This design comes from an exercise in tuning for a short achievable clock period and few clock cycles on the open sky130 flow, not from production work.
At most, simulation tests tie the RTL to the original design; equivalence was not proved.
The series may have gaps, and a smaller design here may also do less where the tests do not look.
No functional check of the RTL was part of runs 2, 3 and 5.
Power is estimated from default activity; no workload was simulated.

File: flow/run.sh
#!/bin/bash
# synth_recipe.tcl (not shown) runs the flow's synth.tcl, then flattens the netlist and writes it again
# the make line also repeats each setting of config.mk as NAME=value (left out here)
make -C /OpenROAD-flow-scripts/flow DESIGN_CONFIG=/design/flow/config.mk WORK_HOME=/design/flow/orfs CLKGATE_MAP_FILE= SYNTH_SCRIPT=/design/flow/synth_recipe.tcl finish
File: flow/config.mk
export PLATFORM = sky130hd
export DESIGN_NAME = my_cpu
export DESIGN_NICKNAME = my_cpu
export VERILOG_FILES = /design/flow/design.v
export SDC_FILE = /design/flow/constraint.sdc
export NUM_CORES = 4
export LEC_CHECK = 0
export CAP_MARGIN = 20
export CORE_MARGIN = 2
export CORE_UTILIZATION = 40
export SLEW_MARGIN = 20
File: flow/constraint.sdc
create_clock -name core_clock -period 5.0 [get_ports {clk}]
set_input_delay 1.0000 -clock core_clock [delete_from_list [all_inputs] [get_ports {clk}]]
set_output_delay 1.0000 -clock core_clock [all_outputs]
set_load 0.01 [all_outputs]
File: flow/design.v
module flopr # (parameter WIDTH = 8)
(input clk, reset,load,
input [WIDTH-1:0] d,
output [WIDTH-1:0] q);
reg [WIDTH-1:0] data;
assign q = data;
always @ (posedge clk)
begin
if(reset)
	data <= 0;
else if(load)
	data <= d;
end
endmodule 
module mux2 # (parameter WIDTH = 8)
(input [WIDTH-1:0] d0, d1, input s,
output [WIDTH-1:0] y);
assign y = s ? d1 : d0;
endmodule
module acc_mux #(parameter N = 8)
(input [N-1:0]d0,d1,d2,d3,
input [1:0] sel,
output reg [N-1:0] out);
always@(*)
	begin 
		case(sel)
		2'b00: out <= d0;
		2'b01: out <= d1;
		2'b10: out <= d2;
		2'b11: out <= d3;
		default: out <= d0;
		endcase
	end
endmodule
module jump_mux #(parameter N = 6)
(input[N-1:0] d0,d1,d2,d3,
input [1:0] sel,
output reg [N-1:0] out);
always@(*)
 begin
	case(sel)
	2'b00: out <= d0;
	2'b01: out <= d1;
	2'b10: out <= d2;
	2'b11: out <= d3;
	default: out <= d1;
	endcase
 end
endmodule 
module pcplus(input[5:0] d,
output [5:0] q);
assign q = d + 6'd1; 
endmodule
module relplus(input[5:0] a,b,
output[5:0] OUT);
assign OUT =  a + {3'b000,b[2:0]};
endmodule 
module relminus(input[5:0]a,b,
output[5:0] OUT);
assign OUT =  a - {3'b000,b[2:0]};
endmodule 
module alu (a,b,sel, out);
    input [7:0] a,b;
    input [2:0] sel; 
    output reg [7:0] out;
    always @ (*) 
    begin 
        case(sel) 
         3'b000: out = a; 
			3'b001: out = a & b; 	
         3'b010: out = a | b;  
			3'b011: out = ~a;    
         3'b100: out = a + b;
			3'b101: out = a - b;
			3'b110: out = a + 8'd1;
			3'b111: out = a - 8'd1;
			default: out = a;  
        endcase
    end
endmodule
module shifter(a,sel,out);
	input [7:0] a;
	input [1:0] sel;
	output reg [7:0] out;
	always@(*)
	begin
		case(sel)
		2'b00:out = a;
		2'b01:out = a << 1;
		2'b10:out = a >> 1;
		2'b11:out = {a[0],a[7:1]};
		default: out = a;
	endcase
	end
endmodule 
module regfile(input[7:0] D,input[2:0] address ,input we,clock,reset,
output [7:0] out);
reg [7:0] register [7:0];
integer i;
always@(posedge clock)
begin
	if(reset)
	begin
		for(i = 0; i < 8; i = i + 1)
			register[i] <= 8'd0;
	end
	else if(we)
	begin
		register[address] <= D; 
	end
end
assign out = register[address];
endmodule 
module datapath(input clk,reset,
				input [7:0] readdata,
				input IRload,
				input [1:0] Jmpmuxsel,
				input PCload,
				input MemInst,
				input MRload,
				input [1:0] Asel,
				input Aload,
				input RFwr,
				input [2:0] ALUsel,
				input [1:0] Shiftsel,
				input outen,
				input [7:0] IN,
				output [7:0] accout,
				output [7:0]OUT,
				output [7:0] INSTR,
				output [5:0] address 
				);				
wire [7:0] result,rfout;
wire [7:0] aluout;
wire [7:0] amux_out; 
wire [5:0] MAout;
wire [5:0] PCout,pos_sign,neg_sign,PCplusone;
wire [5:0] JMPmuxOut; 
flopr #(8) IR (clk,reset,IRload,readdata,INSTR);
flopr #(6) MA (clk,reset,MRload,readdata[5:0],MAout);
flopr #(6) PC(clk,reset,PCload,JMPmuxOut,PCout);
relplus pos(PCout,INSTR[5:0],pos_sign);
relminus min(PCout,INSTR[5:0],neg_sign);
pcplus pcplusone(PCout,PCplusone);
jump_mux #(6) JMPmux(PCplusone,readdata[5:0],neg_sign,pos_sign,Jmpmuxsel,JMPmuxOut);
mux2 #(6) MemMux(PCout,MAout,MemInst,address);
acc_mux #(8) accmux4(result,rfout,IN,readdata,Asel,amux_out);
flopr #(8) accumlator(clk,reset,Aload,amux_out,accout);
regfile RF(accout,INSTR[2:0],RFwr,clk,reset,rfout);
alu ALU(accout,rfout,ALUsel,aluout);
shifter shiftReg(aluout,Shiftsel,result);
flopr #(8) OUTREG(clk,reset,outen,accout,OUT);
endmodule
module controller(input clk,reset,
			     input [7:0] instr,
				  input [7:0] A,
				  output MemWr,
				  output [1:0] JMPmux,Shiftsel,Asel,
				  output IRload,MRload,PCload,MemInst,Aload,RFwr,OutEn,
				  output [2:0] ALUsel,
				  output halted
				  );
wire [5:0] present;
reg [5:0] next;
reg [5:0] next_c;
reg [16:0] bits;
localparam FETCH = 6'd0,
		   DECODE = 6'd1,
			NOP = 6'd2,
		   LDA = 6'd3,
		   STA = 6'd4,
		   LDM = 6'd5,
		   STM = 6'd6,
		   LDI = 6'd7,
		   AND = 6'd8,
		   OR = 6'd9,
		   ADD = 6'd10,
		   SUB = 6'd11,
		   NOT = 6'd12,
		   INC = 6'd13,
		   DEC = 6'd14,
		   SHFL = 6'd15,
		   SHFR = 6'd16,
		   ROTR = 6'd17,
		   IN = 6'd18,
		   OUT = 6'd19,
		   HALT = 6'd20,
		   JMP = 6'd21,
		   JMPR = 6'd22,
		   JZ = 6'd23,
		   JZR = 6'd24,
		   JNZ = 6'd25,
		   JNZR = 6'd26,
		   JP = 6'd27,
		   JPR = 6'd28,
		   LDMC2 = 6'd29,
		   STMC2 = 6'd30;
assign present = reset ? 6'd0 : next;
always@(posedge clk)
begin
	if(reset)
		next <= 6'd0;
	else
		next <= next_c;
end
always@(*)
begin
			bits = 17'd0;
			next_c = 6'd0;
			case(present)
				FETCH:
					begin					
						bits = 17'b10001000000000000;
						next_c = DECODE;
					end
				DECODE:
				begin
						bits = 17'd0;
					if(instr == 8'b0000_0000)
						next_c = NOP;
					else if(instr[7:4] == 4'b0001)
						next_c = LDA;
					else if(instr[7:4] == 4'b0010)
						next_c = STA;
					else if(instr[7:4] == 4'b0011)
						next_c = LDM;
					else if(instr[7:4] == 4'b0100)
						next_c = STM;
					else if(instr[7:4] == 4'b0101)
						next_c = LDI;
					else if(instr[7:4] == 4'b1010)
						next_c = AND;
					else if(instr[7:4] == 4'b1011)
						next_c = OR;
					else if(instr[7:4] == 4'b1100)
						next_c = ADD;
					else if(instr[7:4] == 4'b1101)
						next_c = SUB;
					else if(instr == 8'b1110_0000)
						next_c = NOT;
					else if(instr == 8'b1110_0001)
						next_c = INC;
					else if(instr == 8'b1110_0010)
						next_c = DEC;
					else if(instr == 8'b1110_0011)
						next_c = SHFL;
					else if(instr == 8'b1110_0100)
						next_c = SHFR;
					else if(instr == 8'b1110_0101)
						next_c = ROTR;
					else if(instr == 8'b1111_0000)
						next_c = IN;
					else if(instr == 8'b1111_0001)
						next_c = OUT;
					else if(instr == 8'b1111_0010)
						next_c = HALT;
					else if(instr[7:4] == 4'b0110)
					begin
						if(instr[3:0] == 4'd0)
							next_c = JMP;
						else
							next_c = JMPR;
					end
					else if(instr[7:4] == 4'b0111)
					begin
						if(instr[3:0] == 4'd0)
							next_c = JZ;
						else
							next_c = JZR;
					end
					else if(instr[7:4] == 4'b1000)
					begin
						if(instr[3:0] == 4'd0)
							next_c = JNZ;
						else 
							next_c = JNZR;
					end					
					else if(instr[7:4] == 4'b1001)
					begin
						if(instr[3:0]== 4'd0)	
							next_c = JP;
						else	
							next_c = JPR;
					end
					else 
						next_c = FETCH;
				end
				NOP:
					begin
						bits = 17'b00000000000000000;
						next_c = FETCH;
					end
				LDA:
					begin
						bits = 17'b00000000110000000;
						next_c = FETCH;
					end
				STA:
					begin
						bits = 17'b00000000001000000;
						next_c = FETCH;
					end
				LDM:
					begin
						bits = 17'b01001000000000000;
						next_c = LDMC2;
					end
				STM:
					begin 
						bits = 17'b01001000000000000;
						next_c = STMC2;
					end
				LDI:
					begin
						bits = 17'b00001001110000000;
						next_c = FETCH;
					end
				AND:
					begin
						bits = 17'b00000000010001000;
						next_c = FETCH;
					end
				OR:
					begin
						bits = 17'b00000000010010000;
						next_c = FETCH;
					end
				ADD:
					begin
						bits = 17'b00000000010100000;
						next_c = FETCH;
					end
				SUB:
					begin
						bits = 17'b00000000010101000;
						next_c = FETCH;
					end
				NOT:
					begin
						bits = 17'b00000000010011000;
						next_c = FETCH;
					end
				INC:
					begin
						bits = 17'b00000000010110000;
						next_c = FETCH;
					end
				DEC:
					begin
						bits = 17'b00000000010111000;
						next_c = FETCH;
					end
				SHFL:
					begin
						bits = 17'b00000000010000010;
						next_c = FETCH;
					end
				SHFR:
					begin
						bits = 17'b00000000010000100;
						next_c = FETCH;
					end
				ROTR:
					begin
						bits = 17'b00000000010000110;
						next_c = FETCH;
					end
				IN:
					begin
						bits = 17'b00000001010000000;
						next_c = FETCH;
					end
				OUT:
					begin
						bits = 17'b00000000000000001;
						next_c = FETCH;
					end
				HALT:
					begin
						bits = 17'd0;
						next_c = HALT;
					end
				LDMC2:
					begin
						bits = 17'b00000101110000000;
						next_c = FETCH;
					end
				STMC2:
					begin
						bits = 17'b00000110000000000;
						next_c = FETCH;
					end
				JMP:
					begin
						bits = 17'b00011000000000000;
						next_c = FETCH;
					end
				JMPR:
					begin
						if(instr[3:0] == 4'd0)
							bits = 17'd0;
						else
						begin
							if(instr[3] == 1'd0) 
								bits = 17'b00111000000000000;
							else 
								bits = 17'b00101000000000000;
						end
					next_c = FETCH;
					end
				JZ:
					begin
						if(A == 8'b0)
							bits = 17'b00011000000000000;
						else  
							bits = 17'b00001000000000000;
						next_c = FETCH;
					end
				JZR:
					begin
						if(A == 8'b0 && instr[3:0]!= 4'd0)
							begin
								if(instr[3] == 1'd0) 
									bits = 17'b00111000000000000;
								else 
									bits = 17'b00101000000000000;
							end
						else 
							bits =17'd0;
						next_c = FETCH;
					end
				JNZ:
					begin
						if(A != 8'b0)
							bits = 17'b00011000000000000;
						else
							bits = 17'b00001000000000000;
						next_c = FETCH;
					end
				JNZR:
					begin
						if(A!=8'b0 && instr[3:0] != 4'd0)
							begin
								if(instr[3] == 1'd0) 
									bits = 17'b00111000000000000;
								else 
									bits = 17'b00101000000000000;
							end
						else  
							bits = 17'd0;
						next_c = FETCH;
					end
				JP:
					begin
						if(A[7] == 1'd0 && A !=8'd0 ) 
							bits = 17'b00011000000000000;
						else  
							bits = 17'b00001000000000000;
						next_c = FETCH;
					end
				JPR:
					begin
						if(A[7] == 1'd0 && instr[3:0] != 4'd0)
							begin
								if(instr[3] == 1'd0) 
									bits = 17'b00111000000000000;
								else 
									bits = 17'b00101000000000000;
							end
						else  
							bits = 17'd0;
					next_c = FETCH;
					end
			default:
				begin
					bits = 17'd0;
					next_c = FETCH;
				end
			endcase
end
assign IRload = bits[16];
assign MRload = bits[15];
assign JMPmux = bits[14:13];
assign PCload = bits[12];
assign MemInst = bits[11];
assign MemWr = bits[10];
assign Asel = bits[9:8];
assign Aload = bits [7];
assign RFwr = bits [6];
assign ALUsel = bits [5:3];
assign Shiftsel = bits [2:1];
assign OutEn = bits[0];
assign halted = (present == HALT);	
endmodule 
module my_cpu(input clk,reset,
output[5:0] address,
output memWr,
output[7:0] writedata,
input [7:0] readdata,IN,
output [7:0] OUT,
output halted
);
wire IRload,PCload,MRload,RFwr,OutEn,Aload;
wire MemInst;
wire [1:0] Jmpmuxsel,Shiftsel;
wire [1:0] Asel;
wire [2:0] ALUsel;
wire [7:0] instr;
controller fsm(clk,reset,instr,writedata,memWr,Jmpmuxsel,Shiftsel,Asel,IRload,MRload,PCload,
MemInst,Aload,RFwr,OutEn,ALUsel,halted);
datapath DP(clk,reset,readdata,IRload,Jmpmuxsel,PCload,MemInst,MRload,
Asel,Aload,RFwr,ALUsel,Shiftsel,OutEn,IN,writedata,OUT,instr,address);
endmodule
==> summary.txt, run 1 <==
status - finished clean
leakage power - 2.79 nW
Residual DRC - 0
syn_area_per_cell - 9.78 um2
CP Launch Type - register
global-route wire length before repair - 32100 um
Max VDD drop - 206 uV
critical path data arrival time - 4.55 ns
GRT busiest layer - met2
area share of the largest cell type after synthesis - 27.9%
CP Cell Sequence - mux4_1, mux2_2, inv_1, ha_1, o21ai_0, nand2_1, o31ai_1, nand2_1, o21a_1, fa_1, nand2b_1, a21oi_1, a211oi_1, a2111oi_2, nor2_1, a211oi_1, a221oi_1
vias in the first global route - 5517
P&R area growth vs syn - 13.0%
die area - 18300 um2
Crit-path slowest cell - dfxtp_1
share of post-route cells with drive strength above 1 - 11.7%
Register Area - 2800 um2
diode count - 0
net count after synthesis - 743
CP required - 5.22 ns
register area share after synthesis - 40.7%
final setup vio count - 0
Final min period - 4.33 ns
RSZ-0062 raised after global routing - no
GRT met1 Usage - 31.8%
PnR worst setup slack - 0.671 ns
met2 global-route usage - 37.6%
GP Congestion - 0.887
M3 GR Usage - 4.00%
WP buf/inv - 1
worst setup path class - reg -> reg
HP Start - DP.MA.data[1]$_SDFFE_PP0P_
WL/cell - 21.4 um
Chip Height - 135 um
Total Routing Usage GR - 23.2%
largest cells by area after synthesis - edfxtp_1, dfxtp_1, mux2i_1
Starting Density - 41.2%
CP max FO - 8
1st-iter DRT viols - 595
# fillers - 1606
largest net degree at the start of global routing - 52
max_slew headroom - 19.5%
deepest level of the CTS H-tree - 3
vias - 5715
Clock transition at path regs - 0.07 ns
post-synthesis async set-or-reset flop share - 0%
dpl cell area - 7480 um2
final hold slack - 0.490 ns
Hold-fix buffers, CTS - 0
count leader, synth - nor2_1
vias per inst - 6.02
Syn Inst Count - 704
Die X - 135 um
Slowest Stage Delay on Critical Path - 0.62 ns
metal2 WL - 9610 um
Core Box Area - 16700 um2
CTS Sinks - 108
initial antenna violation count - 0
Mapped Area - 6880 um2
overall power - 0.00268 W
post-CTS sizing - 0
power per cell area - 344 nW/um2
Multi-input gate area - 3810 um2
final worst-path cycle share - 86.6%
WL final - 20300 um
I/O Pins - 42
Pins Over Slew Limit - 0
Testbench counts for the RTL of run 1, summed over its fixed seeds: cycles 129,957.
[run 1: state kept, by name (all words and copies together), names as in the netlist, named ones only]
name / count
DP.PC.data: 6
DP.accumlator.data: 8
DP.IR.data: 8
DP.OUTREG.data: 8
DP.RF.register: 64
fsm.next: 5
DP.MA.data: 6
[run 1: power by group]
part	internal (W)	switching, W
Sequential	0.000992	0.000111
Combinational	0.000360	0.000476
Clock	0.000392	0.000345
[run 1: worst paths after layout]
kind,to,slack (ns),cells after the start
setup / recovery,DP.accumlator.data[4]$_SDFFE_PP0P_,0.67,17
hold / removal,DP.MA.data[1]$_SDFFE_PP0P_,0.49,2
setup reg to reg,DP.accumlator.data[4]$_SDFFE_PP0P_,0.67,17
hold reg to reg,DP.MA.data[1]$_SDFFE_PP0P_,0.49,2
[run 1: layout by cell type (no fill, tap or decap), types with 7 or more instances in the layout]
| cell | n |
|---|---|
| nor3_1 | 25 |
| ha_1 | 19 |
| nor2_1 | 79 |
| inv_1 | 21 |
| buf_4 | 14 |
| mux4_2 | 11 |
| clkbuf_16 | 9 |
| a211oi_1 | 9 |
| clkdlybuf4s50_1 | 40 |
| xnor2_1 | 9 |
| nand2b_1 | 10 |
| dfxtp_1 | 44 |
| or2_2 | 13 |
| a22oi_1 | 7 |
| nand3_1 | 11 |
| a21oi_1 | 25 |
| and2_1 | 50 |
| mux2i_1 | 33 |
| edfxtp_1 | 64 |
| or3_1 | 8 |
| mux2_2 | 15 |
| o22ai_1 | 11 |
| o21ai_0 | 35 |
| o211ai_1 | 8 |
| nand2_1 | 34 |
[run 1: through the flow]
step           utilization, %  instances
2_1_floorplan               -        704
3_3_place_gp             44.8        934
3_5_place_dp             44.8        934
4_1_cts                  46.6        949
5_1_grt                  46.6        949
6_report                 46.6        949
[run 1: worst min-delay path: stages (launching register included)]
cell     delay, ns
dfxtp_1       0.33
a21oi_1       0.06
nor2_1        0.07
[run 1: area by class of cell]
cell class,count,area share (%)
flip-flops and latches,108,36.0
inverters,23,1.11
well taps,220,3.54
repair buffers,55,6.56
clock buffers,9,2.89
clock inverters,6,0.917
multi-input cells,528,49.0
[run 1: cells by family after synthesis]
| kind of cell | share of synthesized area, % |
|---|---|
| AOI/OAI and AO/OA | 15.4 |
| DFF | 40.7 |
| and+or+nand+nor | 20.8 |
| buffers and inverters | 4.04 |
| muxes | 13.2 |
| adders and majority gates | 4.04 |
| xor gates and xnor gates | 1.78 |
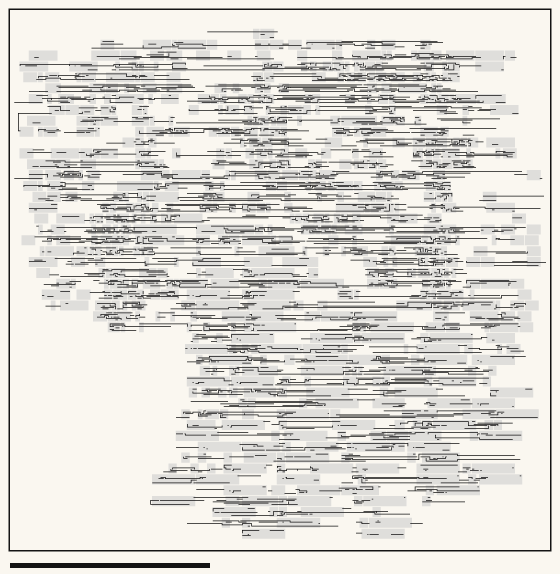
Figure 1: run 1, the metal 1 layer.
The bar under the picture is 50 um long. Cells faint in the background.
- main direction: horizontal
- wire length on this layer: 8840 um

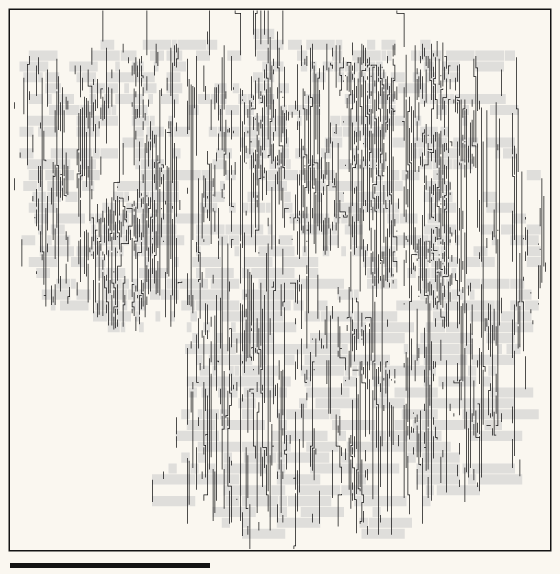
Figure 2: run 1, metal 2.
The bar under the picture is 50 um long. Cells faint in the background.
- share of all routed wire: 47%
- main direction: vertical

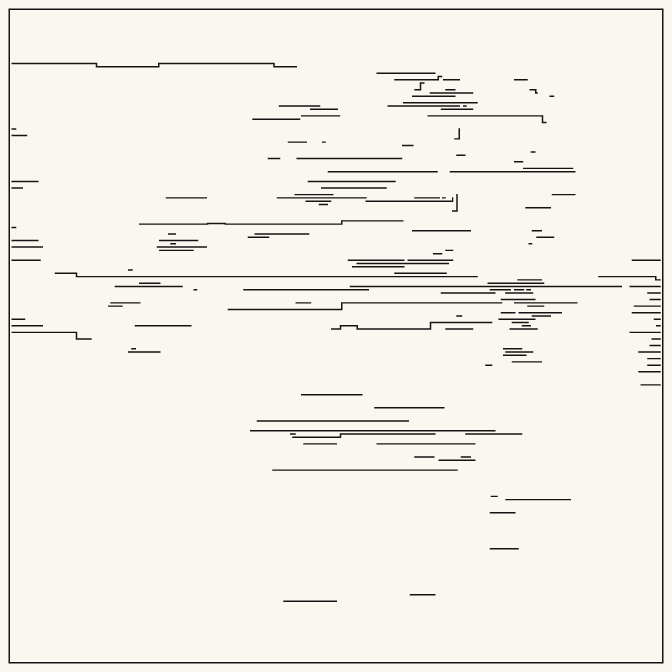
Figure 3: run 1, met3 routing.
- share of all routed wire: 7.0%
- main direction: horizontal
- longest straight run: 83.0 um
- wire length on this layer: 1420 um

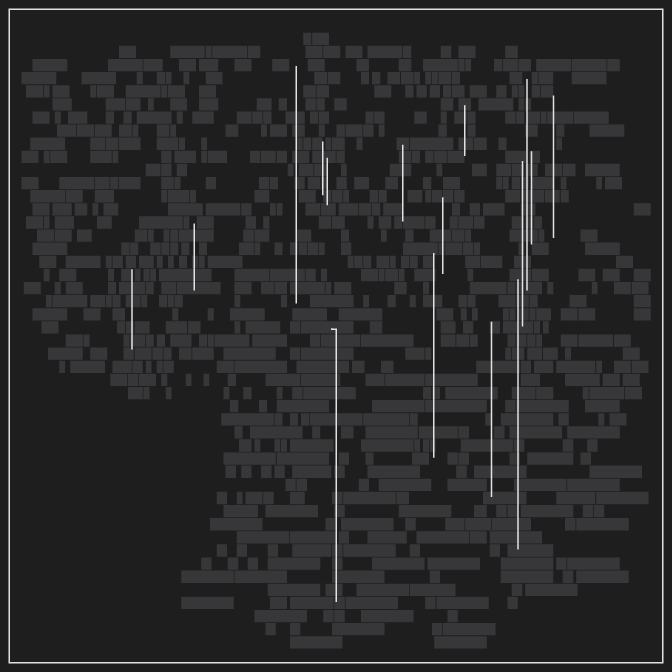
Figure 4: run 1, signal wires on met4.
Cells faint in the background.
- share of all routed wire: 2.3%
- longest straight run: 56.4 um
- wire length on this layer: 458 um
- main direction: vertical
- nets with wire on the layer: 13

==> inputs of run 2 (changes only) <==
--- a/flow/design.v
+++ b/flow/design.v
@@ -501,13 +501,171 @@
 output halted
 );
-wire IRload,PCload,MRload,RFwr,OutEn,Aload;
-wire MemInst;
-wire [1:0] Jmpmuxsel,Shiftsel;
-wire [1:0] Asel;
-wire [2:0] ALUsel;
-wire [7:0] instr;
-controller fsm(clk,reset,instr,writedata,memWr,Jmpmuxsel,Shiftsel,Asel,IRload,MRload,PCload,
-MemInst,Aload,RFwr,OutEn,ALUsel,halted);
-datapath DP(clk,reset,readdata,IRload,Jmpmuxsel,PCload,MemInst,MRload,
-Asel,Aload,RFwr,ALUsel,Shiftsel,OutEn,IN,writedata,OUT,instr,address);
+reg oper;            
+reg data;            
+reg [1:0] kind;      
+reg [5:0] addr;      
+reg [5:0] ret;       
+reg [7:0] A, OUTr;
+reg [7:0] R [0:7];
+reg wr, hlt;
+reg [5:0] lastpc;    
+reg       c_v [0:1];
+reg [5:0] c_tag [0:1];
+reg [5:0] c_qa [0:1];
+reg [7:0] c_d [0:1];
+reg       c_lru;     
+assign address = addr;
+assign memWr = wr;
+assign writedata = A;
+assign OUT = OUTr;
+assign halted = hlt;
+wire [7:0] d = readdata;
+wire [3:0] hi = d[7:4];
+wire [3:0] lo = d[3:0];
+wire fetch = !oper && !data;
+wire [7:0] r_val [0:7];
+wire [7:0] r_and [0:7];
+wire [7:0] r_or  [0:7];
+wire [7:0] r_add [0:7];
+wire [7:0] r_sub [0:7];
+genvar gi;
+generate for (gi = 0; gi < 8; gi = gi + 1) begin : pre
+	assign r_val[gi] = R[gi];
+	assign r_and[gi] = A & R[gi];
+	assign r_or[gi]  = A | R[gi];
+	assign r_add[gi] = A + R[gi];
+	assign r_sub[gi] = A - R[gi];
+end endgenerate
+wire [7:0] u_not  = ~A;
+wire [7:0] u_inc  = A + 8'd1;
+wire [7:0] u_dec  = A - 8'd1;
+wire [7:0] u_shl  = {A[6:0], 1'b0};
+wire [7:0] u_shr  = {1'b0, A[7:1]};
+wire [7:0] u_rotr = {A[0], A[7:1]};
+wire [7:0] rs;
+generate for (gi = 0; gi < 8; gi = gi + 1) begin : rsel
+	assign rs[gi] = (d[2:0] == gi);
+end endgenerate
+wire op_lda = hi == 4'h1;
+wire op_sta = hi == 4'h2;
+wire op_and = hi == 4'hA;
+wire op_or  = hi == 4'hB;
+wire op_add = hi == 4'hC;
+wire op_sub = hi == 4'hD;
+wire op_not = d == 8'hE0;
+wire op_inc = d == 8'hE1;
+wire op_dec = d == 8'hE2;
+wire op_shl = d == 8'hE3;
+wire op_shr = d == 8'hE4;
+wire op_rot = d == 8'hE5;
+wire op_in  = d == 8'hF0;
+wire op_out = d == 8'hF1;
+wire op_hlt = d == 8'hF2;
+reg [7:0] sel_val, sel_and, sel_or, sel_add, sel_sub;
+integer i;
+always @(*) begin
+	sel_val = 8'd0; sel_and = 8'd0; sel_or = 8'd0; sel_add = 8'd0; sel_sub = 8'd0;
+	for (i = 0; i < 8; i = i + 1) begin
+		sel_val = sel_val | ({8{rs[i]}} & r_val[i]);
+		sel_and = sel_and | ({8{rs[i]}} & r_and[i]);
+		sel_or  = sel_or  | ({8{rs[i]}} & r_or[i]);
+		sel_add = sel_add | ({8{rs[i]}} & r_add[i]);
+		sel_sub = sel_sub | ({8{rs[i]}} & r_sub[i]);
+	end
+end
+wire a_alu = op_lda | op_and | op_or | op_add | op_sub | op_not | op_inc |
+             op_dec | op_shl | op_shr | op_rot | op_in;
+wire [7:0] a_fetch = ({8{op_lda}} & sel_val) | ({8{op_and}} & sel_and) |
+                     ({8{op_or}}  & sel_or)  | ({8{op_add}} & sel_add) |
+                     ({8{op_sub}} & sel_sub) | ({8{op_not}} & u_not) |
+                     ({8{op_inc}} & u_inc)   | ({8{op_dec}} & u_dec) |
+                     ({8{op_shl}} & u_shl)   | ({8{op_shr}} & u_shr) |
+                     ({8{op_rot}} & u_rotr)  | ({8{op_in}}  & IN);
+wire z = (A == 8'd0);
+wire n = A[7];
+wire is_jmp = (hi[3:2] == 2'b01 && hi[1:0] == 2'b10) || (hi[3:2] == 2'b01 && hi[1:0] == 2'b11) ||
+              (hi == 4'h8) || (hi == 4'h9);
+wire cond = (hi == 4'h6) | ((hi == 4'h7) & z) | ((hi == 4'h8) & !z) | ((hi == 4'h9) & !n);
+wire is_abs = is_jmp && lo == 4'd0;
+wire is_rel = is_jmp && lo != 4'd0;
+wire abs_take = is_abs && cond && !(hi == 4'h9 && z);
+wire abs_skip = is_abs && !abs_take;
+wire rel_take = is_rel && cond;
+wire two_byte = (hi == 4'h3) || (hi == 4'h4) || (hi == 4'h5) || abs_take;
+wire [5:0] a_p1 = addr + 6'd1;
+wire [5:0] a_p2 = addr + 6'd2;
+wire [5:0] a_rel [0:15];
+generate for (gi = 0; gi < 16; gi = gi + 1) begin : rel
+	if (gi < 8)
+		assign a_rel[gi] = addr + 6'd1 + gi;
+	else
+		assign a_rel[gi] = addr + 6'd1 - (gi - 8);
+end endgenerate
+reg [5:0] rel_addr;
+always @(*) begin
+	rel_addr = 6'd0;
+	for (i = 0; i < 16; i = i + 1)
+		rel_addr = rel_addr | ({6{lo == i}} & a_rel[i]);
+end
+wire hit0 = c_v[0] && c_tag[0] == addr;
+wire hit1 = c_v[1] && c_tag[1] == addr;
+wire chit = hit0 | hit1;
+wire [7:0] cdat = hit0 ? c_d[0] : c_d[1];
+wire use_c = chit && two_byte;
+always @(posedge clk) begin
+	if (reset) begin
+		oper <= 1'b0; data <= 1'b0; kind <= 2'd0;
+		addr <= 6'd0; ret <= 6'd0;
+		A <= 8'd0; OUTr <= 8'd0;
+		for (i = 0; i < 8; i = i + 1) R[i] <= 8'd0;
+		wr <= 1'b0; hlt <= 1'b0;
+		lastpc <= 6'd0; c_lru <= 1'b0;
+		for (i = 0; i < 2; i = i + 1) begin
+			c_v[i] <= 1'b0; c_tag[i] <= 6'd0; c_qa[i] <= 6'd0; c_d[i] <= 8'd0;
+		end
+	end else if (!hlt) begin
+		if (fetch) begin
+			if (a_alu) A <= a_fetch;
+			if (op_sta) R[d[2:0]] <= A;
+			if (op_out) OUTr <= A;
+			if (op_hlt) hlt <= 1'b1;
+			lastpc <= addr;
+			kind <= (hi == 4'h5) ? 2'd0 : (hi == 4'h3) ? 2'd2 : (hi == 4'h4) ? 2'd3 : 2'd1;
+			ret <= a_p2;
+			if (use_c) begin
+				c_lru <= hit0;
+				oper <= 1'b0;
+				if (hi == 4'h5) begin A <= cdat; addr <= a_p2; end
+				else if (hi == 4'h3) begin addr <= cdat[5:0]; data <= 1'b1; end
+				else if (hi == 4'h4) begin addr <= cdat[5:0]; data <= 1'b1; wr <= 1'b1; end
+				else addr <= cdat[5:0];
+			end else begin
+				oper <= two_byte;
+				if (abs_skip) addr <= a_p2;
+				else if (rel_take) addr <= rel_addr;
+				else addr <= a_p1;
+			end
+		end else if (oper) begin
+			oper <= 1'b0;
+			ret <= a_p1;
+			c_v[c_lru] <= 1'b1; c_tag[c_lru] <= lastpc; c_qa[c_lru] <= addr; c_d[c_lru] <= d;
+			c_lru <= !c_lru;
+			case (kind)
+			2'd0: begin A <= d; addr <= a_p1; end
+			2'd1: addr <= d[5:0];
+			2'd2: begin addr <= d[5:0]; data <= 1'b1; end
+			2'd3: begin addr <= d[5:0]; data <= 1'b1; wr <= 1'b1; end
+			endcase
+		end else begin
+			data <= 1'b0;
+			wr <= 1'b0;
+			if (wr) begin
+				for (i = 0; i < 2; i = i + 1)
+					if (c_qa[i] == addr) c_v[i] <= 1'b0;
+			end
+			addr <= ret;
+			if (kind == 2'd2) A <= d;
+		end
+	end
+end
 endmodule
--- a/flow/config.mk
+++ b/flow/config.mk
@@ -9,3 +9,4 @@
 export CORE_MARGIN = 2
 export CORE_UTILIZATION = 40
+export SETUP_SLACK_MARGIN = 3.0
 export SLEW_MARGIN = 20
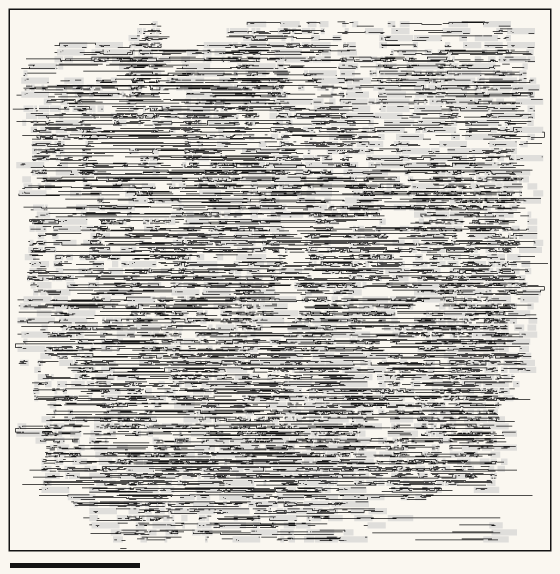
Figure 5: run 2, the metal 1 layer.
The bar under the picture is 50 um long. Cells faint in the background.
- wire length on this layer: 33.4 mm
- nets with wire on the layer: 2217
- share of all routed wire: 38%
- main direction: horizontal
- longest straight run: 82.8 um

==> run 2 against run 1 <==
Against the previous run: final cell count increased to 2.9 times the previous value; sequential power up 32%; die area increased by 140%; maximum frequency is 42% higher; wire length increased to 4.4 times the previous value; clock power is 87% higher; critical path depth shrank 8; power increased by 140%; final area rose to 3.0 times the previous value; hold slack lost 0.023 ns; flip-flop and latch count grew 39; largest cell class unchanged.
==> summary.txt, run 2 <==
Post-DRT Antenna Nets - 0
Gate power share - 55.3%
cell accounting for the most synthesized area - edfxtp_1
syn_area_per_cell - 8.34 um2
Syn Inst Count - 1998
final hold viol count - 0
Mapped Area - 16700 um2
Crit-path slowest cell - a222oi_1
CP Cell Sequence - buf_16, buf_12, inv_2, o211ai_1, a222oi_1, or3_1, o2111ai_1, o21ai_1, a221oi_1
xor/xnor share of the synthesized area - 6.05%
Slew @ Worst Pin - 1.12 ns
post-synthesis async set-or-reset flop share - 0%
Longest Clk Path Bufs - 2
Min-Delay Path Depth - 2
WL final - 88500 um
Power Internal - 0.00363 W
Yosys reg bits - 147
Hold-fix buffers, CTS - 0
sw frac - 42.9%
I/O Pins - 42
vias - 18.5k
r2r endpoint - A[0]$_SDFFE_PP0P_
CTS root buf - clkbuf_16
Max VDD drop - 207 uV
HP Class - reg -> reg
max_slew headroom - 25.2%
Switch Pwr - 0.00272 W
Post-synth top cells - ha_1, clkbuf_1, nor2_1, inv_1, nor3_1
Total Routing Usage GR - 39.1%
Final min period - 3.05 ns
setup_tns - 0 ns
largest net degree at the start of global routing - 39
drt first pass iters - 7
Synth Area in Simple Gates - 19.3%
CP required - 5.37 ns
Reg2Reg Depth - 12
max-cap viol count - 0
compound-cell area share of the yosys netlist - 22.9%
HP Start - lastpc[3]$_SDFFE_PP0P_
largest cells by area after synthesis - edfxtp_1, ha_1, dfxtp_1
status - finished clean
CP top delay family - compound AO/OA/AOI/OAI gates
post-layout util - 57.7%
largest family of logic cells by synthesized area - compound AO/OA/AOI/OAI gates
YS warnings - 1
vias in the first global route - 17.4k
mux share of post-synthesis cell area - 4.00%
Yosys cell types - 87
max reg flops - 64
cts bufs inserted - 17
overall power - 0.00635 W
layout net count - 2440
global-route wire length before repair - 124000 um
Pins Over Slew Limit - 0
critical path data arrival time - 3.42 ns
Sequential Power Share - 22.9%
initial antenna violation count - 1
final hold slack - 0.467 ns
leakage power - 9.26 nW
ys flop type - edfxtp_1
worst setup path class - in -> reg
area share of the largest cell type after synthesis - 18.8%
Hold EP - lastpc[3]$_SDFFE_PP0P_
Core Box Area - 40900 um2
CP Capture Type - register
Residual DRC - 0
Die X - 208 um
count leader, synth - ha_1
vias per inst - 6.70
CTS Sinks - 147
share of post-route cells with drive strength above 1 - 35.3%
final setup vio count - 0
final worst-path cycle share - 61.0%
Starting Density - 40.7%
worst slack at placement - 0.554 ns
reg2reg start - A[0]$_SDFFE_PP0P_
commonest non-fill, non-tap cell in the layout - buf_4
Core Rows - 74
Synth Area in Adders - 16.9%
RSZ-0062 raised after global routing - yes
PnR worst setup slack - 1.95 ns
Slowest Stage Delay on Critical Path - 0.80 ns
Clk pwr share - 21.8%
net count after synthesis - 2232
GP Congestion - 1.08
CTS tree - done
# port buffers - 41
Top reg by flops - R
CP max FO - 24
1st-iter DRT viols - 2450
EDFF count, synth - 104
power per cell area - 269 nW/um2
biggest regs - R: 64 flops, c_d: 16 flops
P&R area growth vs syn - 41.9%
WP buf/inv - 3
Chip Height - 208 um
Max Fclk - 328 MHz
clock skew - 0.0155 ns
CP Launch Type - primary input
Reg2Reg Setup Slack - 1.97 ns
dpl hpwl - 57200 um
register area share after synthesis - 23.9%
die area - 43300 um2
deepest level of the CTS H-tree - 4
most frequent cells in the layout - buf_4, ha_1, nor2_1, edfxtp_1, inv_1
WL/cell - 32.1 um
Clock transition at path regs - 0.07 ns
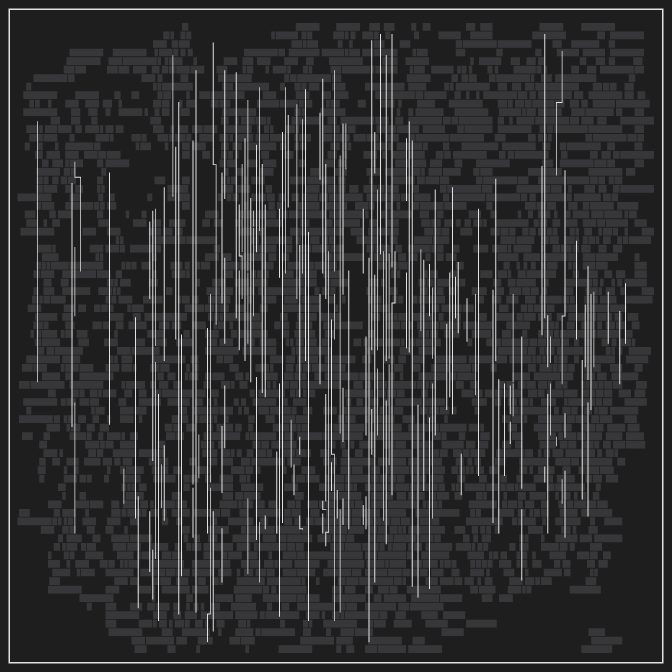
Figure 6: run 2, signal wires on met4.
Cells faint in the background.
- share of all routed wire: 8.1%
- main direction: vertical
- nets with wire on the layer: 139
- longest straight run: 173 um

## run 2: cell count changes in the layout (fill, tap and decap cells not counted), moves of 53 or more
cell	change
nand2_1	+56
a21oi_1	+61
buf_4	+185
buf_6	+53
inv_1	+79
ha_1	+128
## run 2: through the flow
stage	instances	cell area [um2]
2_1_floorplan	1998	18000
3_3_place_gp	2479	18300
3_5_place_dp	2479	18300
4_1_cts	2679	22200
5_1_grt	2751	23600
6_report	2753	23600
## run 2: logic make-up (layout without fill, tap and decap cells)
group / after synthesis / in the layout
other: 0 / 2
flip-flops: 147 / 147
AO/OA/AOI/OAI: 552 / 554
XOR/XNOR: 115 / 115
multiplexers: 62 / 62
adder cells (fa/ha/maj): 216 / 216
buffers and inverters: 292 / 507
AND/OR/NAND/NOR: 614 / 618
## run 2: timing repair
| item | in CTS | in global routing |
|---|---|---|
| endpoints found under the hold margin | 0 | 0 |
| resized for setup | 514 | 171 |
| buffers inserted | 151 | 67 |
| setup endpoints to repair | 266 | 219 |
| gates cloned | 17 | 5 |
| pin swaps | 108 | 88 |
## run 2: worst max path at each step
stage                               start                   end  slack [ns]  cells past startpoint
global route            A[0]$_SDFFE_PP0P_     A[6]$_SDFFE_PP0P_        1.95                     14
finish                        readdata[0]     A[0]$_SDFFE_PP0P_        1.95                      9
floorplan               A[1]$_SDFFE_PP0P_     A[7]$_SDFFE_PP0P_        2.08                     12
detailed placement            readdata[7]  addr[4]$_SDFFE_PP0N_        0.55                      8
global placement              readdata[7]  addr[4]$_SDFFE_PP0N_        0.61                      8
CTS                 R[1][0]$_SDFFCE_PN0P_     A[6]$_SDFFE_PP0P_        2.00                     10
## run 2: cell type report
cell class	instances	area, um2
clock buffers	19	433
diodes	2	5.00
fillers	3626	17300
repair buffers	354	3950
clock inverters	13	148
multi-input cells	1565	13900
flip-flops and latches	147	4050
inverters	121	524
well taps	532	666
## run 2: power groups by stage
stage	clock network [W]	registers [W]	logic, W
finish	0.00138	0.00145	0.00351
global placement	0	0.00152	0.00235
detailed placement	0	0.00152	0.00233
global route	0.00144	0.00146	0.00363
CTS	0.00140	0.00145	0.00308
floorplan	0	0.00148	0.00164
## run 2: routing by layer
metal,track usage (%),share of wire (%),up-vias
li1,-,-,7813
met1,49.6,38,8990
met2,59.8,44,1295
met3,8.62,11,358
met4,25.8,8.1,0
met5,0,0,-
==> inputs of run 3 (changes only) <==
--- a/flow/config.mk
+++ b/flow/config.mk
@@ -6,4 +6,5 @@
 export NUM_CORES = 4
 export LEC_CHECK = 0
+export ABC_CLOCK_PERIOD_IN_PS = 2000
 export CAP_MARGIN = 20
 export CORE_MARGIN = 2
==> run 3 against run 2 <==
Against the previous run: still clean; clock power about the same; synthesized cell count did not move; wire length did not move; die area unchanged; utilization is the same; critical path type unchanged.
==> summary.txt, run 3 <==
status - finished clean
layout net count - 2440
Syn Inst Count - 1998
CP Launch Type - primary input
Top reg by flops - R
ys flop type - edfxtp_1
1st-iter DRT viols - 2450
leakage power - 9.26 nW
Clock transition at path regs - 0.07 ns
Slew @ Worst Pin - 1.12 ns
CP required - 5.37 ns
final hold viol count - 0
Mapped Area - 16700 um2
register area share after synthesis - 23.9%
syn_area_per_cell - 8.34 um2
Core Box Area - 40900 um2
setup_tns - 0 ns
# port buffers - 41
WL/cell - 32.1 um
count leader, synth - ha_1
dpl cell area - 18300 um2
die area - 43300 um2
YS warnings - 1
Core Rows - 74
post-synthesis async set-or-reset flop share - 0%
power per cell area - 269 nW/um2
max_slew headroom - 25.2%
final worst-path cycle share - 61.0%
deepest level of the CTS H-tree - 4
Die X - 208 um
worst setup path class - in -> reg
max-cap viol count - 0
Multi-input gate area - 13900 um2
global-route wire length before repair - 124000 um
RSZ-0062 raised after global routing - yes
Yosys reg bits - 147
Register Area - 4050 um2
HP Class - reg -> reg
vias - 18.5k
# fillers - 3626
initial antenna violation count - 1
largest net degree at the start of global routing - 39
GP Congestion - 1.08
WL final - 88500 um
EDFF count, synth - 104
CP max FO - 24
vias per inst - 6.70
post-layout util - 57.7%
overall power - 0.00635 W
==> run 3: path summary, 6_finish.rpt <==
path / from / endpoint / slack (ns) / cells past startpoint
worst max-delay path: readdata[0] / A[0]$_SDFFE_PP0P_ / 1.95 / 9
worst min-delay path: lastpc[3]$_SDFFE_PP0P_ / lastpc[3]$_SDFFE_PP0P_ / 0.47 / 2
worst max register to register: A[0]$_SDFFE_PP0P_ / A[0]$_SDFFE_PP0P_ / 1.97 / 12
worst min register to register: lastpc[3]$_SDFFE_PP0P_ / lastpc[3]$_SDFFE_PP0P_ / 0.47 / 2
==> run 3: final cells by class <==
cell class,instances,area share (%)
clock inverter,13,0.625
inverter,121,2.22
sequential,147,17.1
clock buffer,19,1.83
timing repair buffer,354,16.7
tap,532,2.82
multi-input combinational,1565,58.6
antenna,2,0.0212
==> run 3: metrics by stage <==
step                cells  worst slack, ns
global placement     2479            0.607
finish               2753             1.95
global route         2751             1.95
floorplan            1998             2.08
detailed placement   2479            0.554
CTS                  2679             2.00
==> run 3: timing repair <==
item	CTS	global route
pin swaps	108	88
hold buffers	0	0
gates cloned	17	5
resized for setup	514	171
setup endpoints to repair	266	219
buffers inserted	151	67
==> run 3: worst max-delay path: stages <==
cell and delay [ns]:
buf_16 0.12, buf_12 0.18, inv_2 0.56, o211ai_1 0.19, a222oi_1 0.80, or3_1 0.26, o2111ai_1 0.12, o21ai_1 0.10
a221oi_1 0.08
==> run 3: routing by layer <==
layer	up-vias	track usage [%]	part of all wire, %
li1	7813	-	-
met1	8990	49.6	38
met2	1295	59.8	44
met3	358	8.62	11
met4	0	25.8	8.1
met5	-	0	0
==> run 3: logic make-up (layout without fill, tap and decap cells) <==
| family | Yosys count | in the layout | synth area share [%] |
|---|---|---|---|
| AOI/OAI and AO/OA | 552 | 554 | 22.9 |
| xor gates and xnor gates | 115 | 115 | 6.05 |
| adders and majority gates | 216 | 216 | 16.9 |
| buffers and inverters | 292 | 507 | 6.91 |
| DFF | 147 | 147 | 23.9 |
| muxes | 62 | 62 | 4.00 |
| other | 0 | 2 | 0 |
| and+or+nand+nor | 614 | 618 | 19.3 |
==> run 3: where the power goes <==
group	total (W)	internal, W	switching [W]
registers	0.00145	0.00137	0.0000831
logic	0.00351	0.00151	0.00199
clock network	0.00138	0.000742	0.000642
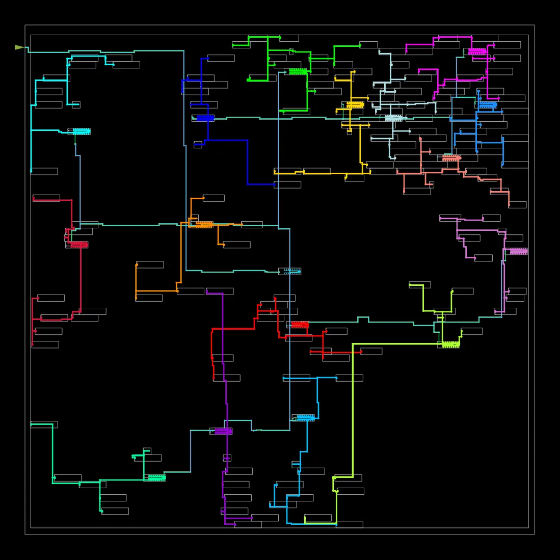
Figure 7: run 3, CTS result over the die.
CTS Sinks: 147
cts bufs inserted: 17
CTS root buf: clkbuf_16

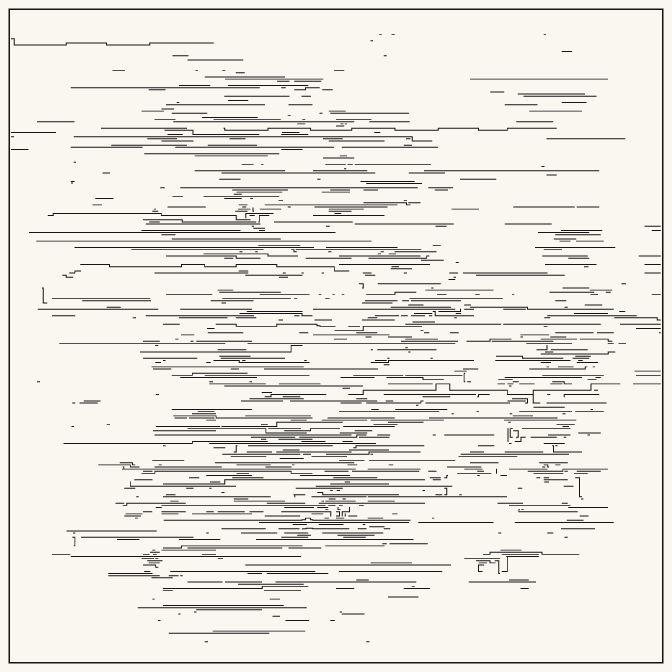
Figure 8: run 3, met3 routing.
- share of all routed wire: 11%
- nets with wire on the layer: 428
- wire length on this layer: 9410 um
- main direction: horizontal
- longest straight run: 108 um

Figure 9. Metal 2 (run 3).
The bar under the picture is 50 um long. Cells faint in the background.
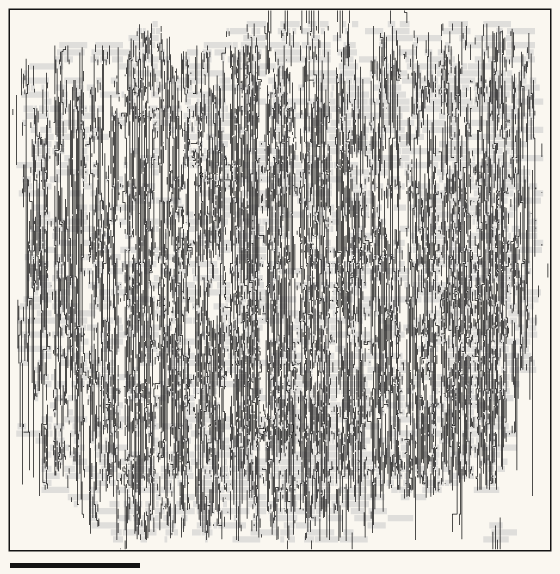

==> inputs of run 4 (changes only) <==
--- a/flow/design.v
+++ b/flow/design.v
@@ -509,10 +509,4 @@
 reg [7:0] R [0:7];
 reg wr, hlt;
-reg [5:0] lastpc;    
-reg       c_v [0:1];
-reg [5:0] c_tag [0:1];
-reg [5:0] c_qa [0:1];
-reg [7:0] c_d [0:1];
-reg       c_lru;     
 assign address = addr;
 assign memWr = wr;
@@ -608,9 +602,4 @@
 		rel_addr = rel_addr | ({6{lo == i}} & a_rel[i]);
 end
-wire hit0 = c_v[0] && c_tag[0] == addr;
-wire hit1 = c_v[1] && c_tag[1] == addr;
-wire chit = hit0 | hit1;
-wire [7:0] cdat = hit0 ? c_d[0] : c_d[1];
-wire use_c = chit && two_byte;
 always @(posedge clk) begin
 	if (reset) begin
@@ -620,8 +609,4 @@
 		for (i = 0; i < 8; i = i + 1) R[i] <= 8'd0;
 		wr <= 1'b0; hlt <= 1'b0;
-		lastpc <= 6'd0; c_lru <= 1'b0;
-		for (i = 0; i < 2; i = i + 1) begin
-			c_v[i] <= 1'b0; c_tag[i] <= 6'd0; c_qa[i] <= 6'd0; c_d[i] <= 8'd0;
-		end
 	end else if (!hlt) begin
 		if (fetch) begin
@@ -630,25 +615,12 @@
 			if (op_out) OUTr <= A;
 			if (op_hlt) hlt <= 1'b1;
-			lastpc <= addr;
+			oper <= two_byte;
 			kind <= (hi == 4'h5) ? 2'd0 : (hi == 4'h3) ? 2'd2 : (hi == 4'h4) ? 2'd3 : 2'd1;
-			ret <= a_p2;
-			if (use_c) begin
-				c_lru <= hit0;
-				oper <= 1'b0;
-				if (hi == 4'h5) begin A <= cdat; addr <= a_p2; end
-				else if (hi == 4'h3) begin addr <= cdat[5:0]; data <= 1'b1; end
-				else if (hi == 4'h4) begin addr <= cdat[5:0]; data <= 1'b1; wr <= 1'b1; end
-				else addr <= cdat[5:0];
-			end else begin
-				oper <= two_byte;
-				if (abs_skip) addr <= a_p2;
-				else if (rel_take) addr <= rel_addr;
-				else addr <= a_p1;
-			end
+			if (abs_skip) addr <= a_p2;
+			else if (rel_take) addr <= rel_addr;
+			else addr <= a_p1;
 		end else if (oper) begin
 			oper <= 1'b0;
 			ret <= a_p1;
-			c_v[c_lru] <= 1'b1; c_tag[c_lru] <= lastpc; c_qa[c_lru] <= addr; c_d[c_lru] <= d;
-			c_lru <= !c_lru;
 			case (kind)
 			2'd0: begin A <= d; addr <= a_p1; end
@@ -660,8 +632,4 @@
 			data <= 1'b0;
 			wr <= 1'b0;
-			if (wr) begin
-				for (i = 0; i < 2; i = i + 1)
-					if (c_qa[i] == addr) c_v[i] <= 1'b0;
-			end
 			addr <= ret;
 			if (kind == 2'd2) A <= d;
--- a/flow/config.mk
+++ b/flow/config.mk
@@ -6,8 +6,6 @@
 export NUM_CORES = 4
 export LEC_CHECK = 0
-export ABC_CLOCK_PERIOD_IN_PS = 2000
 export CAP_MARGIN = 20
 export CORE_MARGIN = 2
 export CORE_UTILIZATION = 40
-export SETUP_SLACK_MARGIN = 3.0
 export SLEW_MARGIN = 20
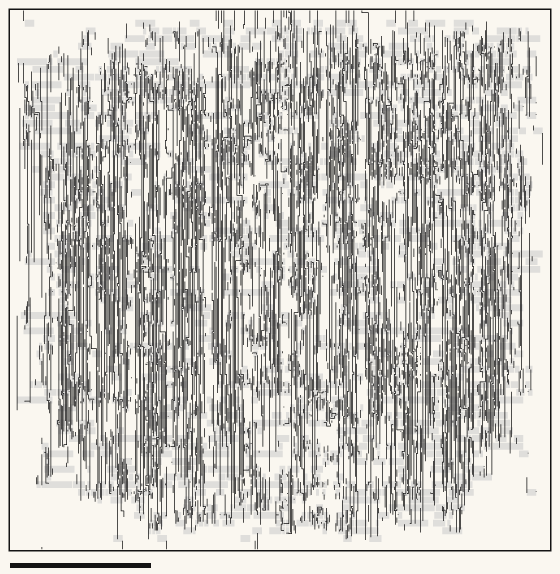
Figure 10: run 4, metal 2.
The bar under the picture is 50 um long. Cells faint in the background.
- longest straight run: 95.9 um
- wire length on this layer: 28.9 mm
- main direction: vertical
- nets with wire on the layer: 1517

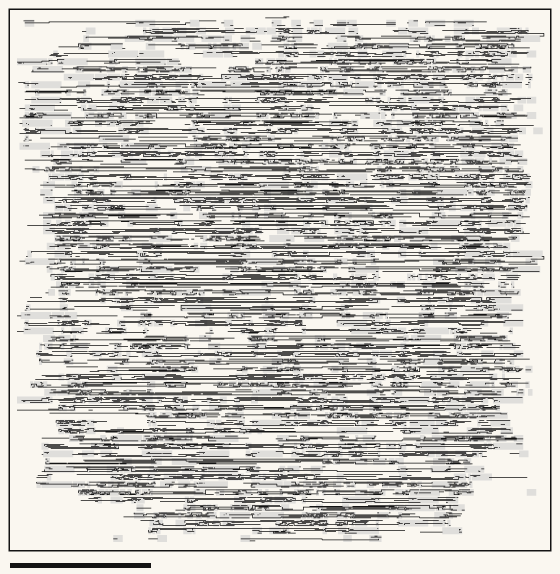
Figure 11: run 4, the metal 1 layer.
The bar under the picture is 50 um long. Cells faint in the background.
- nets with wire on the layer: 1767
- wire length on this layer: 28.0 mm
- main direction: horizontal
- longest straight run: 69.0 um

==> run 4 against run 3 <==
Against the previous run: utilization is 13 points lower; flip-flop and latch count is 49 lower; setup slack worse by 0.79 ns; critical path depth is 1 higher; largest power group unchanged.
==> summary.txt, run 4 <==
deepest level of the CTS H-tree - 3
Top reg by flops - R
Longest Clk Path Bufs - 2
setup_tns - 0 ns
WL/cell - 30.0 um
post-CTS sizing - 0
Slew @ Worst Pin - 1.05 ns
Core Box Area - 34500 um2
# port buffers - 41
clock skew - 0.0134 ns
Yosys reg bits - 98
worst setup path class - reg -> reg
CTS tree - done
largest net degree at the start of global routing - 52
CP Cell Sequence - inv_1, ha_1, a21oi_1, o221ai_1, o41ai_1, mux2i_1, nand4_1, or3_1, a2111oi_0, a21oi_1
WL final - 66300 um
cts bufs inserted - 9
Residual DRC - 0
EDFF count, synth - 64
commonest non-fill, non-tap cell in the layout - ha_1
Setup Fix Bufs, Post-CTS - 0
Slowest Stage Delay on Critical Path - 0.61 ns
status - finished clean
global-route wire length before repair - 95700 um
CP max FO - 11
Post-DRT Antenna Nets - 0
CP dominant cell by count - a21oi_1
biggest regs - R: 64 flops, A: 8 flops, OUTr: 8 flops
HP Class - reg -> reg
Mapped Area - 14000 um2
drt first pass iters - 7
Die X - 191 um
Max Fclk - 260 MHz
power per cell area - 229 nW/um2
count leader, synth - ha_1
WP buf/inv - 1
post-synthesis async set-or-reset flop share - 0%
max_slew headroom - 28.1%
GP Congestion - 1.01
net count after synthesis - 1992
CTS root buf - clkbuf_16
CP required - 5.27 ns
largest cells by area after synthesis - ha_1, edfxtp_1, dfxtp_1
Testbench counts for the RTL of run 4, summed over its fixed seeds: cycles 54,795.
run 4: cells by family (layout without fill, tap and decap cells):
group | count (synthesis) | in the layout | synth area share (%)
adder cells (fa/ha/maj) | 217 | 217 | 20.3
AO/OA/AOI/OAI | 542 | 542 | 26.1
XOR/XNOR | 94 | 94 | 6.05
flip-flops | 98 | 98 | 18.6
multiplexers | 48 | 48 | 3.68
AND/OR/NAND/NOR | 488 | 488 | 17.7
buffers and inverters | 270 | 266 | 7.66
run 4: path summary, 6_finish.rpt:
check	from	to	slack [ns]	cells after the start
worst max register to register	A[1]$_SDFFE_PP0P_	A[7]$_SDFFE_PP0P_	1.16	10
worst min-delay path	ret[3]$_SDFFE_PP0P_	ret[3]$_SDFFE_PP0P_	0.50	2
worst min register to register	ret[3]$_SDFFE_PP0P_	ret[3]$_SDFFE_PP0P_	0.50	2
worst max-delay path	A[1]$_SDFFE_PP0P_	A[7]$_SDFFE_PP0P_	1.16	10
run 4: layer usage:
layer	vias up	track usage [%]	wire length [um]	share of wire, %
met1	6999	49.8	28000	42
li1	6477	-	-	-
met2	863	55.5	28900	44
met4	0	20.9	4050	6.1
met5	-	0	0	0
met3	172	4.11	5350	8.1
run 4: layout make-up:
| cell class | count | area (um2) | share of cell area (%) |
|---|---|---|---|
| Multi-Input combinational cell | 1389 | 10300 | 67.7 |
| Sequential cell | 98 | 2600 | 17.0 |
| Timing Repair Buffer | 120 | 988 | 6.47 |
| Tap cell | 455 | 569 | 3.73 |
| Inverter | 130 | 488 | 3.19 |
| Clock buffer | 9 | 225 | 1.47 |
| Clock inverter | 7 | 60.1 | 0.393 |
run 4: per-stage QoR:
step	hold slack, ns	utilization (%)	setup slack, ns	cells
floorplan	0.455	-	0.701	1757
global route	0.532	44.3	0.871	2208
finish	0.504	44.3	1.16	2208
global placement	0.474	43.5	1.08	2192
detailed placement	0.498	43.5	1.09	2192
CTS	0.508	44.3	1.18	2208
run 4: power breakdown:
| group | internal (W) | total, W | switching (W) | leakage [nW] |
|---|---|---|---|---|
| Sequential | 0.000897 | 0.000949 | 0.0000522 | 0.939 |
| Combinational | 0.000640 | 0.00177 | 0.00113 | 4.76 |
| Clock | 0.000349 | 0.000774 | 0.000425 | 0.138 |
| Total | 0.00189 | 0.00349 | 0.00161 | 5.84 |
--- run 5 (changed files replaced; the others as in run 4) ---
==> flow/design.v <==
module flopr # (parameter WIDTH = 8)
(input clk, reset,load,
input [WIDTH-1:0] d,
output [WIDTH-1:0] q);
reg [WIDTH-1:0] data;
assign q = data;
always @ (posedge clk)
begin
if(reset)
	data <= 0;
else if(load)
	data <= d;
end
endmodule 
module mux2 # (parameter WIDTH = 8)
(input [WIDTH-1:0] d0, d1, input s,
output [WIDTH-1:0] y);
assign y = s ? d1 : d0;
endmodule
module acc_mux #(parameter N = 8)
(input [N-1:0]d0,d1,d2,d3,
input [1:0] sel,
output reg [N-1:0] out);
always@(*)
	begin 
		case(sel)
		2'b00: out <= d0;
		2'b01: out <= d1;
		2'b10: out <= d2;
		2'b11: out <= d3;
		default: out <= d0;
		endcase
	end
endmodule
module jump_mux #(parameter N = 6)
(input[N-1:0] d0,d1,d2,d3,
input [1:0] sel,
output reg [N-1:0] out);
always@(*)
 begin
	case(sel)
	2'b00: out <= d0;
	2'b01: out <= d1;
	2'b10: out <= d2;
	2'b11: out <= d3;
	default: out <= d1;
	endcase
 end
endmodule 
module pcplus(input[5:0] d,
output [5:0] q);
assign q = d + 6'd1; 
endmodule
module relplus(input[5:0] a,b,
output[5:0] OUT);
assign OUT =  a + {3'b000,b[2:0]};
endmodule 
module relminus(input[5:0]a,b,
output[5:0] OUT);
assign OUT =  a - {3'b000,b[2:0]};
endmodule 
module alu (a,b,sel, out);
    input [7:0] a,b;
    input [2:0] sel; 
    output reg [7:0] out;
    always @ (*) 
    begin 
        case(sel) 
         3'b000: out = a; 
			3'b001: out = a & b; 	
         3'b010: out = a | b;  
			3'b011: out = ~a;    
         3'b100: out = a + b;
			3'b101: out = a - b;
			3'b110: out = a + 8'd1;
			3'b111: out = a - 8'd1;
			default: out = a;  
        endcase
    end
endmodule
module shifter(a,sel,out);
	input [7:0] a;
	input [1:0] sel;
	output reg [7:0] out;
	always@(*)
	begin
		case(sel)
		2'b00:out = a;
		2'b01:out = a << 1;
		2'b10:out = a >> 1;
		2'b11:out = {a[0],a[7:1]};
		default: out = a;
	endcase
	end
endmodule 
module regfile(input[7:0] D,input[2:0] address ,input we,clock,reset,
output [7:0] out);
reg [7:0] register [7:0];
integer i;
always@(posedge clock)
begin
	if(reset)
	begin
		for(i = 0; i < 8; i = i + 1)
			register[i] <= 8'd0;
	end
	else if(we)
	begin
		register[address] <= D; 
	end
end
assign out = register[address];
endmodule 
module datapath(input clk,reset,
				input [7:0] readdata,
				input IRload,
				input [1:0] Jmpmuxsel,
				input PCload,
				input MemInst,
				input MRload,
				input [1:0] Asel,
				input Aload,
				input RFwr,
				input [2:0] ALUsel,
				input [1:0] Shiftsel,
				input outen,
				input [7:0] IN,
				output [7:0] accout,
				output [7:0]OUT,
				output [7:0] INSTR,
				output [5:0] address 
				);				
wire [7:0] result,rfout;
wire [7:0] aluout;
wire [7:0] amux_out; 
wire [5:0] MAout;
wire [5:0] PCout,pos_sign,neg_sign,PCplusone;
wire [5:0] JMPmuxOut; 
flopr #(8) IR (clk,reset,IRload,readdata,INSTR);
flopr #(6) MA (clk,reset,MRload,readdata[5:0],MAout);
flopr #(6) PC(clk,reset,PCload,JMPmuxOut,PCout);
relplus pos(PCout,INSTR[5:0],pos_sign);
relminus min(PCout,INSTR[5:0],neg_sign);
pcplus pcplusone(PCout,PCplusone);
jump_mux #(6) JMPmux(PCplusone,readdata[5:0],neg_sign,pos_sign,Jmpmuxsel,JMPmuxOut);
mux2 #(6) MemMux(PCout,MAout,MemInst,address);
acc_mux #(8) accmux4(result,rfout,IN,readdata,Asel,amux_out);
flopr #(8) accumlator(clk,reset,Aload,amux_out,accout);
regfile RF(accout,INSTR[2:0],RFwr,clk,reset,rfout);
alu ALU(accout,rfout,ALUsel,aluout);
shifter shiftReg(aluout,Shiftsel,result);
flopr #(8) OUTREG(clk,reset,outen,accout,OUT);
endmodule
module controller(input clk,reset,
			     input [7:0] instr,
				  input [7:0] A,
				  output MemWr,
				  output [1:0] JMPmux,Shiftsel,Asel,
				  output IRload,MRload,PCload,MemInst,Aload,RFwr,OutEn,
				  output [2:0] ALUsel,
				  output halted
				  );
wire [5:0] present;
reg [5:0] next;
reg [5:0] next_c;
reg [16:0] bits;
localparam FETCH = 6'd0,
		   DECODE = 6'd1,
			NOP = 6'd2,
		   LDA = 6'd3,
		   STA = 6'd4,
		   LDM = 6'd5,
		   STM = 6'd6,
		   LDI = 6'd7,
		   AND = 6'd8,
		   OR = 6'd9,
		   ADD = 6'd10,
		   SUB = 6'd11,
		   NOT = 6'd12,
		   INC = 6'd13,
		   DEC = 6'd14,
		   SHFL = 6'd15,
		   SHFR = 6'd16,
		   ROTR = 6'd17,
		   IN = 6'd18,
		   OUT = 6'd19,
		   HALT = 6'd20,
		   JMP = 6'd21,
		   JMPR = 6'd22,
		   JZ = 6'd23,
		   JZR = 6'd24,
		   JNZ = 6'd25,
		   JNZR = 6'd26,
		   JP = 6'd27,
		   JPR = 6'd28,
		   LDMC2 = 6'd29,
		   STMC2 = 6'd30;
assign present = reset ? 6'd0 : next;
always@(posedge clk)
begin
	if(reset)
		next <= 6'd0;
	else
		next <= next_c;
end
always@(*)
begin
			bits = 17'd0;
			next_c = 6'd0;
			case(present)
				FETCH:
					begin					
						bits = 17'b10001000000000000;
						next_c = DECODE;
					end
				DECODE:
				begin
						bits = 17'd0;
					if(instr == 8'b0000_0000)
						next_c = NOP;
					else if(instr[7:4] == 4'b0001)
						next_c = LDA;
					else if(instr[7:4] == 4'b0010)
						next_c = STA;
					else if(instr[7:4] == 4'b0011)
						next_c = LDM;
					else if(instr[7:4] == 4'b0100)
						next_c = STM;
					else if(instr[7:4] == 4'b0101)
						next_c = LDI;
					else if(instr[7:4] == 4'b1010)
						next_c = AND;
					else if(instr[7:4] == 4'b1011)
						next_c = OR;
					else if(instr[7:4] == 4'b1100)
						next_c = ADD;
					else if(instr[7:4] == 4'b1101)
						next_c = SUB;
					else if(instr == 8'b1110_0000)
						next_c = NOT;
					else if(instr == 8'b1110_0001)
						next_c = INC;
					else if(instr == 8'b1110_0010)
						next_c = DEC;
					else if(instr == 8'b1110_0011)
						next_c = SHFL;
					else if(instr == 8'b1110_0100)
						next_c = SHFR;
					else if(instr == 8'b1110_0101)
						next_c = ROTR;
					else if(instr == 8'b1111_0000)
						next_c = IN;
					else if(instr == 8'b1111_0001)
						next_c = OUT;
					else if(instr == 8'b1111_0010)
						next_c = HALT;
					else if(instr[7:4] == 4'b0110)
					begin
						if(instr[3:0] == 4'd0)
							next_c = JMP;
						else
							next_c = JMPR;
					end
					else if(instr[7:4] == 4'b0111)
					begin
						if(instr[3:0] == 4'd0)
							next_c = JZ;
						else
							next_c = JZR;
					end
					else if(instr[7:4] == 4'b1000)
					begin
						if(instr[3:0] == 4'd0)
							next_c = JNZ;
						else 
							next_c = JNZR;
					end					
					else if(instr[7:4] == 4'b1001)
					begin
						if(instr[3:0]== 4'd0)	
							next_c = JP;
						else	
							next_c = JPR;
					end
					else 
						next_c = FETCH;
				end
				NOP:
					begin
						bits = 17'b00000000000000000;
						next_c = FETCH;
					end
				LDA:
					begin
						bits = 17'b00000000110000000;
						next_c = FETCH;
					end
				STA:
					begin
						bits = 17'b00000000001000000;
						next_c = FETCH;
					end
				LDM:
					begin
						bits = 17'b01001000000000000;
						next_c = LDMC2;
					end
				STM:
					begin 
						bits = 17'b01001000000000000;
						next_c = STMC2;
					end
				LDI:
					begin
						bits = 17'b00001001110000000;
						next_c = FETCH;
					end
				AND:
					begin
						bits = 17'b00000000010001000;
						next_c = FETCH;
					end
				OR:
					begin
						bits = 17'b00000000010010000;
						next_c = FETCH;
					end
				ADD:
					begin
						bits = 17'b00000000010100000;
						next_c = FETCH;
					end
				SUB:
					begin
						bits = 17'b00000000010101000;
						next_c = FETCH;
					end
				NOT:
					begin
						bits = 17'b00000000010011000;
						next_c = FETCH;
					end
				INC:
					begin
						bits = 17'b00000000010110000;
						next_c = FETCH;
					end
				DEC:
					begin
						bits = 17'b00000000010111000;
						next_c = FETCH;
					end
				SHFL:
					begin
						bits = 17'b00000000010000010;
						next_c = FETCH;
					end
				SHFR:
					begin
						bits = 17'b00000000010000100;
						next_c = FETCH;
					end
				ROTR:
					begin
						bits = 17'b00000000010000110;
						next_c = FETCH;
					end
				IN:
					begin
						bits = 17'b00000001010000000;
						next_c = FETCH;
					end
				OUT:
					begin
						bits = 17'b00000000000000001;
						next_c = FETCH;
					end
				HALT:
					begin
						bits = 17'd0;
						next_c = HALT;
					end
				LDMC2:
					begin
						bits = 17'b00000101110000000;
						next_c = FETCH;
					end
				STMC2:
					begin
						bits = 17'b00000110000000000;
						next_c = FETCH;
					end
				JMP:
					begin
						bits = 17'b00011000000000000;
						next_c = FETCH;
					end
				JMPR:
					begin
						if(instr[3:0] == 4'd0)
							bits = 17'd0;
						else
						begin
							if(instr[3] == 1'd0) 
								bits = 17'b00111000000000000;
							else 
								bits = 17'b00101000000000000;
						end
					next_c = FETCH;
					end
				JZ:
					begin
						if(A == 8'b0)
							bits = 17'b00011000000000000;
						else  
							bits = 17'b00001000000000000;
						next_c = FETCH;
					end
				JZR:
					begin
						if(A == 8'b0 && instr[3:0]!= 4'd0)
							begin
								if(instr[3] == 1'd0) 
									bits = 17'b00111000000000000;
								else 
									bits = 17'b00101000000000000;
							end
						else 
							bits =17'd0;
						next_c = FETCH;
					end
				JNZ:
					begin
						if(A != 8'b0)
							bits = 17'b00011000000000000;
						else
							bits = 17'b00001000000000000;
						next_c = FETCH;
					end
				JNZR:
					begin
						if(A!=8'b0 && instr[3:0] != 4'd0)
							begin
								if(instr[3] == 1'd0) 
									bits = 17'b00111000000000000;
								else 
									bits = 17'b00101000000000000;
							end
						else  
							bits = 17'd0;
						next_c = FETCH;
					end
				JP:
					begin
						if(A[7] == 1'd0 && A !=8'd0 ) 
							bits = 17'b00011000000000000;
						else  
							bits = 17'b00001000000000000;
						next_c = FETCH;
					end
				JPR:
					begin
						if(A[7] == 1'd0 && instr[3:0] != 4'd0)
							begin
								if(instr[3] == 1'd0) 
									bits = 17'b00111000000000000;
								else 
									bits = 17'b00101000000000000;
							end
						else  
							bits = 17'd0;
					next_c = FETCH;
					end
			default:
				begin
					bits = 17'd0;
					next_c = FETCH;
				end
			endcase
end
assign IRload = bits[16];
assign MRload = bits[15];
assign JMPmux = bits[14:13];
assign PCload = bits[12];
assign MemInst = bits[11];
assign MemWr = bits[10];
assign Asel = bits[9:8];
assign Aload = bits [7];
assign RFwr = bits [6];
assign ALUsel = bits [5:3];
assign Shiftsel = bits [2:1];
assign OutEn = bits[0];
assign halted = (present == HALT);	
endmodule 
module my_cpu(input clk,reset,
output[5:0] address,
output memWr,
output[7:0] writedata,
input [7:0] readdata,IN,
output [7:0] OUT,
output halted
);
integer i;
genvar gi;
reg m_o;             
reg m_d;             
reg k_ldi, k_ldm, k_stm, k_jmp, k_jcc;    
reg ld_d;            
reg [5:0] addr;      
reg [5:0] addr_o;    
reg [5:0] ret;       
reg [5:0] alt;       
reg [5:0] ipc;       
reg wr, hlt;
reg [7:0] A, WD, B, OUTr, opnd;    
reg [7:0] R [0:7];
reg xv;
reg x_b, x_and, x_or, x_add, x_sub, x_not, x_inc, x_dec, x_shl, x_shr, x_rot, x_in, x_opnd;
reg x_awe;           
reg x_out, x_sta;
reg [2:0] x_r;       
reg bv, bpred;       
reg [4:0] bc;        
reg       c_v [0:1];
reg [5:0] c_tag [0:1];
reg [5:0] c_qa [0:1];
reg [7:0] c_d [0:1];
reg       c_lru;
assign address = addr_o;
assign memWr = wr;
assign writedata = WD;
assign OUT = OUTr;
assign halted = hlt;
wire [7:0] d = readdata;
wire [3:0] hi = d[7:4];
wire [3:0] lo = d[3:0];
wire mf = !m_o && !m_d;      
wire z = (A == 8'd0);
wire n = A[7];
function cond_of(input [4:0] c, input zf, input nf);
	cond_of = c[0] | (c[1] & zf) | (c[2] & !zf) | (c[3] & !nf & !zf) | (c[4] & !nf);
endfunction
wire misp = bv && (cond_of(bc, z, n) != bpred);
wire fv = mf && !misp;       
wire [7:0] r_add = A + B;
wire [7:0] r_sub = A - B;
wire [7:0] r_inc = A + 8'd1;
wire [7:0] r_dec = A - 8'd1;
wire [7:0] a_res = ({8{x_b}}   & B)       | ({8{x_and}} & (A & B)) |
                   ({8{x_or}}  & (A | B)) | ({8{x_add}} & r_add)   |
                   ({8{x_sub}} & r_sub)   | ({8{x_not}} & ~A)      |
                   ({8{x_inc}} & r_inc)   | ({8{x_dec}} & r_dec)   |
                   ({8{x_shl}} & {A[6:0], 1'b0}) |
                   ({8{x_shr}} & {1'b0, A[7:1]}) |
                   ({8{x_rot}} & {A[0], A[7:1]}) |
                   ({8{x_in}}  & IN)      | ({8{x_opnd}} & opnd);
wire a_we = ((x_awe & xv) | ld_d) & !hlt;
wire [7:0] a_next = ld_d ? d : a_res;
wire st_we = x_sta & xv & !hlt;
wire op_lda = hi == 4'h1;
wire op_sta = hi == 4'h2;
wire op_ldm = hi == 4'h3;
wire op_stm = hi == 4'h4;
wire op_ldi = hi == 4'h5;
wire op_and = hi == 4'hA;
wire op_or  = hi == 4'hB;
wire op_add = hi == 4'hC;
wire op_sub = hi == 4'hD;
wire op_not = d == 8'hE0;
wire op_inc = d == 8'hE1;
wire op_dec = d == 8'hE2;
wire op_shl = d == 8'hE3;
wire op_shr = d == 8'hE4;
wire op_rot = d == 8'hE5;
wire op_in  = d == 8'hF0;
wire op_out = d == 8'hF1;
wire op_hlt = d == 8'hF2;
wire op_br  = hi[3:2] == 2'b01 && hi[1] == 1'b1 || hi[3:1] == 3'b100;    
wire lo0 = lo == 4'd0;
wire op_abs = op_br && lo0;
wire op_rel = op_br && !lo0;
wire [4:0] f_bc = {(hi == 4'h9) & !lo0, (hi == 4'h9) & lo0, hi == 4'h8, hi == 4'h7, hi == 4'h6};
wire stable = !x_awe;        
wire [3:0] c_abs = {!n && !z, !z, z, 1'b1};
wire [3:0] c_rel = {!n, !z, z, 1'b1};
wire [3:0] p_rel = 4'b1011;                  
wire [3:0] t_rel = stable ? c_rel : p_rel;   
wire [3:0] r_abs = {stable, stable, stable, 1'b1};   
wire [1:0] row = hi[1:0] ^ 2'b10;            
wire hit0 = c_v[0] && c_tag[0] == addr;
wire hit1 = c_v[1] && c_tag[1] == addr;
wire chit = hit0 | hit1;
wire [7:0] cdat = hit0 ? c_d[0] : c_d[1];
wire [5:0] a_p1 = addr + 6'd1;
wire [5:0] a_p2 = addr + 6'd2;
wire [5:0] a_rel [0:15];
generate for (gi = 0; gi < 16; gi = gi + 1) begin : rel
	if (gi < 8)
		assign a_rel[gi] = addr + 6'd1 + gi;
	else
		assign a_rel[gi] = addr + 6'd1 - (gi - 8);
end endgenerate
wire [5:0] rel_addr = a_rel[lo];
wire [5:0] c_p1 = chit ? cdat[5:0] : a_p1;
wire [5:0] abs_nx [0:3];
generate for (gi = 0; gi < 4; gi = gi + 1) begin : absn
	assign abs_nx[gi] = (r_abs[gi] && !c_abs[gi]) ? a_p2 : c_p1;
end endgenerate
reg [5:0] f_next;    
always @(*) begin
	case (hi)
	4'h3, 4'h4: f_next = c_p1;
	4'h5: f_next = chit ? a_p2 : a_p1;
	4'h6, 4'h7, 4'h8, 4'h9:
		if (lo0) f_next = abs_nx[row];
		else f_next = t_rel[row] ? rel_addr : a_p1;
	default: f_next = a_p1;
	endcase
end
wire [5:0] o_next = k_ldi ? ret : (k_jcc && !cond_of(bc, z, n)) ? ret : d[5:0];
wire [5:0] addr_next = m_o ? o_next : m_d ? ret : misp ? alt : f_next;
always @(posedge clk) begin
	if (reset) begin
		m_o <= 1'b0; m_d <= 1'b0; ld_d <= 1'b0;
		k_ldi <= 1'b0; k_ldm <= 1'b0; k_stm <= 1'b0; k_jmp <= 1'b0; k_jcc <= 1'b0;
		addr <= 6'd0; addr_o <= 6'd0;
		wr <= 1'b0; hlt <= 1'b0;
		A <= 8'd0; WD <= 8'd0; OUTr <= 8'd0;
		for (i = 0; i < 8; i = i + 1) R[i] <= 8'd0;
		xv <= 1'b0;
		x_b <= 1'b0; x_and <= 1'b0; x_or <= 1'b0; x_add <= 1'b0; x_sub <= 1'b0;
		x_not <= 1'b0; x_inc <= 1'b0; x_dec <= 1'b0; x_shl <= 1'b0; x_shr <= 1'b0;
		x_rot <= 1'b0; x_in <= 1'b0; x_opnd <= 1'b0; x_awe <= 1'b0; x_out <= 1'b0;
		x_sta <= 1'b0; bv <= 1'b0;
		c_lru <= 1'b0;
		for (i = 0; i < 2; i = i + 1) c_v[i] <= 1'b0;
	end else begin
		if (a_we) A <= a_next;
		WD <= a_we ? a_next : A;
		if (st_we) R[x_r] <= A;
		if (x_out && xv && !hlt) OUTr <= A;
		addr <= addr_next;
		addr_o <= addr_next;
		xv <= !misp;
		x_b   <= mf & op_lda; x_and <= mf & op_and; x_or  <= mf & op_or;
		x_add <= mf & op_add; x_sub <= mf & op_sub; x_not <= mf & op_not;
		x_inc <= mf & op_inc; x_dec <= mf & op_dec; x_shl <= mf & op_shl;
		x_shr <= mf & op_shr; x_rot <= mf & op_rot; x_in  <= mf & op_in;
		x_out <= mf & op_out; x_sta <= mf & op_sta;
		x_opnd <= mf & op_ldi & chit;
		x_awe <= mf & (op_lda | op_and | op_or | op_add | op_sub | op_not | op_inc |
		         op_dec | op_shl | op_shr | op_rot | op_in | (op_ldi & chit));
		x_r <= d[2:0];
		B <= (st_we && x_r == d[2:0]) ? A : R[d[2:0]];
		opnd <= cdat;
		if (fv && op_hlt) hlt <= 1'b1;
		if (m_o) begin
			c_v[c_lru] <= 1'b1; c_tag[c_lru] <= ipc; c_qa[c_lru] <= addr; c_d[c_lru] <= d;
			c_lru <= !c_lru;
			m_o <= 1'b0;
			m_d <= k_ldm | k_stm;
			ld_d <= k_ldm;
			wr <= k_stm & !hlt;
			bv <= 1'b0;
		end else if (m_d) begin
			m_d <= 1'b0;
			ld_d <= 1'b0;
			wr <= 1'b0;
			bv <= 1'b0;
			if (wr) begin
				for (i = 0; i < 2; i = i + 1)
					if (c_qa[i] == addr) c_v[i] <= 1'b0;
			end
		end else begin
			k_ldi <= op_ldi; k_ldm <= op_ldm; k_stm <= op_stm;
			k_jmp <= op_abs; k_jcc <= op_abs && !r_abs[row];
			bc <= f_bc;
			ret <= a_p2;
			ipc <= addr;
			m_o <= fv & !chit & (op_ldi | op_ldm | op_stm | (op_abs & c_abs[row] | op_abs & !r_abs[row]));
			m_d <= fv & chit & (op_ldm | op_stm);
			ld_d <= fv & ((chit & op_ldm) | (!chit & op_ldi));
			wr <= fv & chit & op_stm & !hlt;
			bv <= fv & op_br & (lo0 ? (chit & !r_abs[row]) : (row != 2'd0 && !stable));
			bpred <= lo0 | t_rel[row];
			alt <= lo0 ? a_p2 : t_rel[row] ? a_p1 : rel_addr;
			if ((op_ldi | op_ldm | op_stm | op_abs) & chit & fv) c_lru <= hit0;
		end
	end
end
endmodule
==> flow/config.mk <==
export PLATFORM = sky130hd
export DESIGN_NAME = my_cpu
export DESIGN_NICKNAME = my_cpu
export VERILOG_FILES = /design/flow/design.v
export SDC_FILE = /design/flow/constraint.sdc
export NUM_CORES = 4
export LEC_CHECK = 0
export CAP_MARGIN = 20
export CORE_MARGIN = 2
export CORE_UTILIZATION = 40
export SETUP_SLACK_MARGIN = 3.0
export SLEW_MARGIN = 20
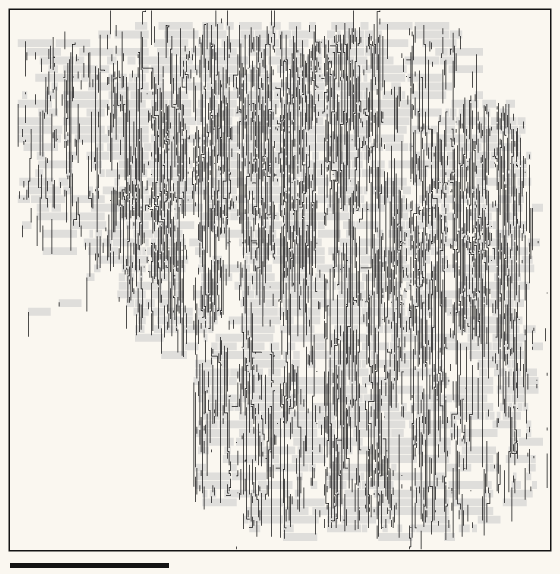
Figure 12: run 5, metal 2.
The bar under the picture is 50 um long. Cells faint in the background.
- nets with wire on the layer: 1143
- main direction: vertical
- wire length on this layer: 17700 um
- longest straight run: 72.1 um

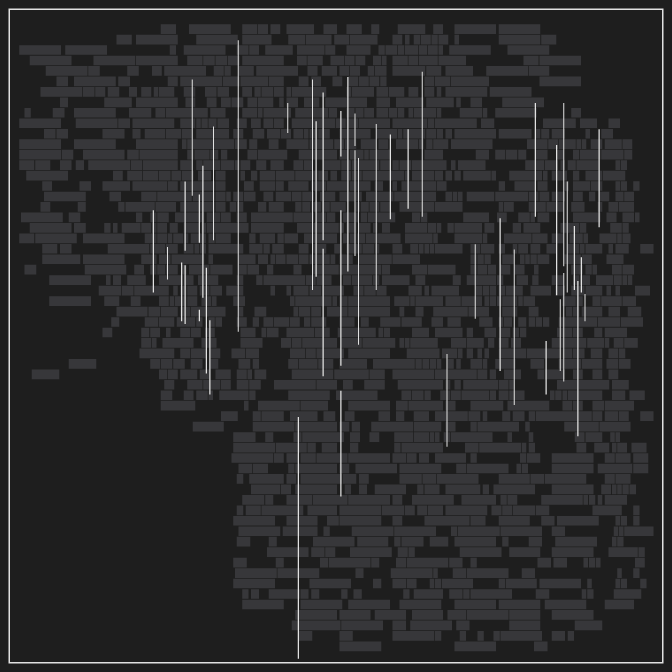
Figure 13: run 5, signal wires on met4.
Cells faint in the background.
vias: 9773
WL final: 37400 um

==> run 5 against run 4 <==
Against the previous run: maximum frequency is 34% higher; clock power grew 85%; global-route usage is 10 points lower; setup slack gained 0.99 ns; critical path depth grew 2; sequential share of layout area rose by 18 points; final area grew 3.0%.
==> summary.txt, run 5 <==
total grt overflow - 0
EDFF count, synth - 146
xor/xnor share of the synthesized area - 4.40%
CTS root buf - clkbuf_16
Worst Setup SP - readdata[1]
GP Congestion - 0.898
CP Launch Type - primary input
final hold slack - 0.452 ns
setup_tns - 0 ns
largest net degree at the start of global routing - 33
critical path data arrival time - 3.06 ns
Core Box Area - 27000 um2
final setup vio count - 0
biggest regs - R: 64 flops, c_d: 16 flops
post-synthesis async set-or-reset flop share - 0%
Chip Height - 170 um
final hold viol count - 0
dpl hpwl - 21800 um
count leader, synth - edfxtp_1
Starting Density - 40.7%
max reg flops - 64
final worst-path cycle share - 57.2%
Mapped Area - 11000 um2
CP Capture Type - register
Synth Area in Simple Gates - 14.6%
Final min period - 2.86 ns
deepest level of the CTS H-tree - 4
syn_area_per_cell - 10.5 um2
Total Routing Usage GR - 26.0%
share of post-route cells with drive strength above 1 - 44.5%
diode count - 0
Residual DRC - 0
Clock transition at path regs - 0.09 ns
HP Start - ipc[5]$_DFFE_PP_
CTS tree - done
vias per inst - 6.07
net count after synthesis - 1098
max-cap viol count - 0
Top reg by flops - R
Die X - 170 um
cell accounting for the most synthesized area - edfxtp_1
Post-DRT Antenna Nets - 0
post-layout util - 58.4%
CP required - 5.20 ns
Pins Over Slew Limit - 0
ys flop type - edfxtp_1
Yosys cell types - 83
HP Class - reg -> reg
# port buffers - 41
Reg2Reg Setup Slack - 2.16 ns
power per cell area - 270 nW/um2
mux share of post-synthesis cell area - 6.32%
leakage power - 5.77 nW
Syn Inst Count - 1039
Longest Clk Path Bufs - 2
PnR worst setup slack - 2.14 ns
register area share after synthesis - 49.5%
max_slew headroom - 50.2%
compound-cell area share of the yosys netlist - 15.6%
Slew @ Worst Pin - 0.744 ns
worst slack at placement - 0.854 ns
Post-synth top cells - edfxtp_1, nor2_1, a21oi_1, nor3_1, clkbuf_1
RSZ-0062 raised after global routing - yes
vias in the first global route - 9355
Clock Latency Late Sink - 0.45 ns
WL/cell - 23.2 um
fin cells - 1610
clock skew - 0.0184 ns
area share of the largest cell type after synthesis - 40.0%
Synth Area in Adders - 4.95%
largest family of logic cells by synthesized area - compound AO/OA/AOI/OAI gates
I/O Pins - 42
dpl cell area - 12100 um2
Max Fclk - 350 MHz
most frequent cells in the layout - buf_4, edfxtp_1, nor2_1, buf_6, a21oi_1
CTS Sinks - 198
largest cells by area after synthesis - edfxtp_1, dfxtp_1, ha_1
Hold-fix buffers, CTS - 0
overall power - 0.00425 W
initial antenna violation count - 0
commonest non-fill, non-tap cell in the layout - buf_4
Placed Cells - 1362
YS warnings - 1
layout net count - 1315
CP max FO - 4
P&R area growth vs syn - 43.5%
worst setup path class - in -> reg
cts bufs inserted - 17
Post-Layout Inst Area - 15700 um2
status - finished clean
Core Rows - 60
die area - 28700 um2
Max VDD drop - 225 uV
global-route wire length before repair - 56500 um
drt first pass iters - 5
reg2reg start - addr[2]$_SDFF_PP0_
Yosys reg bits - 198
1st-iter DRT viols - 1023
[run 5: cell types whose count changed after synthesis, sizes merged, moves of 28 or more]
cell / change
edfxtp: +82
o21ai: -34
a22oi: -44
o22ai: -70
inv: -85
nor3: -35
buf: -29
clkbuf: -31
nor2: -37
a21oi: -28
ha: -164
[run 5: layout make-up]
type	instances	area, um2
fillers	2125	11200
multi-input cells	722	6340
flip-flops and latches	198	5490
repair buffers	273	2650
clock buffers	19	443
well taps	341	427
inverters	43	220
clock inverters	13	155
repair inverters	1	7.51
[run 5: final timing paths]
| kind | end | cells past startpoint |
|---|---|---|
| setup reg to reg | alt[5]$_DFFE_PP_ | 14 |
| hold / removal | c_tag[1][5]$_DFFE_PP_ | 0 |
| hold reg to reg | c_tag[1][5]$_DFFE_PP_ | 0 |
| setup / recovery | alt[5]$_DFFE_PP_ | 12 |
[run 5: cell families (layout without fill, tap and decap cells)]
family / after synthesis / after routing
and+or+nand+nor: 322 / 325
AOI/OAI and AO/OA: 253 / 253
DFF: 198 / 198
buffers and inverters: 123 / 349
xor gates and xnor gates: 55 / 55
muxes: 47 / 48
adders and majority gates: 41 / 41
[run 5: layer usage]
| metal | GRT usage, % | share of wire, % | vias up | routed length, um |
|---|---|---|---|---|
| li1 | - | - | 4355 | - |
| met1 | 35.8 | 42 | 4791 | 15700 |
| met2 | 42.0 | 47 | 526 | 17700 |
| met3 | 4.01 | 7.4 | 101 | 2760 |
| met4 | 9.18 | 3.5 | 0 | 1300 |
| met5 | 0 | 0 | - | 0 |
[run 5: where the power goes]
| group | internal [W] | leakage, nW | switching, W |
|---|---|---|---|
| clock network | 0.000730 | 0.294 | 0.000699 |
| registers | 0.00183 | 1.88 | 0.0000512 |
| logic | 0.000451 | 3.60 | 0.000487 |
| total | 0.00301 | 5.77 | 0.00124 |
[run 5: critical path, stage by stage]
cell	delay, ns
buf_12	0.08
nor2b_4	0.17
and2_4	0.18
ha_4	0.20
nor2b_1	0.12
o21a_1	0.21
or4b_1	0.48
a21oi_1	0.15
o31a_1	0.19
nor3_2	0.06
a21oi_1	0.12
o21ai_1	0.07
[run 5: what timing repair did]
| action | CTS | global route |
|---|---|---|
| setup endpoints to repair | 255 | 130 |
| cloned | 7 | 1 |
| setup buffers | 159 | 49 |
| gates resized for setup | 321 | 113 |
| pin swaps | 69 | 50 |
--- run 6 (changed files replaced; the others as in run 5) ---
==> flow/design.v <==
module flopr # (parameter WIDTH = 8)
(input clk, reset,load,
input [WIDTH-1:0] d,
output [WIDTH-1:0] q);
reg [WIDTH-1:0] data;
assign q = data;
always @ (posedge clk)
begin
if(reset)
	data <= 0;
else if(load)
	data <= d;
end
endmodule 
module mux2 # (parameter WIDTH = 8)
(input [WIDTH-1:0] d0, d1, input s,
output [WIDTH-1:0] y);
assign y = s ? d1 : d0;
endmodule
module acc_mux #(parameter N = 8)
(input [N-1:0]d0,d1,d2,d3,
input [1:0] sel,
output reg [N-1:0] out);
always@(*)
	begin 
		case(sel)
		2'b00: out <= d0;
		2'b01: out <= d1;
		2'b10: out <= d2;
		2'b11: out <= d3;
		default: out <= d0;
		endcase
	end
endmodule
module jump_mux #(parameter N = 6)
(input[N-1:0] d0,d1,d2,d3,
input [1:0] sel,
output reg [N-1:0] out);
always@(*)
 begin
	case(sel)
	2'b00: out <= d0;
	2'b01: out <= d1;
	2'b10: out <= d2;
	2'b11: out <= d3;
	default: out <= d1;
	endcase
 end
endmodule 
module pcplus(input[5:0] d,
output [5:0] q);
assign q = d + 6'd1; 
endmodule
module relplus(input[5:0] a,b,
output[5:0] OUT);
assign OUT =  a + {3'b000,b[2:0]};
endmodule 
module relminus(input[5:0]a,b,
output[5:0] OUT);
assign OUT =  a - {3'b000,b[2:0]};
endmodule 
module alu (a,b,sel, out);
    input [7:0] a,b;
    input [2:0] sel; 
    output reg [7:0] out;
    always @ (*) 
    begin 
        case(sel) 
         3'b000: out = a; 
			3'b001: out = a & b; 	
         3'b010: out = a | b;  
			3'b011: out = ~a;    
         3'b100: out = a + b;
			3'b101: out = a - b;
			3'b110: out = a + 8'd1;
			3'b111: out = a - 8'd1;
			default: out = a;  
        endcase
    end
endmodule
module shifter(a,sel,out);
	input [7:0] a;
	input [1:0] sel;
	output reg [7:0] out;
	always@(*)
	begin
		case(sel)
		2'b00:out = a;
		2'b01:out = a << 1;
		2'b10:out = a >> 1;
		2'b11:out = {a[0],a[7:1]};
		default: out = a;
	endcase
	end
endmodule 
module regfile(input[7:0] D,input[2:0] address ,input we,clock,reset,
output [7:0] out);
reg [7:0] register [7:0];
integer i;
always@(posedge clock)
begin
	if(reset)
	begin
		for(i = 0; i < 8; i = i + 1)
			register[i] <= 8'd0;
	end
	else if(we)
	begin
		register[address] <= D; 
	end
end
assign out = register[address];
endmodule 
module datapath(input clk,reset,
				input [7:0] readdata,
				input IRload,
				input [1:0] Jmpmuxsel,
				input PCload,
				input MemInst,
				input MRload,
				input [1:0] Asel,
				input Aload,
				input RFwr,
				input [2:0] ALUsel,
				input [1:0] Shiftsel,
				input outen,
				input [7:0] IN,
				output [7:0] accout,
				output [7:0]OUT,
				output [7:0] INSTR,
				output [5:0] address 
				);				
wire [7:0] result,rfout;
wire [7:0] aluout;
wire [7:0] amux_out; 
wire [5:0] MAout;
wire [5:0] PCout,pos_sign,neg_sign,PCplusone;
wire [5:0] JMPmuxOut; 
flopr #(8) IR (clk,reset,IRload,readdata,INSTR);
flopr #(6) MA (clk,reset,MRload,readdata[5:0],MAout);
flopr #(6) PC(clk,reset,PCload,JMPmuxOut,PCout);
relplus pos(PCout,INSTR[5:0],pos_sign);
relminus min(PCout,INSTR[5:0],neg_sign);
pcplus pcplusone(PCout,PCplusone);
jump_mux #(6) JMPmux(PCplusone,readdata[5:0],neg_sign,pos_sign,Jmpmuxsel,JMPmuxOut);
mux2 #(6) MemMux(PCout,MAout,MemInst,address);
acc_mux #(8) accmux4(result,rfout,IN,readdata,Asel,amux_out);
flopr #(8) accumlator(clk,reset,Aload,amux_out,accout);
regfile RF(accout,INSTR[2:0],RFwr,clk,reset,rfout);
alu ALU(accout,rfout,ALUsel,aluout);
shifter shiftReg(aluout,Shiftsel,result);
flopr #(8) OUTREG(clk,reset,outen,accout,OUT);
endmodule
module controller(input clk,reset,
			     input [7:0] instr,
				  input [7:0] A,
				  output MemWr,
				  output [1:0] JMPmux,Shiftsel,Asel,
				  output IRload,MRload,PCload,MemInst,Aload,RFwr,OutEn,
				  output [2:0] ALUsel,
				  output halted
				  );
wire [5:0] present;
reg [5:0] next;
reg [5:0] next_c;
reg [16:0] bits;
localparam FETCH = 6'd0,
		   DECODE = 6'd1,
			NOP = 6'd2,
		   LDA = 6'd3,
		   STA = 6'd4,
		   LDM = 6'd5,
		   STM = 6'd6,
		   LDI = 6'd7,
		   AND = 6'd8,
		   OR = 6'd9,
		   ADD = 6'd10,
		   SUB = 6'd11,
		   NOT = 6'd12,
		   INC = 6'd13,
		   DEC = 6'd14,
		   SHFL = 6'd15,
		   SHFR = 6'd16,
		   ROTR = 6'd17,
		   IN = 6'd18,
		   OUT = 6'd19,
		   HALT = 6'd20,
		   JMP = 6'd21,
		   JMPR = 6'd22,
		   JZ = 6'd23,
		   JZR = 6'd24,
		   JNZ = 6'd25,
		   JNZR = 6'd26,
		   JP = 6'd27,
		   JPR = 6'd28,
		   LDMC2 = 6'd29,
		   STMC2 = 6'd30;
assign present = reset ? 6'd0 : next;
always@(posedge clk)
begin
	if(reset)
		next <= 6'd0;
	else
		next <= next_c;
end
always@(*)
begin
			bits = 17'd0;
			next_c = 6'd0;
			case(present)
				FETCH:
					begin					
						bits = 17'b10001000000000000;
						next_c = DECODE;
					end
				DECODE:
				begin
						bits = 17'd0;
					if(instr == 8'b0000_0000)
						next_c = NOP;
					else if(instr[7:4] == 4'b0001)
						next_c = LDA;
					else if(instr[7:4] == 4'b0010)
						next_c = STA;
					else if(instr[7:4] == 4'b0011)
						next_c = LDM;
					else if(instr[7:4] == 4'b0100)
						next_c = STM;
					else if(instr[7:4] == 4'b0101)
						next_c = LDI;
					else if(instr[7:4] == 4'b1010)
						next_c = AND;
					else if(instr[7:4] == 4'b1011)
						next_c = OR;
					else if(instr[7:4] == 4'b1100)
						next_c = ADD;
					else if(instr[7:4] == 4'b1101)
						next_c = SUB;
					else if(instr == 8'b1110_0000)
						next_c = NOT;
					else if(instr == 8'b1110_0001)
						next_c = INC;
					else if(instr == 8'b1110_0010)
						next_c = DEC;
					else if(instr == 8'b1110_0011)
						next_c = SHFL;
					else if(instr == 8'b1110_0100)
						next_c = SHFR;
					else if(instr == 8'b1110_0101)
						next_c = ROTR;
					else if(instr == 8'b1111_0000)
						next_c = IN;
					else if(instr == 8'b1111_0001)
						next_c = OUT;
					else if(instr == 8'b1111_0010)
						next_c = HALT;
					else if(instr[7:4] == 4'b0110)
					begin
						if(instr[3:0] == 4'd0)
							next_c = JMP;
						else
							next_c = JMPR;
					end
					else if(instr[7:4] == 4'b0111)
					begin
						if(instr[3:0] == 4'd0)
							next_c = JZ;
						else
							next_c = JZR;
					end
					else if(instr[7:4] == 4'b1000)
					begin
						if(instr[3:0] == 4'd0)
							next_c = JNZ;
						else 
							next_c = JNZR;
					end					
					else if(instr[7:4] == 4'b1001)
					begin
						if(instr[3:0]== 4'd0)	
							next_c = JP;
						else	
							next_c = JPR;
					end
					else 
						next_c = FETCH;
				end
				NOP:
					begin
						bits = 17'b00000000000000000;
						next_c = FETCH;
					end
				LDA:
					begin
						bits = 17'b00000000110000000;
						next_c = FETCH;
					end
				STA:
					begin
						bits = 17'b00000000001000000;
						next_c = FETCH;
					end
				LDM:
					begin
						bits = 17'b01001000000000000;
						next_c = LDMC2;
					end
				STM:
					begin 
						bits = 17'b01001000000000000;
						next_c = STMC2;
					end
				LDI:
					begin
						bits = 17'b00001001110000000;
						next_c = FETCH;
					end
				AND:
					begin
						bits = 17'b00000000010001000;
						next_c = FETCH;
					end
				OR:
					begin
						bits = 17'b00000000010010000;
						next_c = FETCH;
					end
				ADD:
					begin
						bits = 17'b00000000010100000;
						next_c = FETCH;
					end
				SUB:
					begin
						bits = 17'b00000000010101000;
						next_c = FETCH;
					end
				NOT:
					begin
						bits = 17'b00000000010011000;
						next_c = FETCH;
					end
				INC:
					begin
						bits = 17'b00000000010110000;
						next_c = FETCH;
					end
				DEC:
					begin
						bits = 17'b00000000010111000;
						next_c = FETCH;
					end
				SHFL:
					begin
						bits = 17'b00000000010000010;
						next_c = FETCH;
					end
				SHFR:
					begin
						bits = 17'b00000000010000100;
						next_c = FETCH;
					end
				ROTR:
					begin
						bits = 17'b00000000010000110;
						next_c = FETCH;
					end
				IN:
					begin
						bits = 17'b00000001010000000;
						next_c = FETCH;
					end
				OUT:
					begin
						bits = 17'b00000000000000001;
						next_c = FETCH;
					end
				HALT:
					begin
						bits = 17'd0;
						next_c = HALT;
					end
				LDMC2:
					begin
						bits = 17'b00000101110000000;
						next_c = FETCH;
					end
				STMC2:
					begin
						bits = 17'b00000110000000000;
						next_c = FETCH;
					end
				JMP:
					begin
						bits = 17'b00011000000000000;
						next_c = FETCH;
					end
				JMPR:
					begin
						if(instr[3:0] == 4'd0)
							bits = 17'd0;
						else
						begin
							if(instr[3] == 1'd0) 
								bits = 17'b00111000000000000;
							else 
								bits = 17'b00101000000000000;
						end
					next_c = FETCH;
					end
				JZ:
					begin
						if(A == 8'b0)
							bits = 17'b00011000000000000;
						else  
							bits = 17'b00001000000000000;
						next_c = FETCH;
					end
				JZR:
					begin
						if(A == 8'b0 && instr[3:0]!= 4'd0)
							begin
								if(instr[3] == 1'd0) 
									bits = 17'b00111000000000000;
								else 
									bits = 17'b00101000000000000;
							end
						else 
							bits =17'd0;
						next_c = FETCH;
					end
				JNZ:
					begin
						if(A != 8'b0)
							bits = 17'b00011000000000000;
						else
							bits = 17'b00001000000000000;
						next_c = FETCH;
					end
				JNZR:
					begin
						if(A!=8'b0 && instr[3:0] != 4'd0)
							begin
								if(instr[3] == 1'd0) 
									bits = 17'b00111000000000000;
								else 
									bits = 17'b00101000000000000;
							end
						else  
							bits = 17'd0;
						next_c = FETCH;
					end
				JP:
					begin
						if(A[7] == 1'd0 && A !=8'd0 ) 
							bits = 17'b00011000000000000;
						else  
							bits = 17'b00001000000000000;
						next_c = FETCH;
					end
				JPR:
					begin
						if(A[7] == 1'd0 && instr[3:0] != 4'd0)
							begin
								if(instr[3] == 1'd0) 
									bits = 17'b00111000000000000;
								else 
									bits = 17'b00101000000000000;
							end
						else  
							bits = 17'd0;
					next_c = FETCH;
					end
			default:
				begin
					bits = 17'd0;
					next_c = FETCH;
				end
			endcase
end
assign IRload = bits[16];
assign MRload = bits[15];
assign JMPmux = bits[14:13];
assign PCload = bits[12];
assign MemInst = bits[11];
assign MemWr = bits[10];
assign Asel = bits[9:8];
assign Aload = bits [7];
assign RFwr = bits [6];
assign ALUsel = bits [5:3];
assign Shiftsel = bits [2:1];
assign OutEn = bits[0];
assign halted = (present == HALT);	
endmodule 
module my_cpu(input clk,reset,
output[5:0] address,
output memWr,
output[7:0] writedata,
input [7:0] readdata,IN,
output [7:0] OUT,
output halted
);
integer i;
genvar gi;
reg m_o;             
reg m_d;             
reg k_ldi, k_ldm, k_stm, k_jmp, k_jcc;    
reg [5:0] addr;      
reg [5:0] ret;       
reg [5:0] alt;       
reg [5:0] ipc;       
reg wr, hlt;
reg [7:0] A, B, OUTr, opnd;
reg [7:0] R [0:7];
reg x_b, x_and, x_or, x_add, x_sub, x_not, x_inc, x_dec, x_shl, x_shr, x_rot, x_in, x_opnd;
reg x_awe;           
reg x_out;
reg [7:0] x_sta;
reg bv, bpred;       
reg [4:0] bc;        
reg       c_v [0:1];
reg [5:0] c_tag [0:1];
reg [5:0] c_qa [0:1];
reg [7:0] c_d [0:1];
reg       c_lru;
assign address = addr;
assign memWr = wr;
assign writedata = A;
assign OUT = OUTr;
assign halted = hlt;
wire [7:0] d = readdata;
wire [3:0] hi = d[7:4];
wire [3:0] lo = d[3:0];
wire z = (A == 8'd0);
wire n = A[7];
function cond_of(input [4:0] c, input zf, input nf);
	cond_of = c[0] | (c[1] & zf) | (c[2] & !zf) | (c[3] & !nf & !zf) | (c[4] & !nf);
endfunction
wire misp = bv && (cond_of(bc, z, n) != bpred);
wire fv = !m_o && !m_d && !misp;           
wire [7:0] r_add = A + B;
wire [7:0] r_sub = A - B;
wire [7:0] r_inc = A + 8'd1;
wire [7:0] r_dec = A - 8'd1;
wire ld_d = (m_o & k_ldi) | (m_d & k_ldm);
wire [7:0] a_next = ({8{x_b}}   & B)       | ({8{x_and}} & (A & B)) |
                    ({8{x_or}}  & (A | B)) | ({8{x_add}} & r_add)   |
                    ({8{x_sub}} & r_sub)   | ({8{x_not}} & ~A)      |
                    ({8{x_inc}} & r_inc)   | ({8{x_dec}} & r_dec)   |
                    ({8{x_shl}} & {A[6:0], 1'b0}) |
                    ({8{x_shr}} & {1'b0, A[7:1]}) |
                    ({8{x_rot}} & {A[0], A[7:1]}) |
                    ({8{x_in}}  & IN)      | ({8{x_opnd}} & opnd)    |
                    ({8{ld_d}}  & d);
wire a_we = x_awe | ld_d;
wire op_lda = hi == 4'h1;
wire op_sta = hi == 4'h2;
wire op_ldm = hi == 4'h3;
wire op_stm = hi == 4'h4;
wire op_ldi = hi == 4'h5;
wire op_and = hi == 4'hA;
wire op_or  = hi == 4'hB;
wire op_add = hi == 4'hC;
wire op_sub = hi == 4'hD;
wire op_not = d == 8'hE0;
wire op_inc = d == 8'hE1;
wire op_dec = d == 8'hE2;
wire op_shl = d == 8'hE3;
wire op_shr = d == 8'hE4;
wire op_rot = d == 8'hE5;
wire op_in  = d == 8'hF0;
wire op_out = d == 8'hF1;
wire op_hlt = d == 8'hF2;
wire op_br  = hi[3:2] == 2'b01 && hi[1] == 1'b1 || hi[3:1] == 3'b100;    
wire op_abs = op_br && lo == 4'd0;
wire op_rel = op_br && lo != 4'd0;
wire [4:0] f_bc = {(hi == 4'h9) & op_rel, (hi == 4'h9) & op_abs, hi == 4'h8, hi == 4'h7, hi == 4'h6};
wire cond_now = cond_of(f_bc, z, n);
wire stable = !x_awe || hi == 4'h6;
wire hit0 = c_v[0] && c_tag[0] == addr;
wire hit1 = c_v[1] && c_tag[1] == addr;
wire chit = hit0 | hit1;
wire [7:0] cdat = hit0 ? c_d[0] : c_d[1];
wire [5:0] a_p1 = addr + 6'd1;
wire [5:0] a_p2 = addr + 6'd2;
wire [5:0] a_rel [0:15];
generate for (gi = 0; gi < 16; gi = gi + 1) begin : rel
	if (gi < 8)
		assign a_rel[gi] = addr + 6'd1 + gi;
	else
		assign a_rel[gi] = addr + 6'd1 - (gi - 8);
end endgenerate
wire [5:0] rel_addr = a_rel[lo];
wire [7:0] r_eff [0:7];
generate for (gi = 0; gi < 8; gi = gi + 1) begin : reff
	assign r_eff[gi] = x_sta[gi] ? A : R[gi];
end endgenerate
always @(posedge clk) begin
	if (reset) begin
		m_o <= 1'b0; m_d <= 1'b0;
		k_ldi <= 1'b0; k_ldm <= 1'b0; k_stm <= 1'b0; k_jmp <= 1'b0; k_jcc <= 1'b0;
		addr <= 6'd0; ret <= 6'd0; alt <= 6'd0; ipc <= 6'd0;
		wr <= 1'b0; hlt <= 1'b0;
		A <= 8'd0; B <= 8'd0; OUTr <= 8'd0; opnd <= 8'd0;
		for (i = 0; i < 8; i = i + 1) R[i] <= 8'd0;
		x_b <= 1'b0; x_and <= 1'b0; x_or <= 1'b0; x_add <= 1'b0; x_sub <= 1'b0;
		x_not <= 1'b0; x_inc <= 1'b0; x_dec <= 1'b0; x_shl <= 1'b0; x_shr <= 1'b0;
		x_rot <= 1'b0; x_in <= 1'b0; x_opnd <= 1'b0; x_awe <= 1'b0; x_out <= 1'b0;
		x_sta <= 8'd0; bv <= 1'b0; bpred <= 1'b0; bc <= 5'd0;
		c_lru <= 1'b0;
		for (i = 0; i < 2; i = i + 1) begin
			c_v[i] <= 1'b0; c_tag[i] <= 6'd0; c_qa[i] <= 6'd0; c_d[i] <= 8'd0;
		end
	end else if (!hlt) begin
		if (a_we) A <= a_next;
		for (i = 0; i < 8; i = i + 1)
			if (x_sta[i]) R[i] <= A;
		if (x_out) OUTr <= A;
		B <= r_eff[d[2:0]];
		x_b <= 1'b0; x_and <= 1'b0; x_or <= 1'b0; x_add <= 1'b0; x_sub <= 1'b0;
		x_not <= 1'b0; x_inc <= 1'b0; x_dec <= 1'b0; x_shl <= 1'b0; x_shr <= 1'b0;
		x_rot <= 1'b0; x_in <= 1'b0; x_opnd <= 1'b0; x_awe <= 1'b0; x_out <= 1'b0;
		x_sta <= 8'd0; bv <= 1'b0;
		m_o <= 1'b0; m_d <= 1'b0; wr <= 1'b0;
		k_ldi <= op_ldi; k_ldm <= op_ldm; k_stm <= op_stm; k_jmp <= 1'b0; k_jcc <= 1'b0;
		bc <= f_bc;
		opnd <= cdat;
		ret <= a_p2;
		ipc <= addr;
		if (m_o) begin
			k_ldi <= k_ldi; k_ldm <= k_ldm; k_stm <= k_stm; bc <= bc;
			ret <= ret; ipc <= ipc;
			c_v[c_lru] <= 1'b1; c_tag[c_lru] <= ipc; c_qa[c_lru] <= addr; c_d[c_lru] <= d;
			c_lru <= !c_lru;
			if (k_ldi) addr <= ret;
			else if (k_jcc) addr <= cond_of(bc, z, n) ? d[5:0] : ret;
			else addr <= d[5:0];
			if (k_ldm | k_stm) m_d <= 1'b1;
			if (k_stm) wr <= 1'b1;
		end else if (m_d) begin
			addr <= ret;
			if (wr) begin
				for (i = 0; i < 2; i = i + 1)
					if (c_qa[i] == addr) c_v[i] <= 1'b0;
			end
		end else if (misp) begin
			addr <= alt;
		end else begin
			if (op_hlt) hlt <= 1'b1;
			x_b   <= op_lda; x_and <= op_and; x_or  <= op_or;
			x_add <= op_add; x_sub <= op_sub; x_not <= op_not;
			x_inc <= op_inc; x_dec <= op_dec; x_shl <= op_shl;
			x_shr <= op_shr; x_rot <= op_rot; x_in  <= op_in;
			x_out <= op_out;
			x_awe <= op_lda | op_and | op_or | op_add | op_sub | op_not | op_inc |
			         op_dec | op_shl | op_shr | op_rot | op_in | (op_ldi & chit);
			for (i = 0; i < 8; i = i + 1)
				x_sta[i] <= op_sta && d[2:0] == i;
			addr <= a_p1;
			if (op_ldi) begin
				if (chit) begin x_opnd <= 1'b1; addr <= a_p2; c_lru <= hit0; end
				else m_o <= 1'b1;
			end
			if (op_ldm | op_stm) begin
				if (chit) begin
					m_d <= 1'b1; addr <= cdat[5:0]; c_lru <= hit0;
					if (op_stm) wr <= 1'b1;
				end else m_o <= 1'b1;
			end
			if (op_abs) begin
				if (stable) begin
					if (cond_now) begin
						if (chit) begin addr <= cdat[5:0]; c_lru <= hit0; end
						else begin m_o <= 1'b1; k_jmp <= 1'b1; end
					end else
						addr <= a_p2;
				end else begin
					if (chit) begin
						addr <= cdat[5:0]; c_lru <= hit0;
						bv <= 1'b1; bpred <= 1'b1; alt <= a_p2;
					end else begin
						m_o <= 1'b1; k_jcc <= 1'b1;
					end
				end
			end
			if (op_rel) begin
				if (stable) begin
					if (cond_now) addr <= rel_addr;
				end else begin
					bv <= 1'b1;
					if (hi != 4'h7) begin
						bpred <= 1'b1; addr <= rel_addr; alt <= a_p1;
					end else begin
						bpred <= 1'b0; alt <= rel_addr;
					end
				end
			end
		end
	end
end
endmodule
==> flow/config.mk <==
export PLATFORM = sky130hd
export DESIGN_NAME = my_cpu
export DESIGN_NICKNAME = my_cpu
export VERILOG_FILES = /design/flow/design.v
export SDC_FILE = /design/flow/constraint.sdc
export NUM_CORES = 4
export LEC_CHECK = 0
export CAP_MARGIN = 20
export CORE_MARGIN = 2
export CORE_UTILIZATION = 55
export PLACE_DENSITY = 0.7
export SETUP_SLACK_MARGIN = 3.5
export SLEW_MARGIN = 20
==> run 6 against run 5 <==
Against the previous run: largest power group unchanged; via count increased by 38%; clock power is 5% higher; die area down 20%; critical path depth is the same; first-iteration DRC count rose by 120%; sequential power fell by 7%; non-clock buffer count up 12; hold slack gained 0.0088 ns; combinational power grew 35%; global-route usage rose by 12 points; final cell count up 21%.
==> summary.txt, run 6 <==
setup_tns - 0 ns
P&R area growth vs syn - 44.5%
r2r endpoint - alt[4]$_SDFFE_PP0P_
Post-synth top cells - nor2_1, dfxtp_1, a21oi_1, clkbuf_1, nand2_1
Final min period - 2.89 ns
sw frac - 34.4%
vias in the first global route - 11.9k
YS warnings - 2
vias - 13.5k
Max VDD drop - 188 uV
Min-Delay Path Depth - 2
Worst Setup SP - addr[1]$_SDFFE_PP0N_
area share of the largest cell type after synthesis - 26.6%
Chip Height - 152 um
RSZ-0062 raised after global routing - yes
GRT met1 Usage - 55.2%
final hold slack - 0.460 ns
HP Start - ret[2]$_SDFFE_PP0P_
total grt overflow - 0
post-synthesis async set-or-reset flop share - 0%
cell accounting for the most synthesized area - dfxtp_1
GP Congestion - 0.994
1st-iter DRT viols - 2262
Switch Pwr - 0.00156 W
count leader, synth - nor2_1
clock skew - 0.0126 ns
Max Fclk - 346 MHz
Total Routing Usage GR - 38.3%
largest net degree at the start of global routing - 106
CP max FO - 4
Core Box Area - 21700 um2
Syn Inst Count - 1474
GRT busiest layer - met2
Residual DRC - 0
Longest Clk Path Bufs - 2
syn_area_per_cell - 8.18 um2
Post-DRT Antenna Nets - 0
most frequent cells in the layout - nor2_1, buf_4, dfxtp_1, a21oi_1, buf_6
Clk pwr share - 33.1%
WL/cell - 26.3 um
Yosys cell types - 85
CTS tree - done
Clock transition at path regs - 0.09 ns
final setup vio count - 0
global-route wire length before repair - 69800 um
die area - 23100 um2
met2 global-route usage - 55.3%
CP Launch Type - register
Sequential Power Share - 38.8%
Pins Over Slew Limit - 0
HP Class - reg -> reg
Clock Latency Late Sink - 0.47 ns
Reg2Reg Depth - 12
crit path capture - alt[4]$_SDFFE_PP0P_
net count after synthesis - 1533
Slew @ Worst Pin - 0.832 ns
ys flop type - dfxtp_1
status - finished clean
Post-Layout Inst Area - 17400 um2
Hold EP - ret[2]$_SDFFE_PP0P_
largest cells by area after synthesis - dfxtp_1, edfxtp_1, nor2_1
Yosys reg bits - 200
Starting Density - 55.6%
max reg flops - 64
CTS root buf - clkbuf_16
final worst-path cycle share - 57.8%
max_slew headroom - 44.5%
post-layout util - 80.4%
CP Capture Type - register
Gate power share - 28.2%
layout net count - 1717
worst setup path class - reg -> reg
drt first pass iters - 10
critical path data arrival time - 3.21 ns
reg2reg start - addr[1]$_SDFFE_PP0N_
M3 GR Usage - 9.93%
Power Internal - 0.00297 W
max-cap viol count - 0
dpl cell area - 12900 um2
share of post-route cells with drive strength above 1 - 36.8%
leakage power - 6.52 nW
cts bufs inserted - 17
I/O Pins - 42
diode count - 0
initial antenna violation count - 0
Mapped Area - 12100 um2
Top reg by flops - R
commonest non-fill, non-tap cell in the layout - nor2_1
EDFF count, synth - 40
Core Rows - 54
# port buffers - 41
Die X - 152 um
power per cell area - 260 nW/um2
WL final - 51400 um
biggest regs - R: 64 flops, c_d: 16 flops
CP required - 5.32 ns
Reg2Reg Setup Slack - 2.11 ns
final hold viol count - 0
dpl hpwl - 25500 um
vias per inst - 6.92
register area share after synthesis - 36.5%
Testbench counts for the RTL of run 6, summed over its fixed seeds: cycles 51,525.
==> run 6: cell count changes after synthesis, sizes merged, moves of 16 or more <==
cell | previous run | this run
nor2 | 87 | 231
dfxtp | 52 | 160
edfxtp | 146 | 40
a21oi | 81 | 146
mux2i | 19 | 74
clkbuf | 61 | 103
nand2 | 54 | 94
nor3 | 74 | 35
and2 | 3 | 41
o22ai | 7 | 29
a22oi | 10 | 30
mux4 | 16 | 0
nand3 | 17 | 33
==> run 6: cell families after synthesis <==
kind of cell | share of synthesized area [%]
flops | 36.5
mux | 6.70
xor+xnor | 4.87
buf+inv | 5.64
simple gates | 20.5
compound gates | 21.3
fa+ha+maj | 4.50
==> run 6: routing by layer <==
layer  part of all wire (%)  wire length [um]
met1                     37             19200
met2                     42             21500
met5                      0                 0
met4                    6.3              3220
met3                     15              7470
==> run 6: worst max-delay path, cell delays in order, from the launching register on <==
cell	delay, ns
dfxtp_4	0.40
ha_2	0.21
nand3_1	0.13
xor2_2	0.34
inv_2	0.13
ha_1	0.33
xnor2_1	0.28
o22ai_2	0.15
a221oi_2	0.23
buf_4	0.20
a21oi_2	0.06
o22ai_1	0.15
a311oi_1	0.13
==> run 6: cell type report <==
type / count / area [um2]
timing repair buffer: 285 / 3140
tap: 280 / 350
clock inverter: 15 / 193
sequential: 200 / 4480
multi-input combinational: 1112 / 8600
timing repair inverter: 1 / 8.76
clock buffer: 17 / 425
fill: 1276 / 4260
inverter: 41 / 241
==> run 6: power by group through the flow <==
stage                     logic [W]  clock network, W  registers [W]
after floorplan            0.000598                 0        0.00176
after global placement     0.000712                 0        0.00181
after detailed placement   0.000718                 0        0.00182
after CTS                   0.00106           0.00148        0.00175
after global routing        0.00131           0.00155        0.00176
final                       0.00127           0.00150        0.00175
==> run 6: what timing repair did <==
item / CTS / global route
endpoints found under the setup margin: 264 / 238
cloned: 18 / 6
gates resized for setup: 452 / 138
setup buffers: 140 / 67
hold buffers: 0 / 0
pin swaps: 95 / 87
==> run 6: through the flow <==
| step | total power [W] | cells | setup slack [ns] |
|---|---|---|---|
| after CTS | 0.00429 | 1878 | 2.30 |
| after global routing | 0.00462 | 1951 | 2.13 |
| final | 0.00452 | 1951 | 2.11 |
| after global placement | 0.00253 | 1688 | 0.741 |
| after detailed placement | 0.00253 | 1688 | 0.667 |
| after floorplan | 0.00236 | 1474 | 1.71 |
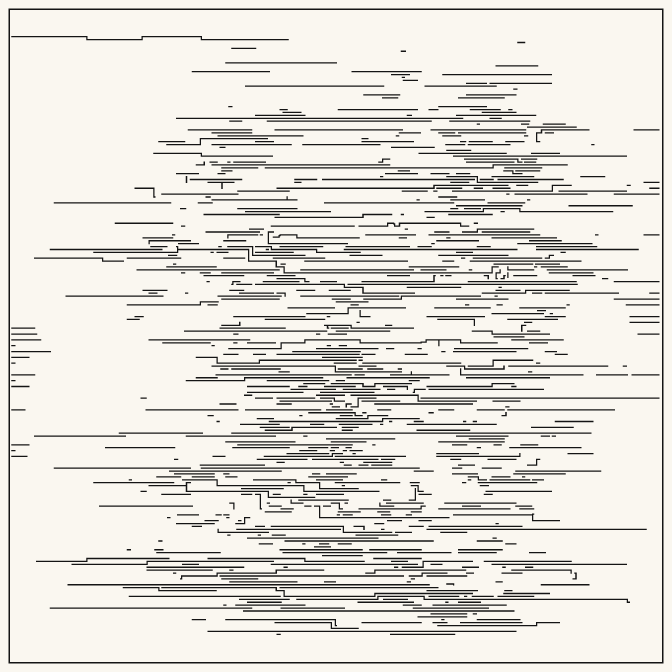
Figure 14: run 6, met3 routing.
- wire length on this layer: 7470 um
- share of all routed wire: 15%
- nets with wire on the layer: 381
- main direction: horizontal

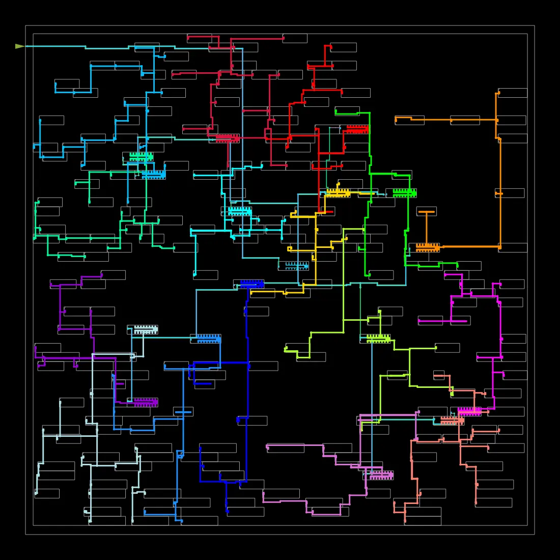
Figure 15: run 6, CTS result over the die.
sequential cell count: 200
deepest level of the CTS H-tree: 4
CTS Sinks: 200

==> inputs of run 7 (changes only) <==
--- a/flow/config.mk
+++ b/flow/config.mk
@@ -8,6 +8,5 @@
 export CAP_MARGIN = 20
 export CORE_MARGIN = 2
-export CORE_UTILIZATION = 55
-export PLACE_DENSITY = 0.7
-export SETUP_SLACK_MARGIN = 3.5
+export CORE_UTILIZATION = 40
+export SETUP_SLACK_MARGIN = 3.0
 export SLEW_MARGIN = 20
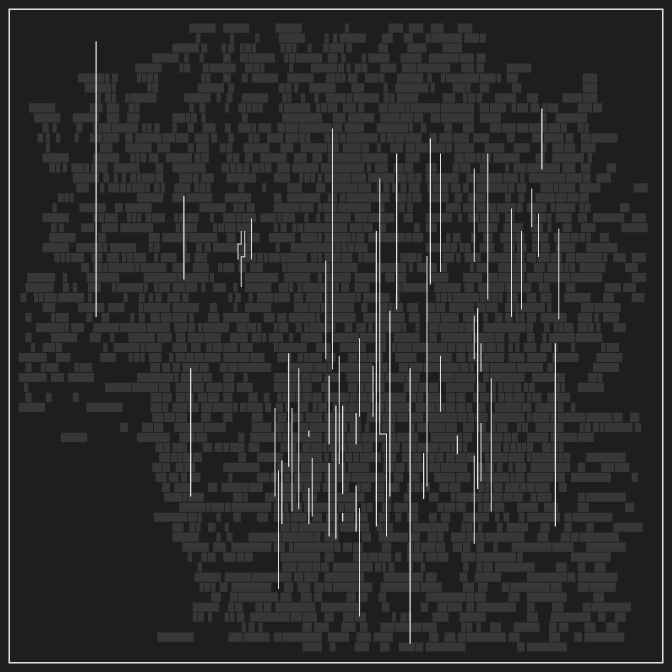
Figure 16: run 7, signal wires on met4.
Cells faint in the background.
- share of all routed wire: 3.4%
- nets with wire on the layer: 44
- main direction: vertical
- longest straight run: 80.2 um
- wire length on this layer: 1550 um

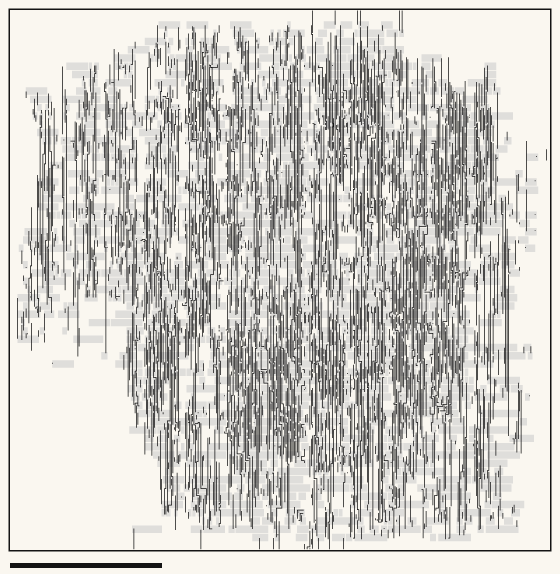
Figure 17: run 7, metal 2.
The bar under the picture is 50 um long. Cells faint in the background.
met2 global-route usage: 42.5%
vias: 12.2k
WL final: 45700 um

==> run 7 against run 6 <==
Against the previous run: non-clock buffer count is 11 lower; hold slack got worse by 0.0055 ns; setup slack improved by 0.12 ns; combinational power is 4% lower; highest routed layer unchanged.
==> summary.txt, run 7 <==
Non-CTS inverters - 41
Core Rows - 63
syn_area_per_cell - 8.18 um2
deepest level of the CTS H-tree - 4
post-synthesis async set-or-reset flop share - 0%
status - finished clean
CP Capture Type - register
# fillers - 2612
Post-synth top cells - nor2_1, dfxtp_1, a21oi_1, clkbuf_1, nand2_1
critical path data arrival time - 3.09 ns
register area share after synthesis - 36.5%
fin cells - 2042
#MultiIn Comb - 1105
net count after synthesis - 1533
cell accounting for the most synthesized area - dfxtp_1
total grt overflow - 0
critical path depth in cells - 8
YS warnings - 2
Register Area - 4470 um2
sequential cell area share - 26.5%
CP max FO - 7
sequential cell count - 200
CP Launch Type - primary input
GP Congestion - 0.935
Core Box Area - 29600 um2
WP buf/inv - 2
max reg flops - 64
count leader, synth - nor2_1
die area - 31600 um2
most frequent cells in the layout - nor2_1, buf_4, dfxtp_1, a21oi_1, nand2_1
# clk buffers - 20
final worst-path cycle share - 55.5%
CP top delay family - compound AO/OA/AOI/OAI gates
CTS tree - done
EDFF count, synth - 40
overall power - 0.00442 W
Yosys reg bits - 200
Total Routing Usage GR - 28.3%
vias per inst - 5.98
Top reg by flops - R
Post-Layout Inst Area - 16900 um2
Post-DRT Antenna Nets - 0
Reg2Reg Depth - 12
max_slew headroom - 54.7%
Final min period - 2.78 ns
P&R area growth vs syn - 40.0%
Crit-path slowest cell - or4_4
Max VDD drop - 230 uV
drt first pass iters - 8
final setup vio count - 0
final hold slack - 0.455 ns
Pins Over Slew Limit - 0
Yosys cell types - 85
Mapped Area - 12100 um2
dpl hpwl - 27100 um
worst slack at placement - 0.575 ns
Chip Height - 178 um
ys flop type - dfxtp_1
Slowest Stage Delay on Critical Path - 0.59 ns
PnR worst setup slack - 2.22 ns
post-layout util - 57.0%
Hold-fix buffers, CTS - 0
CTS root buf - clkbuf_16
Largest area class, layout - multi-input gates
global-route wire length before repair - 68100 um
multi-input gate share of the layout cell area - 49.6%
I/O Pins - 42
# port buffers - 41
WL/cell - 22.4 um
diode count - 0
HP Class - reg -> reg
RSZ-0062 raised after global routing - yes
Reg2Reg Setup Slack - 2.33 ns
largest cells by area after synthesis - dfxtp_1, edfxtp_1, nor2_1
Signal buf overhead - 16.2%
Placed Cells - 1803
initial antenna violation count - 0
Clock Latency Late Sink - 0.45 ns
clock skew - 0.0147 ns
1st-iter DRT viols - 1393
biggest regs - R: 64 flops, c_d: 16 flops
largest net degree at the start of global routing - 105
Starting Density - 40.7%
CP required - 5.32 ns
final hold viol count - 0
Slew @ Worst Pin - 0.680 ns
worst setup path class - in -> reg
share of post-route cells with drive strength above 1 - 34.1%
Max Fclk - 360 MHz
leakage power - 6.29 nW
Die X - 178 um
layout net count - 1698
power per cell area - 262 nW/um2
Longest Clk Path Bufs - 2
Residual DRC - 0
clock-cell share of area - 3.62%
Clock transition at path regs - 0.07 ns
CTS Sinks - 200
Multi-input gate area - 8380 um2
dpl cell area - 12900 um2
Tap Count - 390
max-cap viol count - 0
crit path capture - addr[1]$_SDFFE_PP0N_
cts bufs inserted - 17
Syn Inst Count - 1474
setup_tns - 0 ns
area share of the largest cell type after synthesis - 26.6%
Worst Setup SP - readdata[2]
r2r endpoint - alt[4]$_SDFFE_PP0P_
==> run 7: cell types whose count changed in the layout (fill, tap and decap cells not counted), moves of 6 or more <==
| cell | previous run | this run |
|---|---|---|
| nand2_4 | 8 | 2 |
| nor2_1 | 207 | 213 |
| and2_1 | 26 | 38 |
| o22ai_1 | 22 | 16 |
| buf_6 | 89 | 54 |
| and2_4 | 15 | 3 |
| a21oi_1 | 113 | 126 |
| buf_2 | 2 | 11 |
| buf_4 | 145 | 166 |
| o22ai_2 | 5 | 12 |
| a21oi_2 | 31 | 17 |
==> run 7: logic make-up (layout without fill, tap and decap cells) <==
kind of cell,Yosys count,count (layout),synth area share (%)
AO/OA/AOI/OAI,393,394,21.3
XOR/XNOR,67,67,4.87
adder cells (fa/ha/maj),41,41,4.50
buffers and inverters,172,347,5.64
flip-flops,200,200,36.5
multiplexers,80,80,6.70
AND/OR/NAND/NOR,521,523,20.5
==> run 7: power by group <==
group | switching [W] | internal [W] | total, W
clock | 0.000703 | 0.000763 | 0.00147
combinational | 0.000648 | 0.000568 | 0.00122
sequential | 0.0000535 | 0.00169 | 0.00174
total | 0.00141 | 0.00302 | 0.00442
==> run 7: layer usage <==
| layer | part of all wire [%] | track usage [%] | up-vias |
|---|---|---|---|
| met5 | 0 | 0 | - |
| met3 | 8.9 | 6.58 | 120 |
| li1 | - | - | 5583 |
| met2 | 43 | 42.5 | 651 |
| met1 | 44 | 39.5 | 5865 |
| met4 | 3.4 | 10.3 | 0 |
==> run 7: worst min path at each step <==
stage,from,endpoint,slack (ns),cells after the start
final,R[7][2]$_SDFFE_PP0N_,R[7][2]$_SDFFE_PP0N_,0.45,2
after CTS,bc[2]$_SDFFE_PP0P_,bc[2]$_SDFFE_PP0P_,0.45,2
after detailed placement,bc[2]$_SDFFE_PP0P_,bc[2]$_SDFFE_PP0P_,0.44,2
after floorplan,bc[2]$_SDFFE_PP0P_,bc[2]$_SDFFE_PP0P_,0.43,2
after global routing,R[7][1]$_SDFFE_PP0N_,R[7][1]$_SDFFE_PP0N_,0.48,2
after global placement,R[7][6]$_SDFFE_PP0N_,R[7][6]$_SDFFE_PP0N_,0.44,2
==> run 7: timing repair <==
item / CTS / global route
resized for setup: 411 / 130
hold endpoints to repair: 0 / 0
pin swaps: 74 / 84
cloned: 9 / 2
buffers inserted: 131 / 65
endpoints found under the setup margin: 250 / 161

==> notes/layouts.md <==
Pictures saved along the way, in no particular order.

The metal 1 layer.
The bar under the picture is 50 um long. Cells faint in the background.
panel A
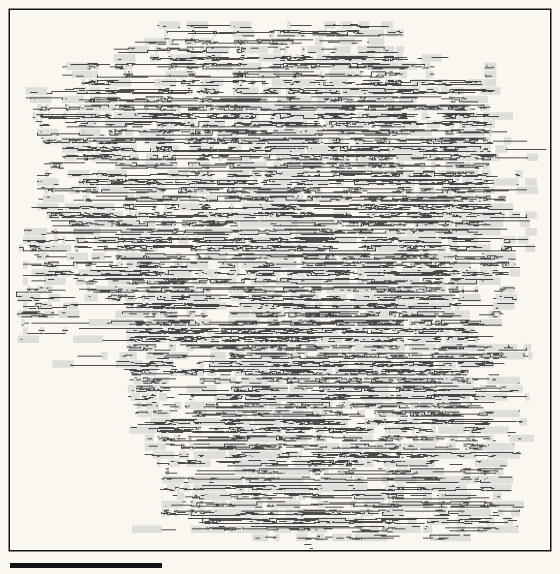
panel B
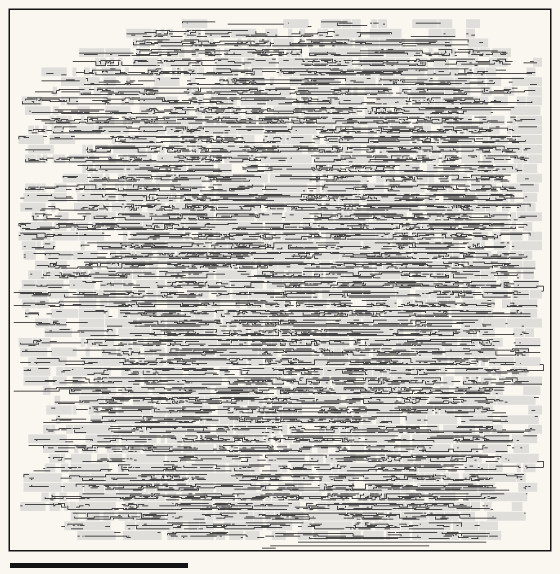
Panel B is run 6.
Panel A is run 7.

Key to panel A:
- share of all routed wire: 44%
- wire length on this layer: 20.2 mm
- longest straight run: 81.9 um
- main direction: horizontal


## Gallery

Met3 routing.
shot_01.png
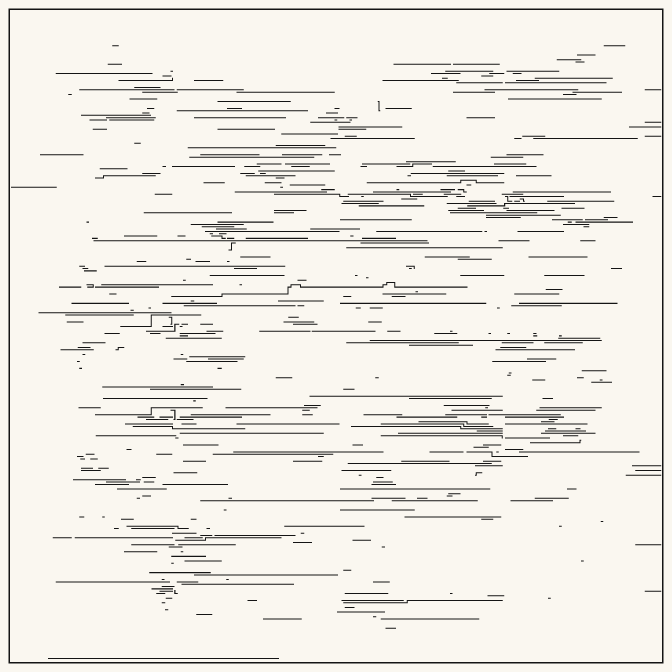
shot_02.png
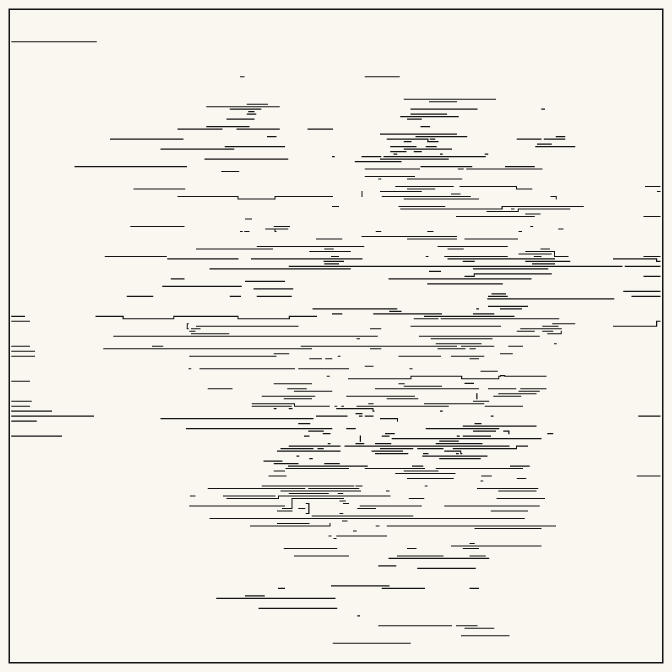
shot_03.png
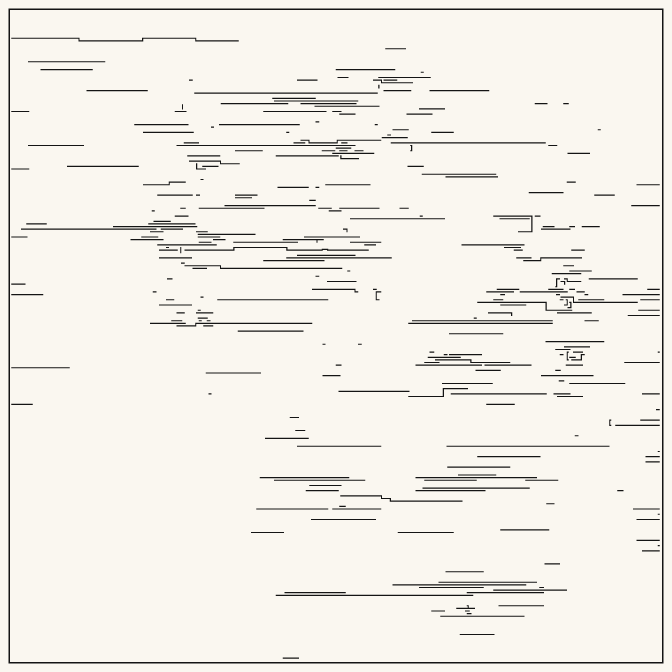
run 5 -> shot_03.png
run 7 -> shot_02.png
run 4 -> shot_01.png

Key to shot_02.png:
- wire length on this layer: 4090 um
- share of all routed wire: 9.0%
- longest straight run: 90.6 um
- main direction: horizontal
- nets with wire on the layer: 237

what the ideal ports hide:
In the flow no input, the clock included, has a driving cell. The finished layouts below were timed again as built, in two steps. Step 1 (the two cells are an assumption about what drives the block):
set clk [get_ports {clk}]
set_driving_cell -lib_cell sky130_fd_sc_hd__clkbuf_16 $clk
set_driving_cell -lib_cell sky130_fd_sc_hd__buf_2 [delete_from_list [all_inputs] $clk]
Step 2, shift: input delay + t, output delay - t, t = (earliest + latest rising clock arrival at the registers) / 2. This alone moves slack from input paths to output paths. a / b / c = no drivers / after step 1 / after step 2; a / b = the first two.
run	t, ns	setup WS [ns]	hold WS [ns]	worst data-port slew with drivers (ns)	pins driven straight from the clock port
run 1	0.402	0.671 / 0.671 / 0.671	0.490 / 0.490 / 0.490	0.04	1
run 2	0.555	1.949 / 1.933 / 1.378	0.467 / 0.467 / 0.467	0.18	1
run 3	0.555	1.949 / 1.933 / 1.378	0.467 / 0.467 / 0.467	0.18	1
run 4	0.447	1.156 / 1.156 / 1.013	0.504 / 0.504 / 0.504	0.03	1
run 5	0.488	2.141 / 2.123 / 1.635	0.452 / 0.452 / 0.452	0.11	1
run 6	0.508	2.108 / 2.108 / 1.604	0.460 / 0.460 / 0.460	0.18	1
run 7	0.498	2.224 / 2.180 / 1.682	0.455 / 0.455 / 0.455	0.17	1
After both steps every run listed still meets setup and hold.
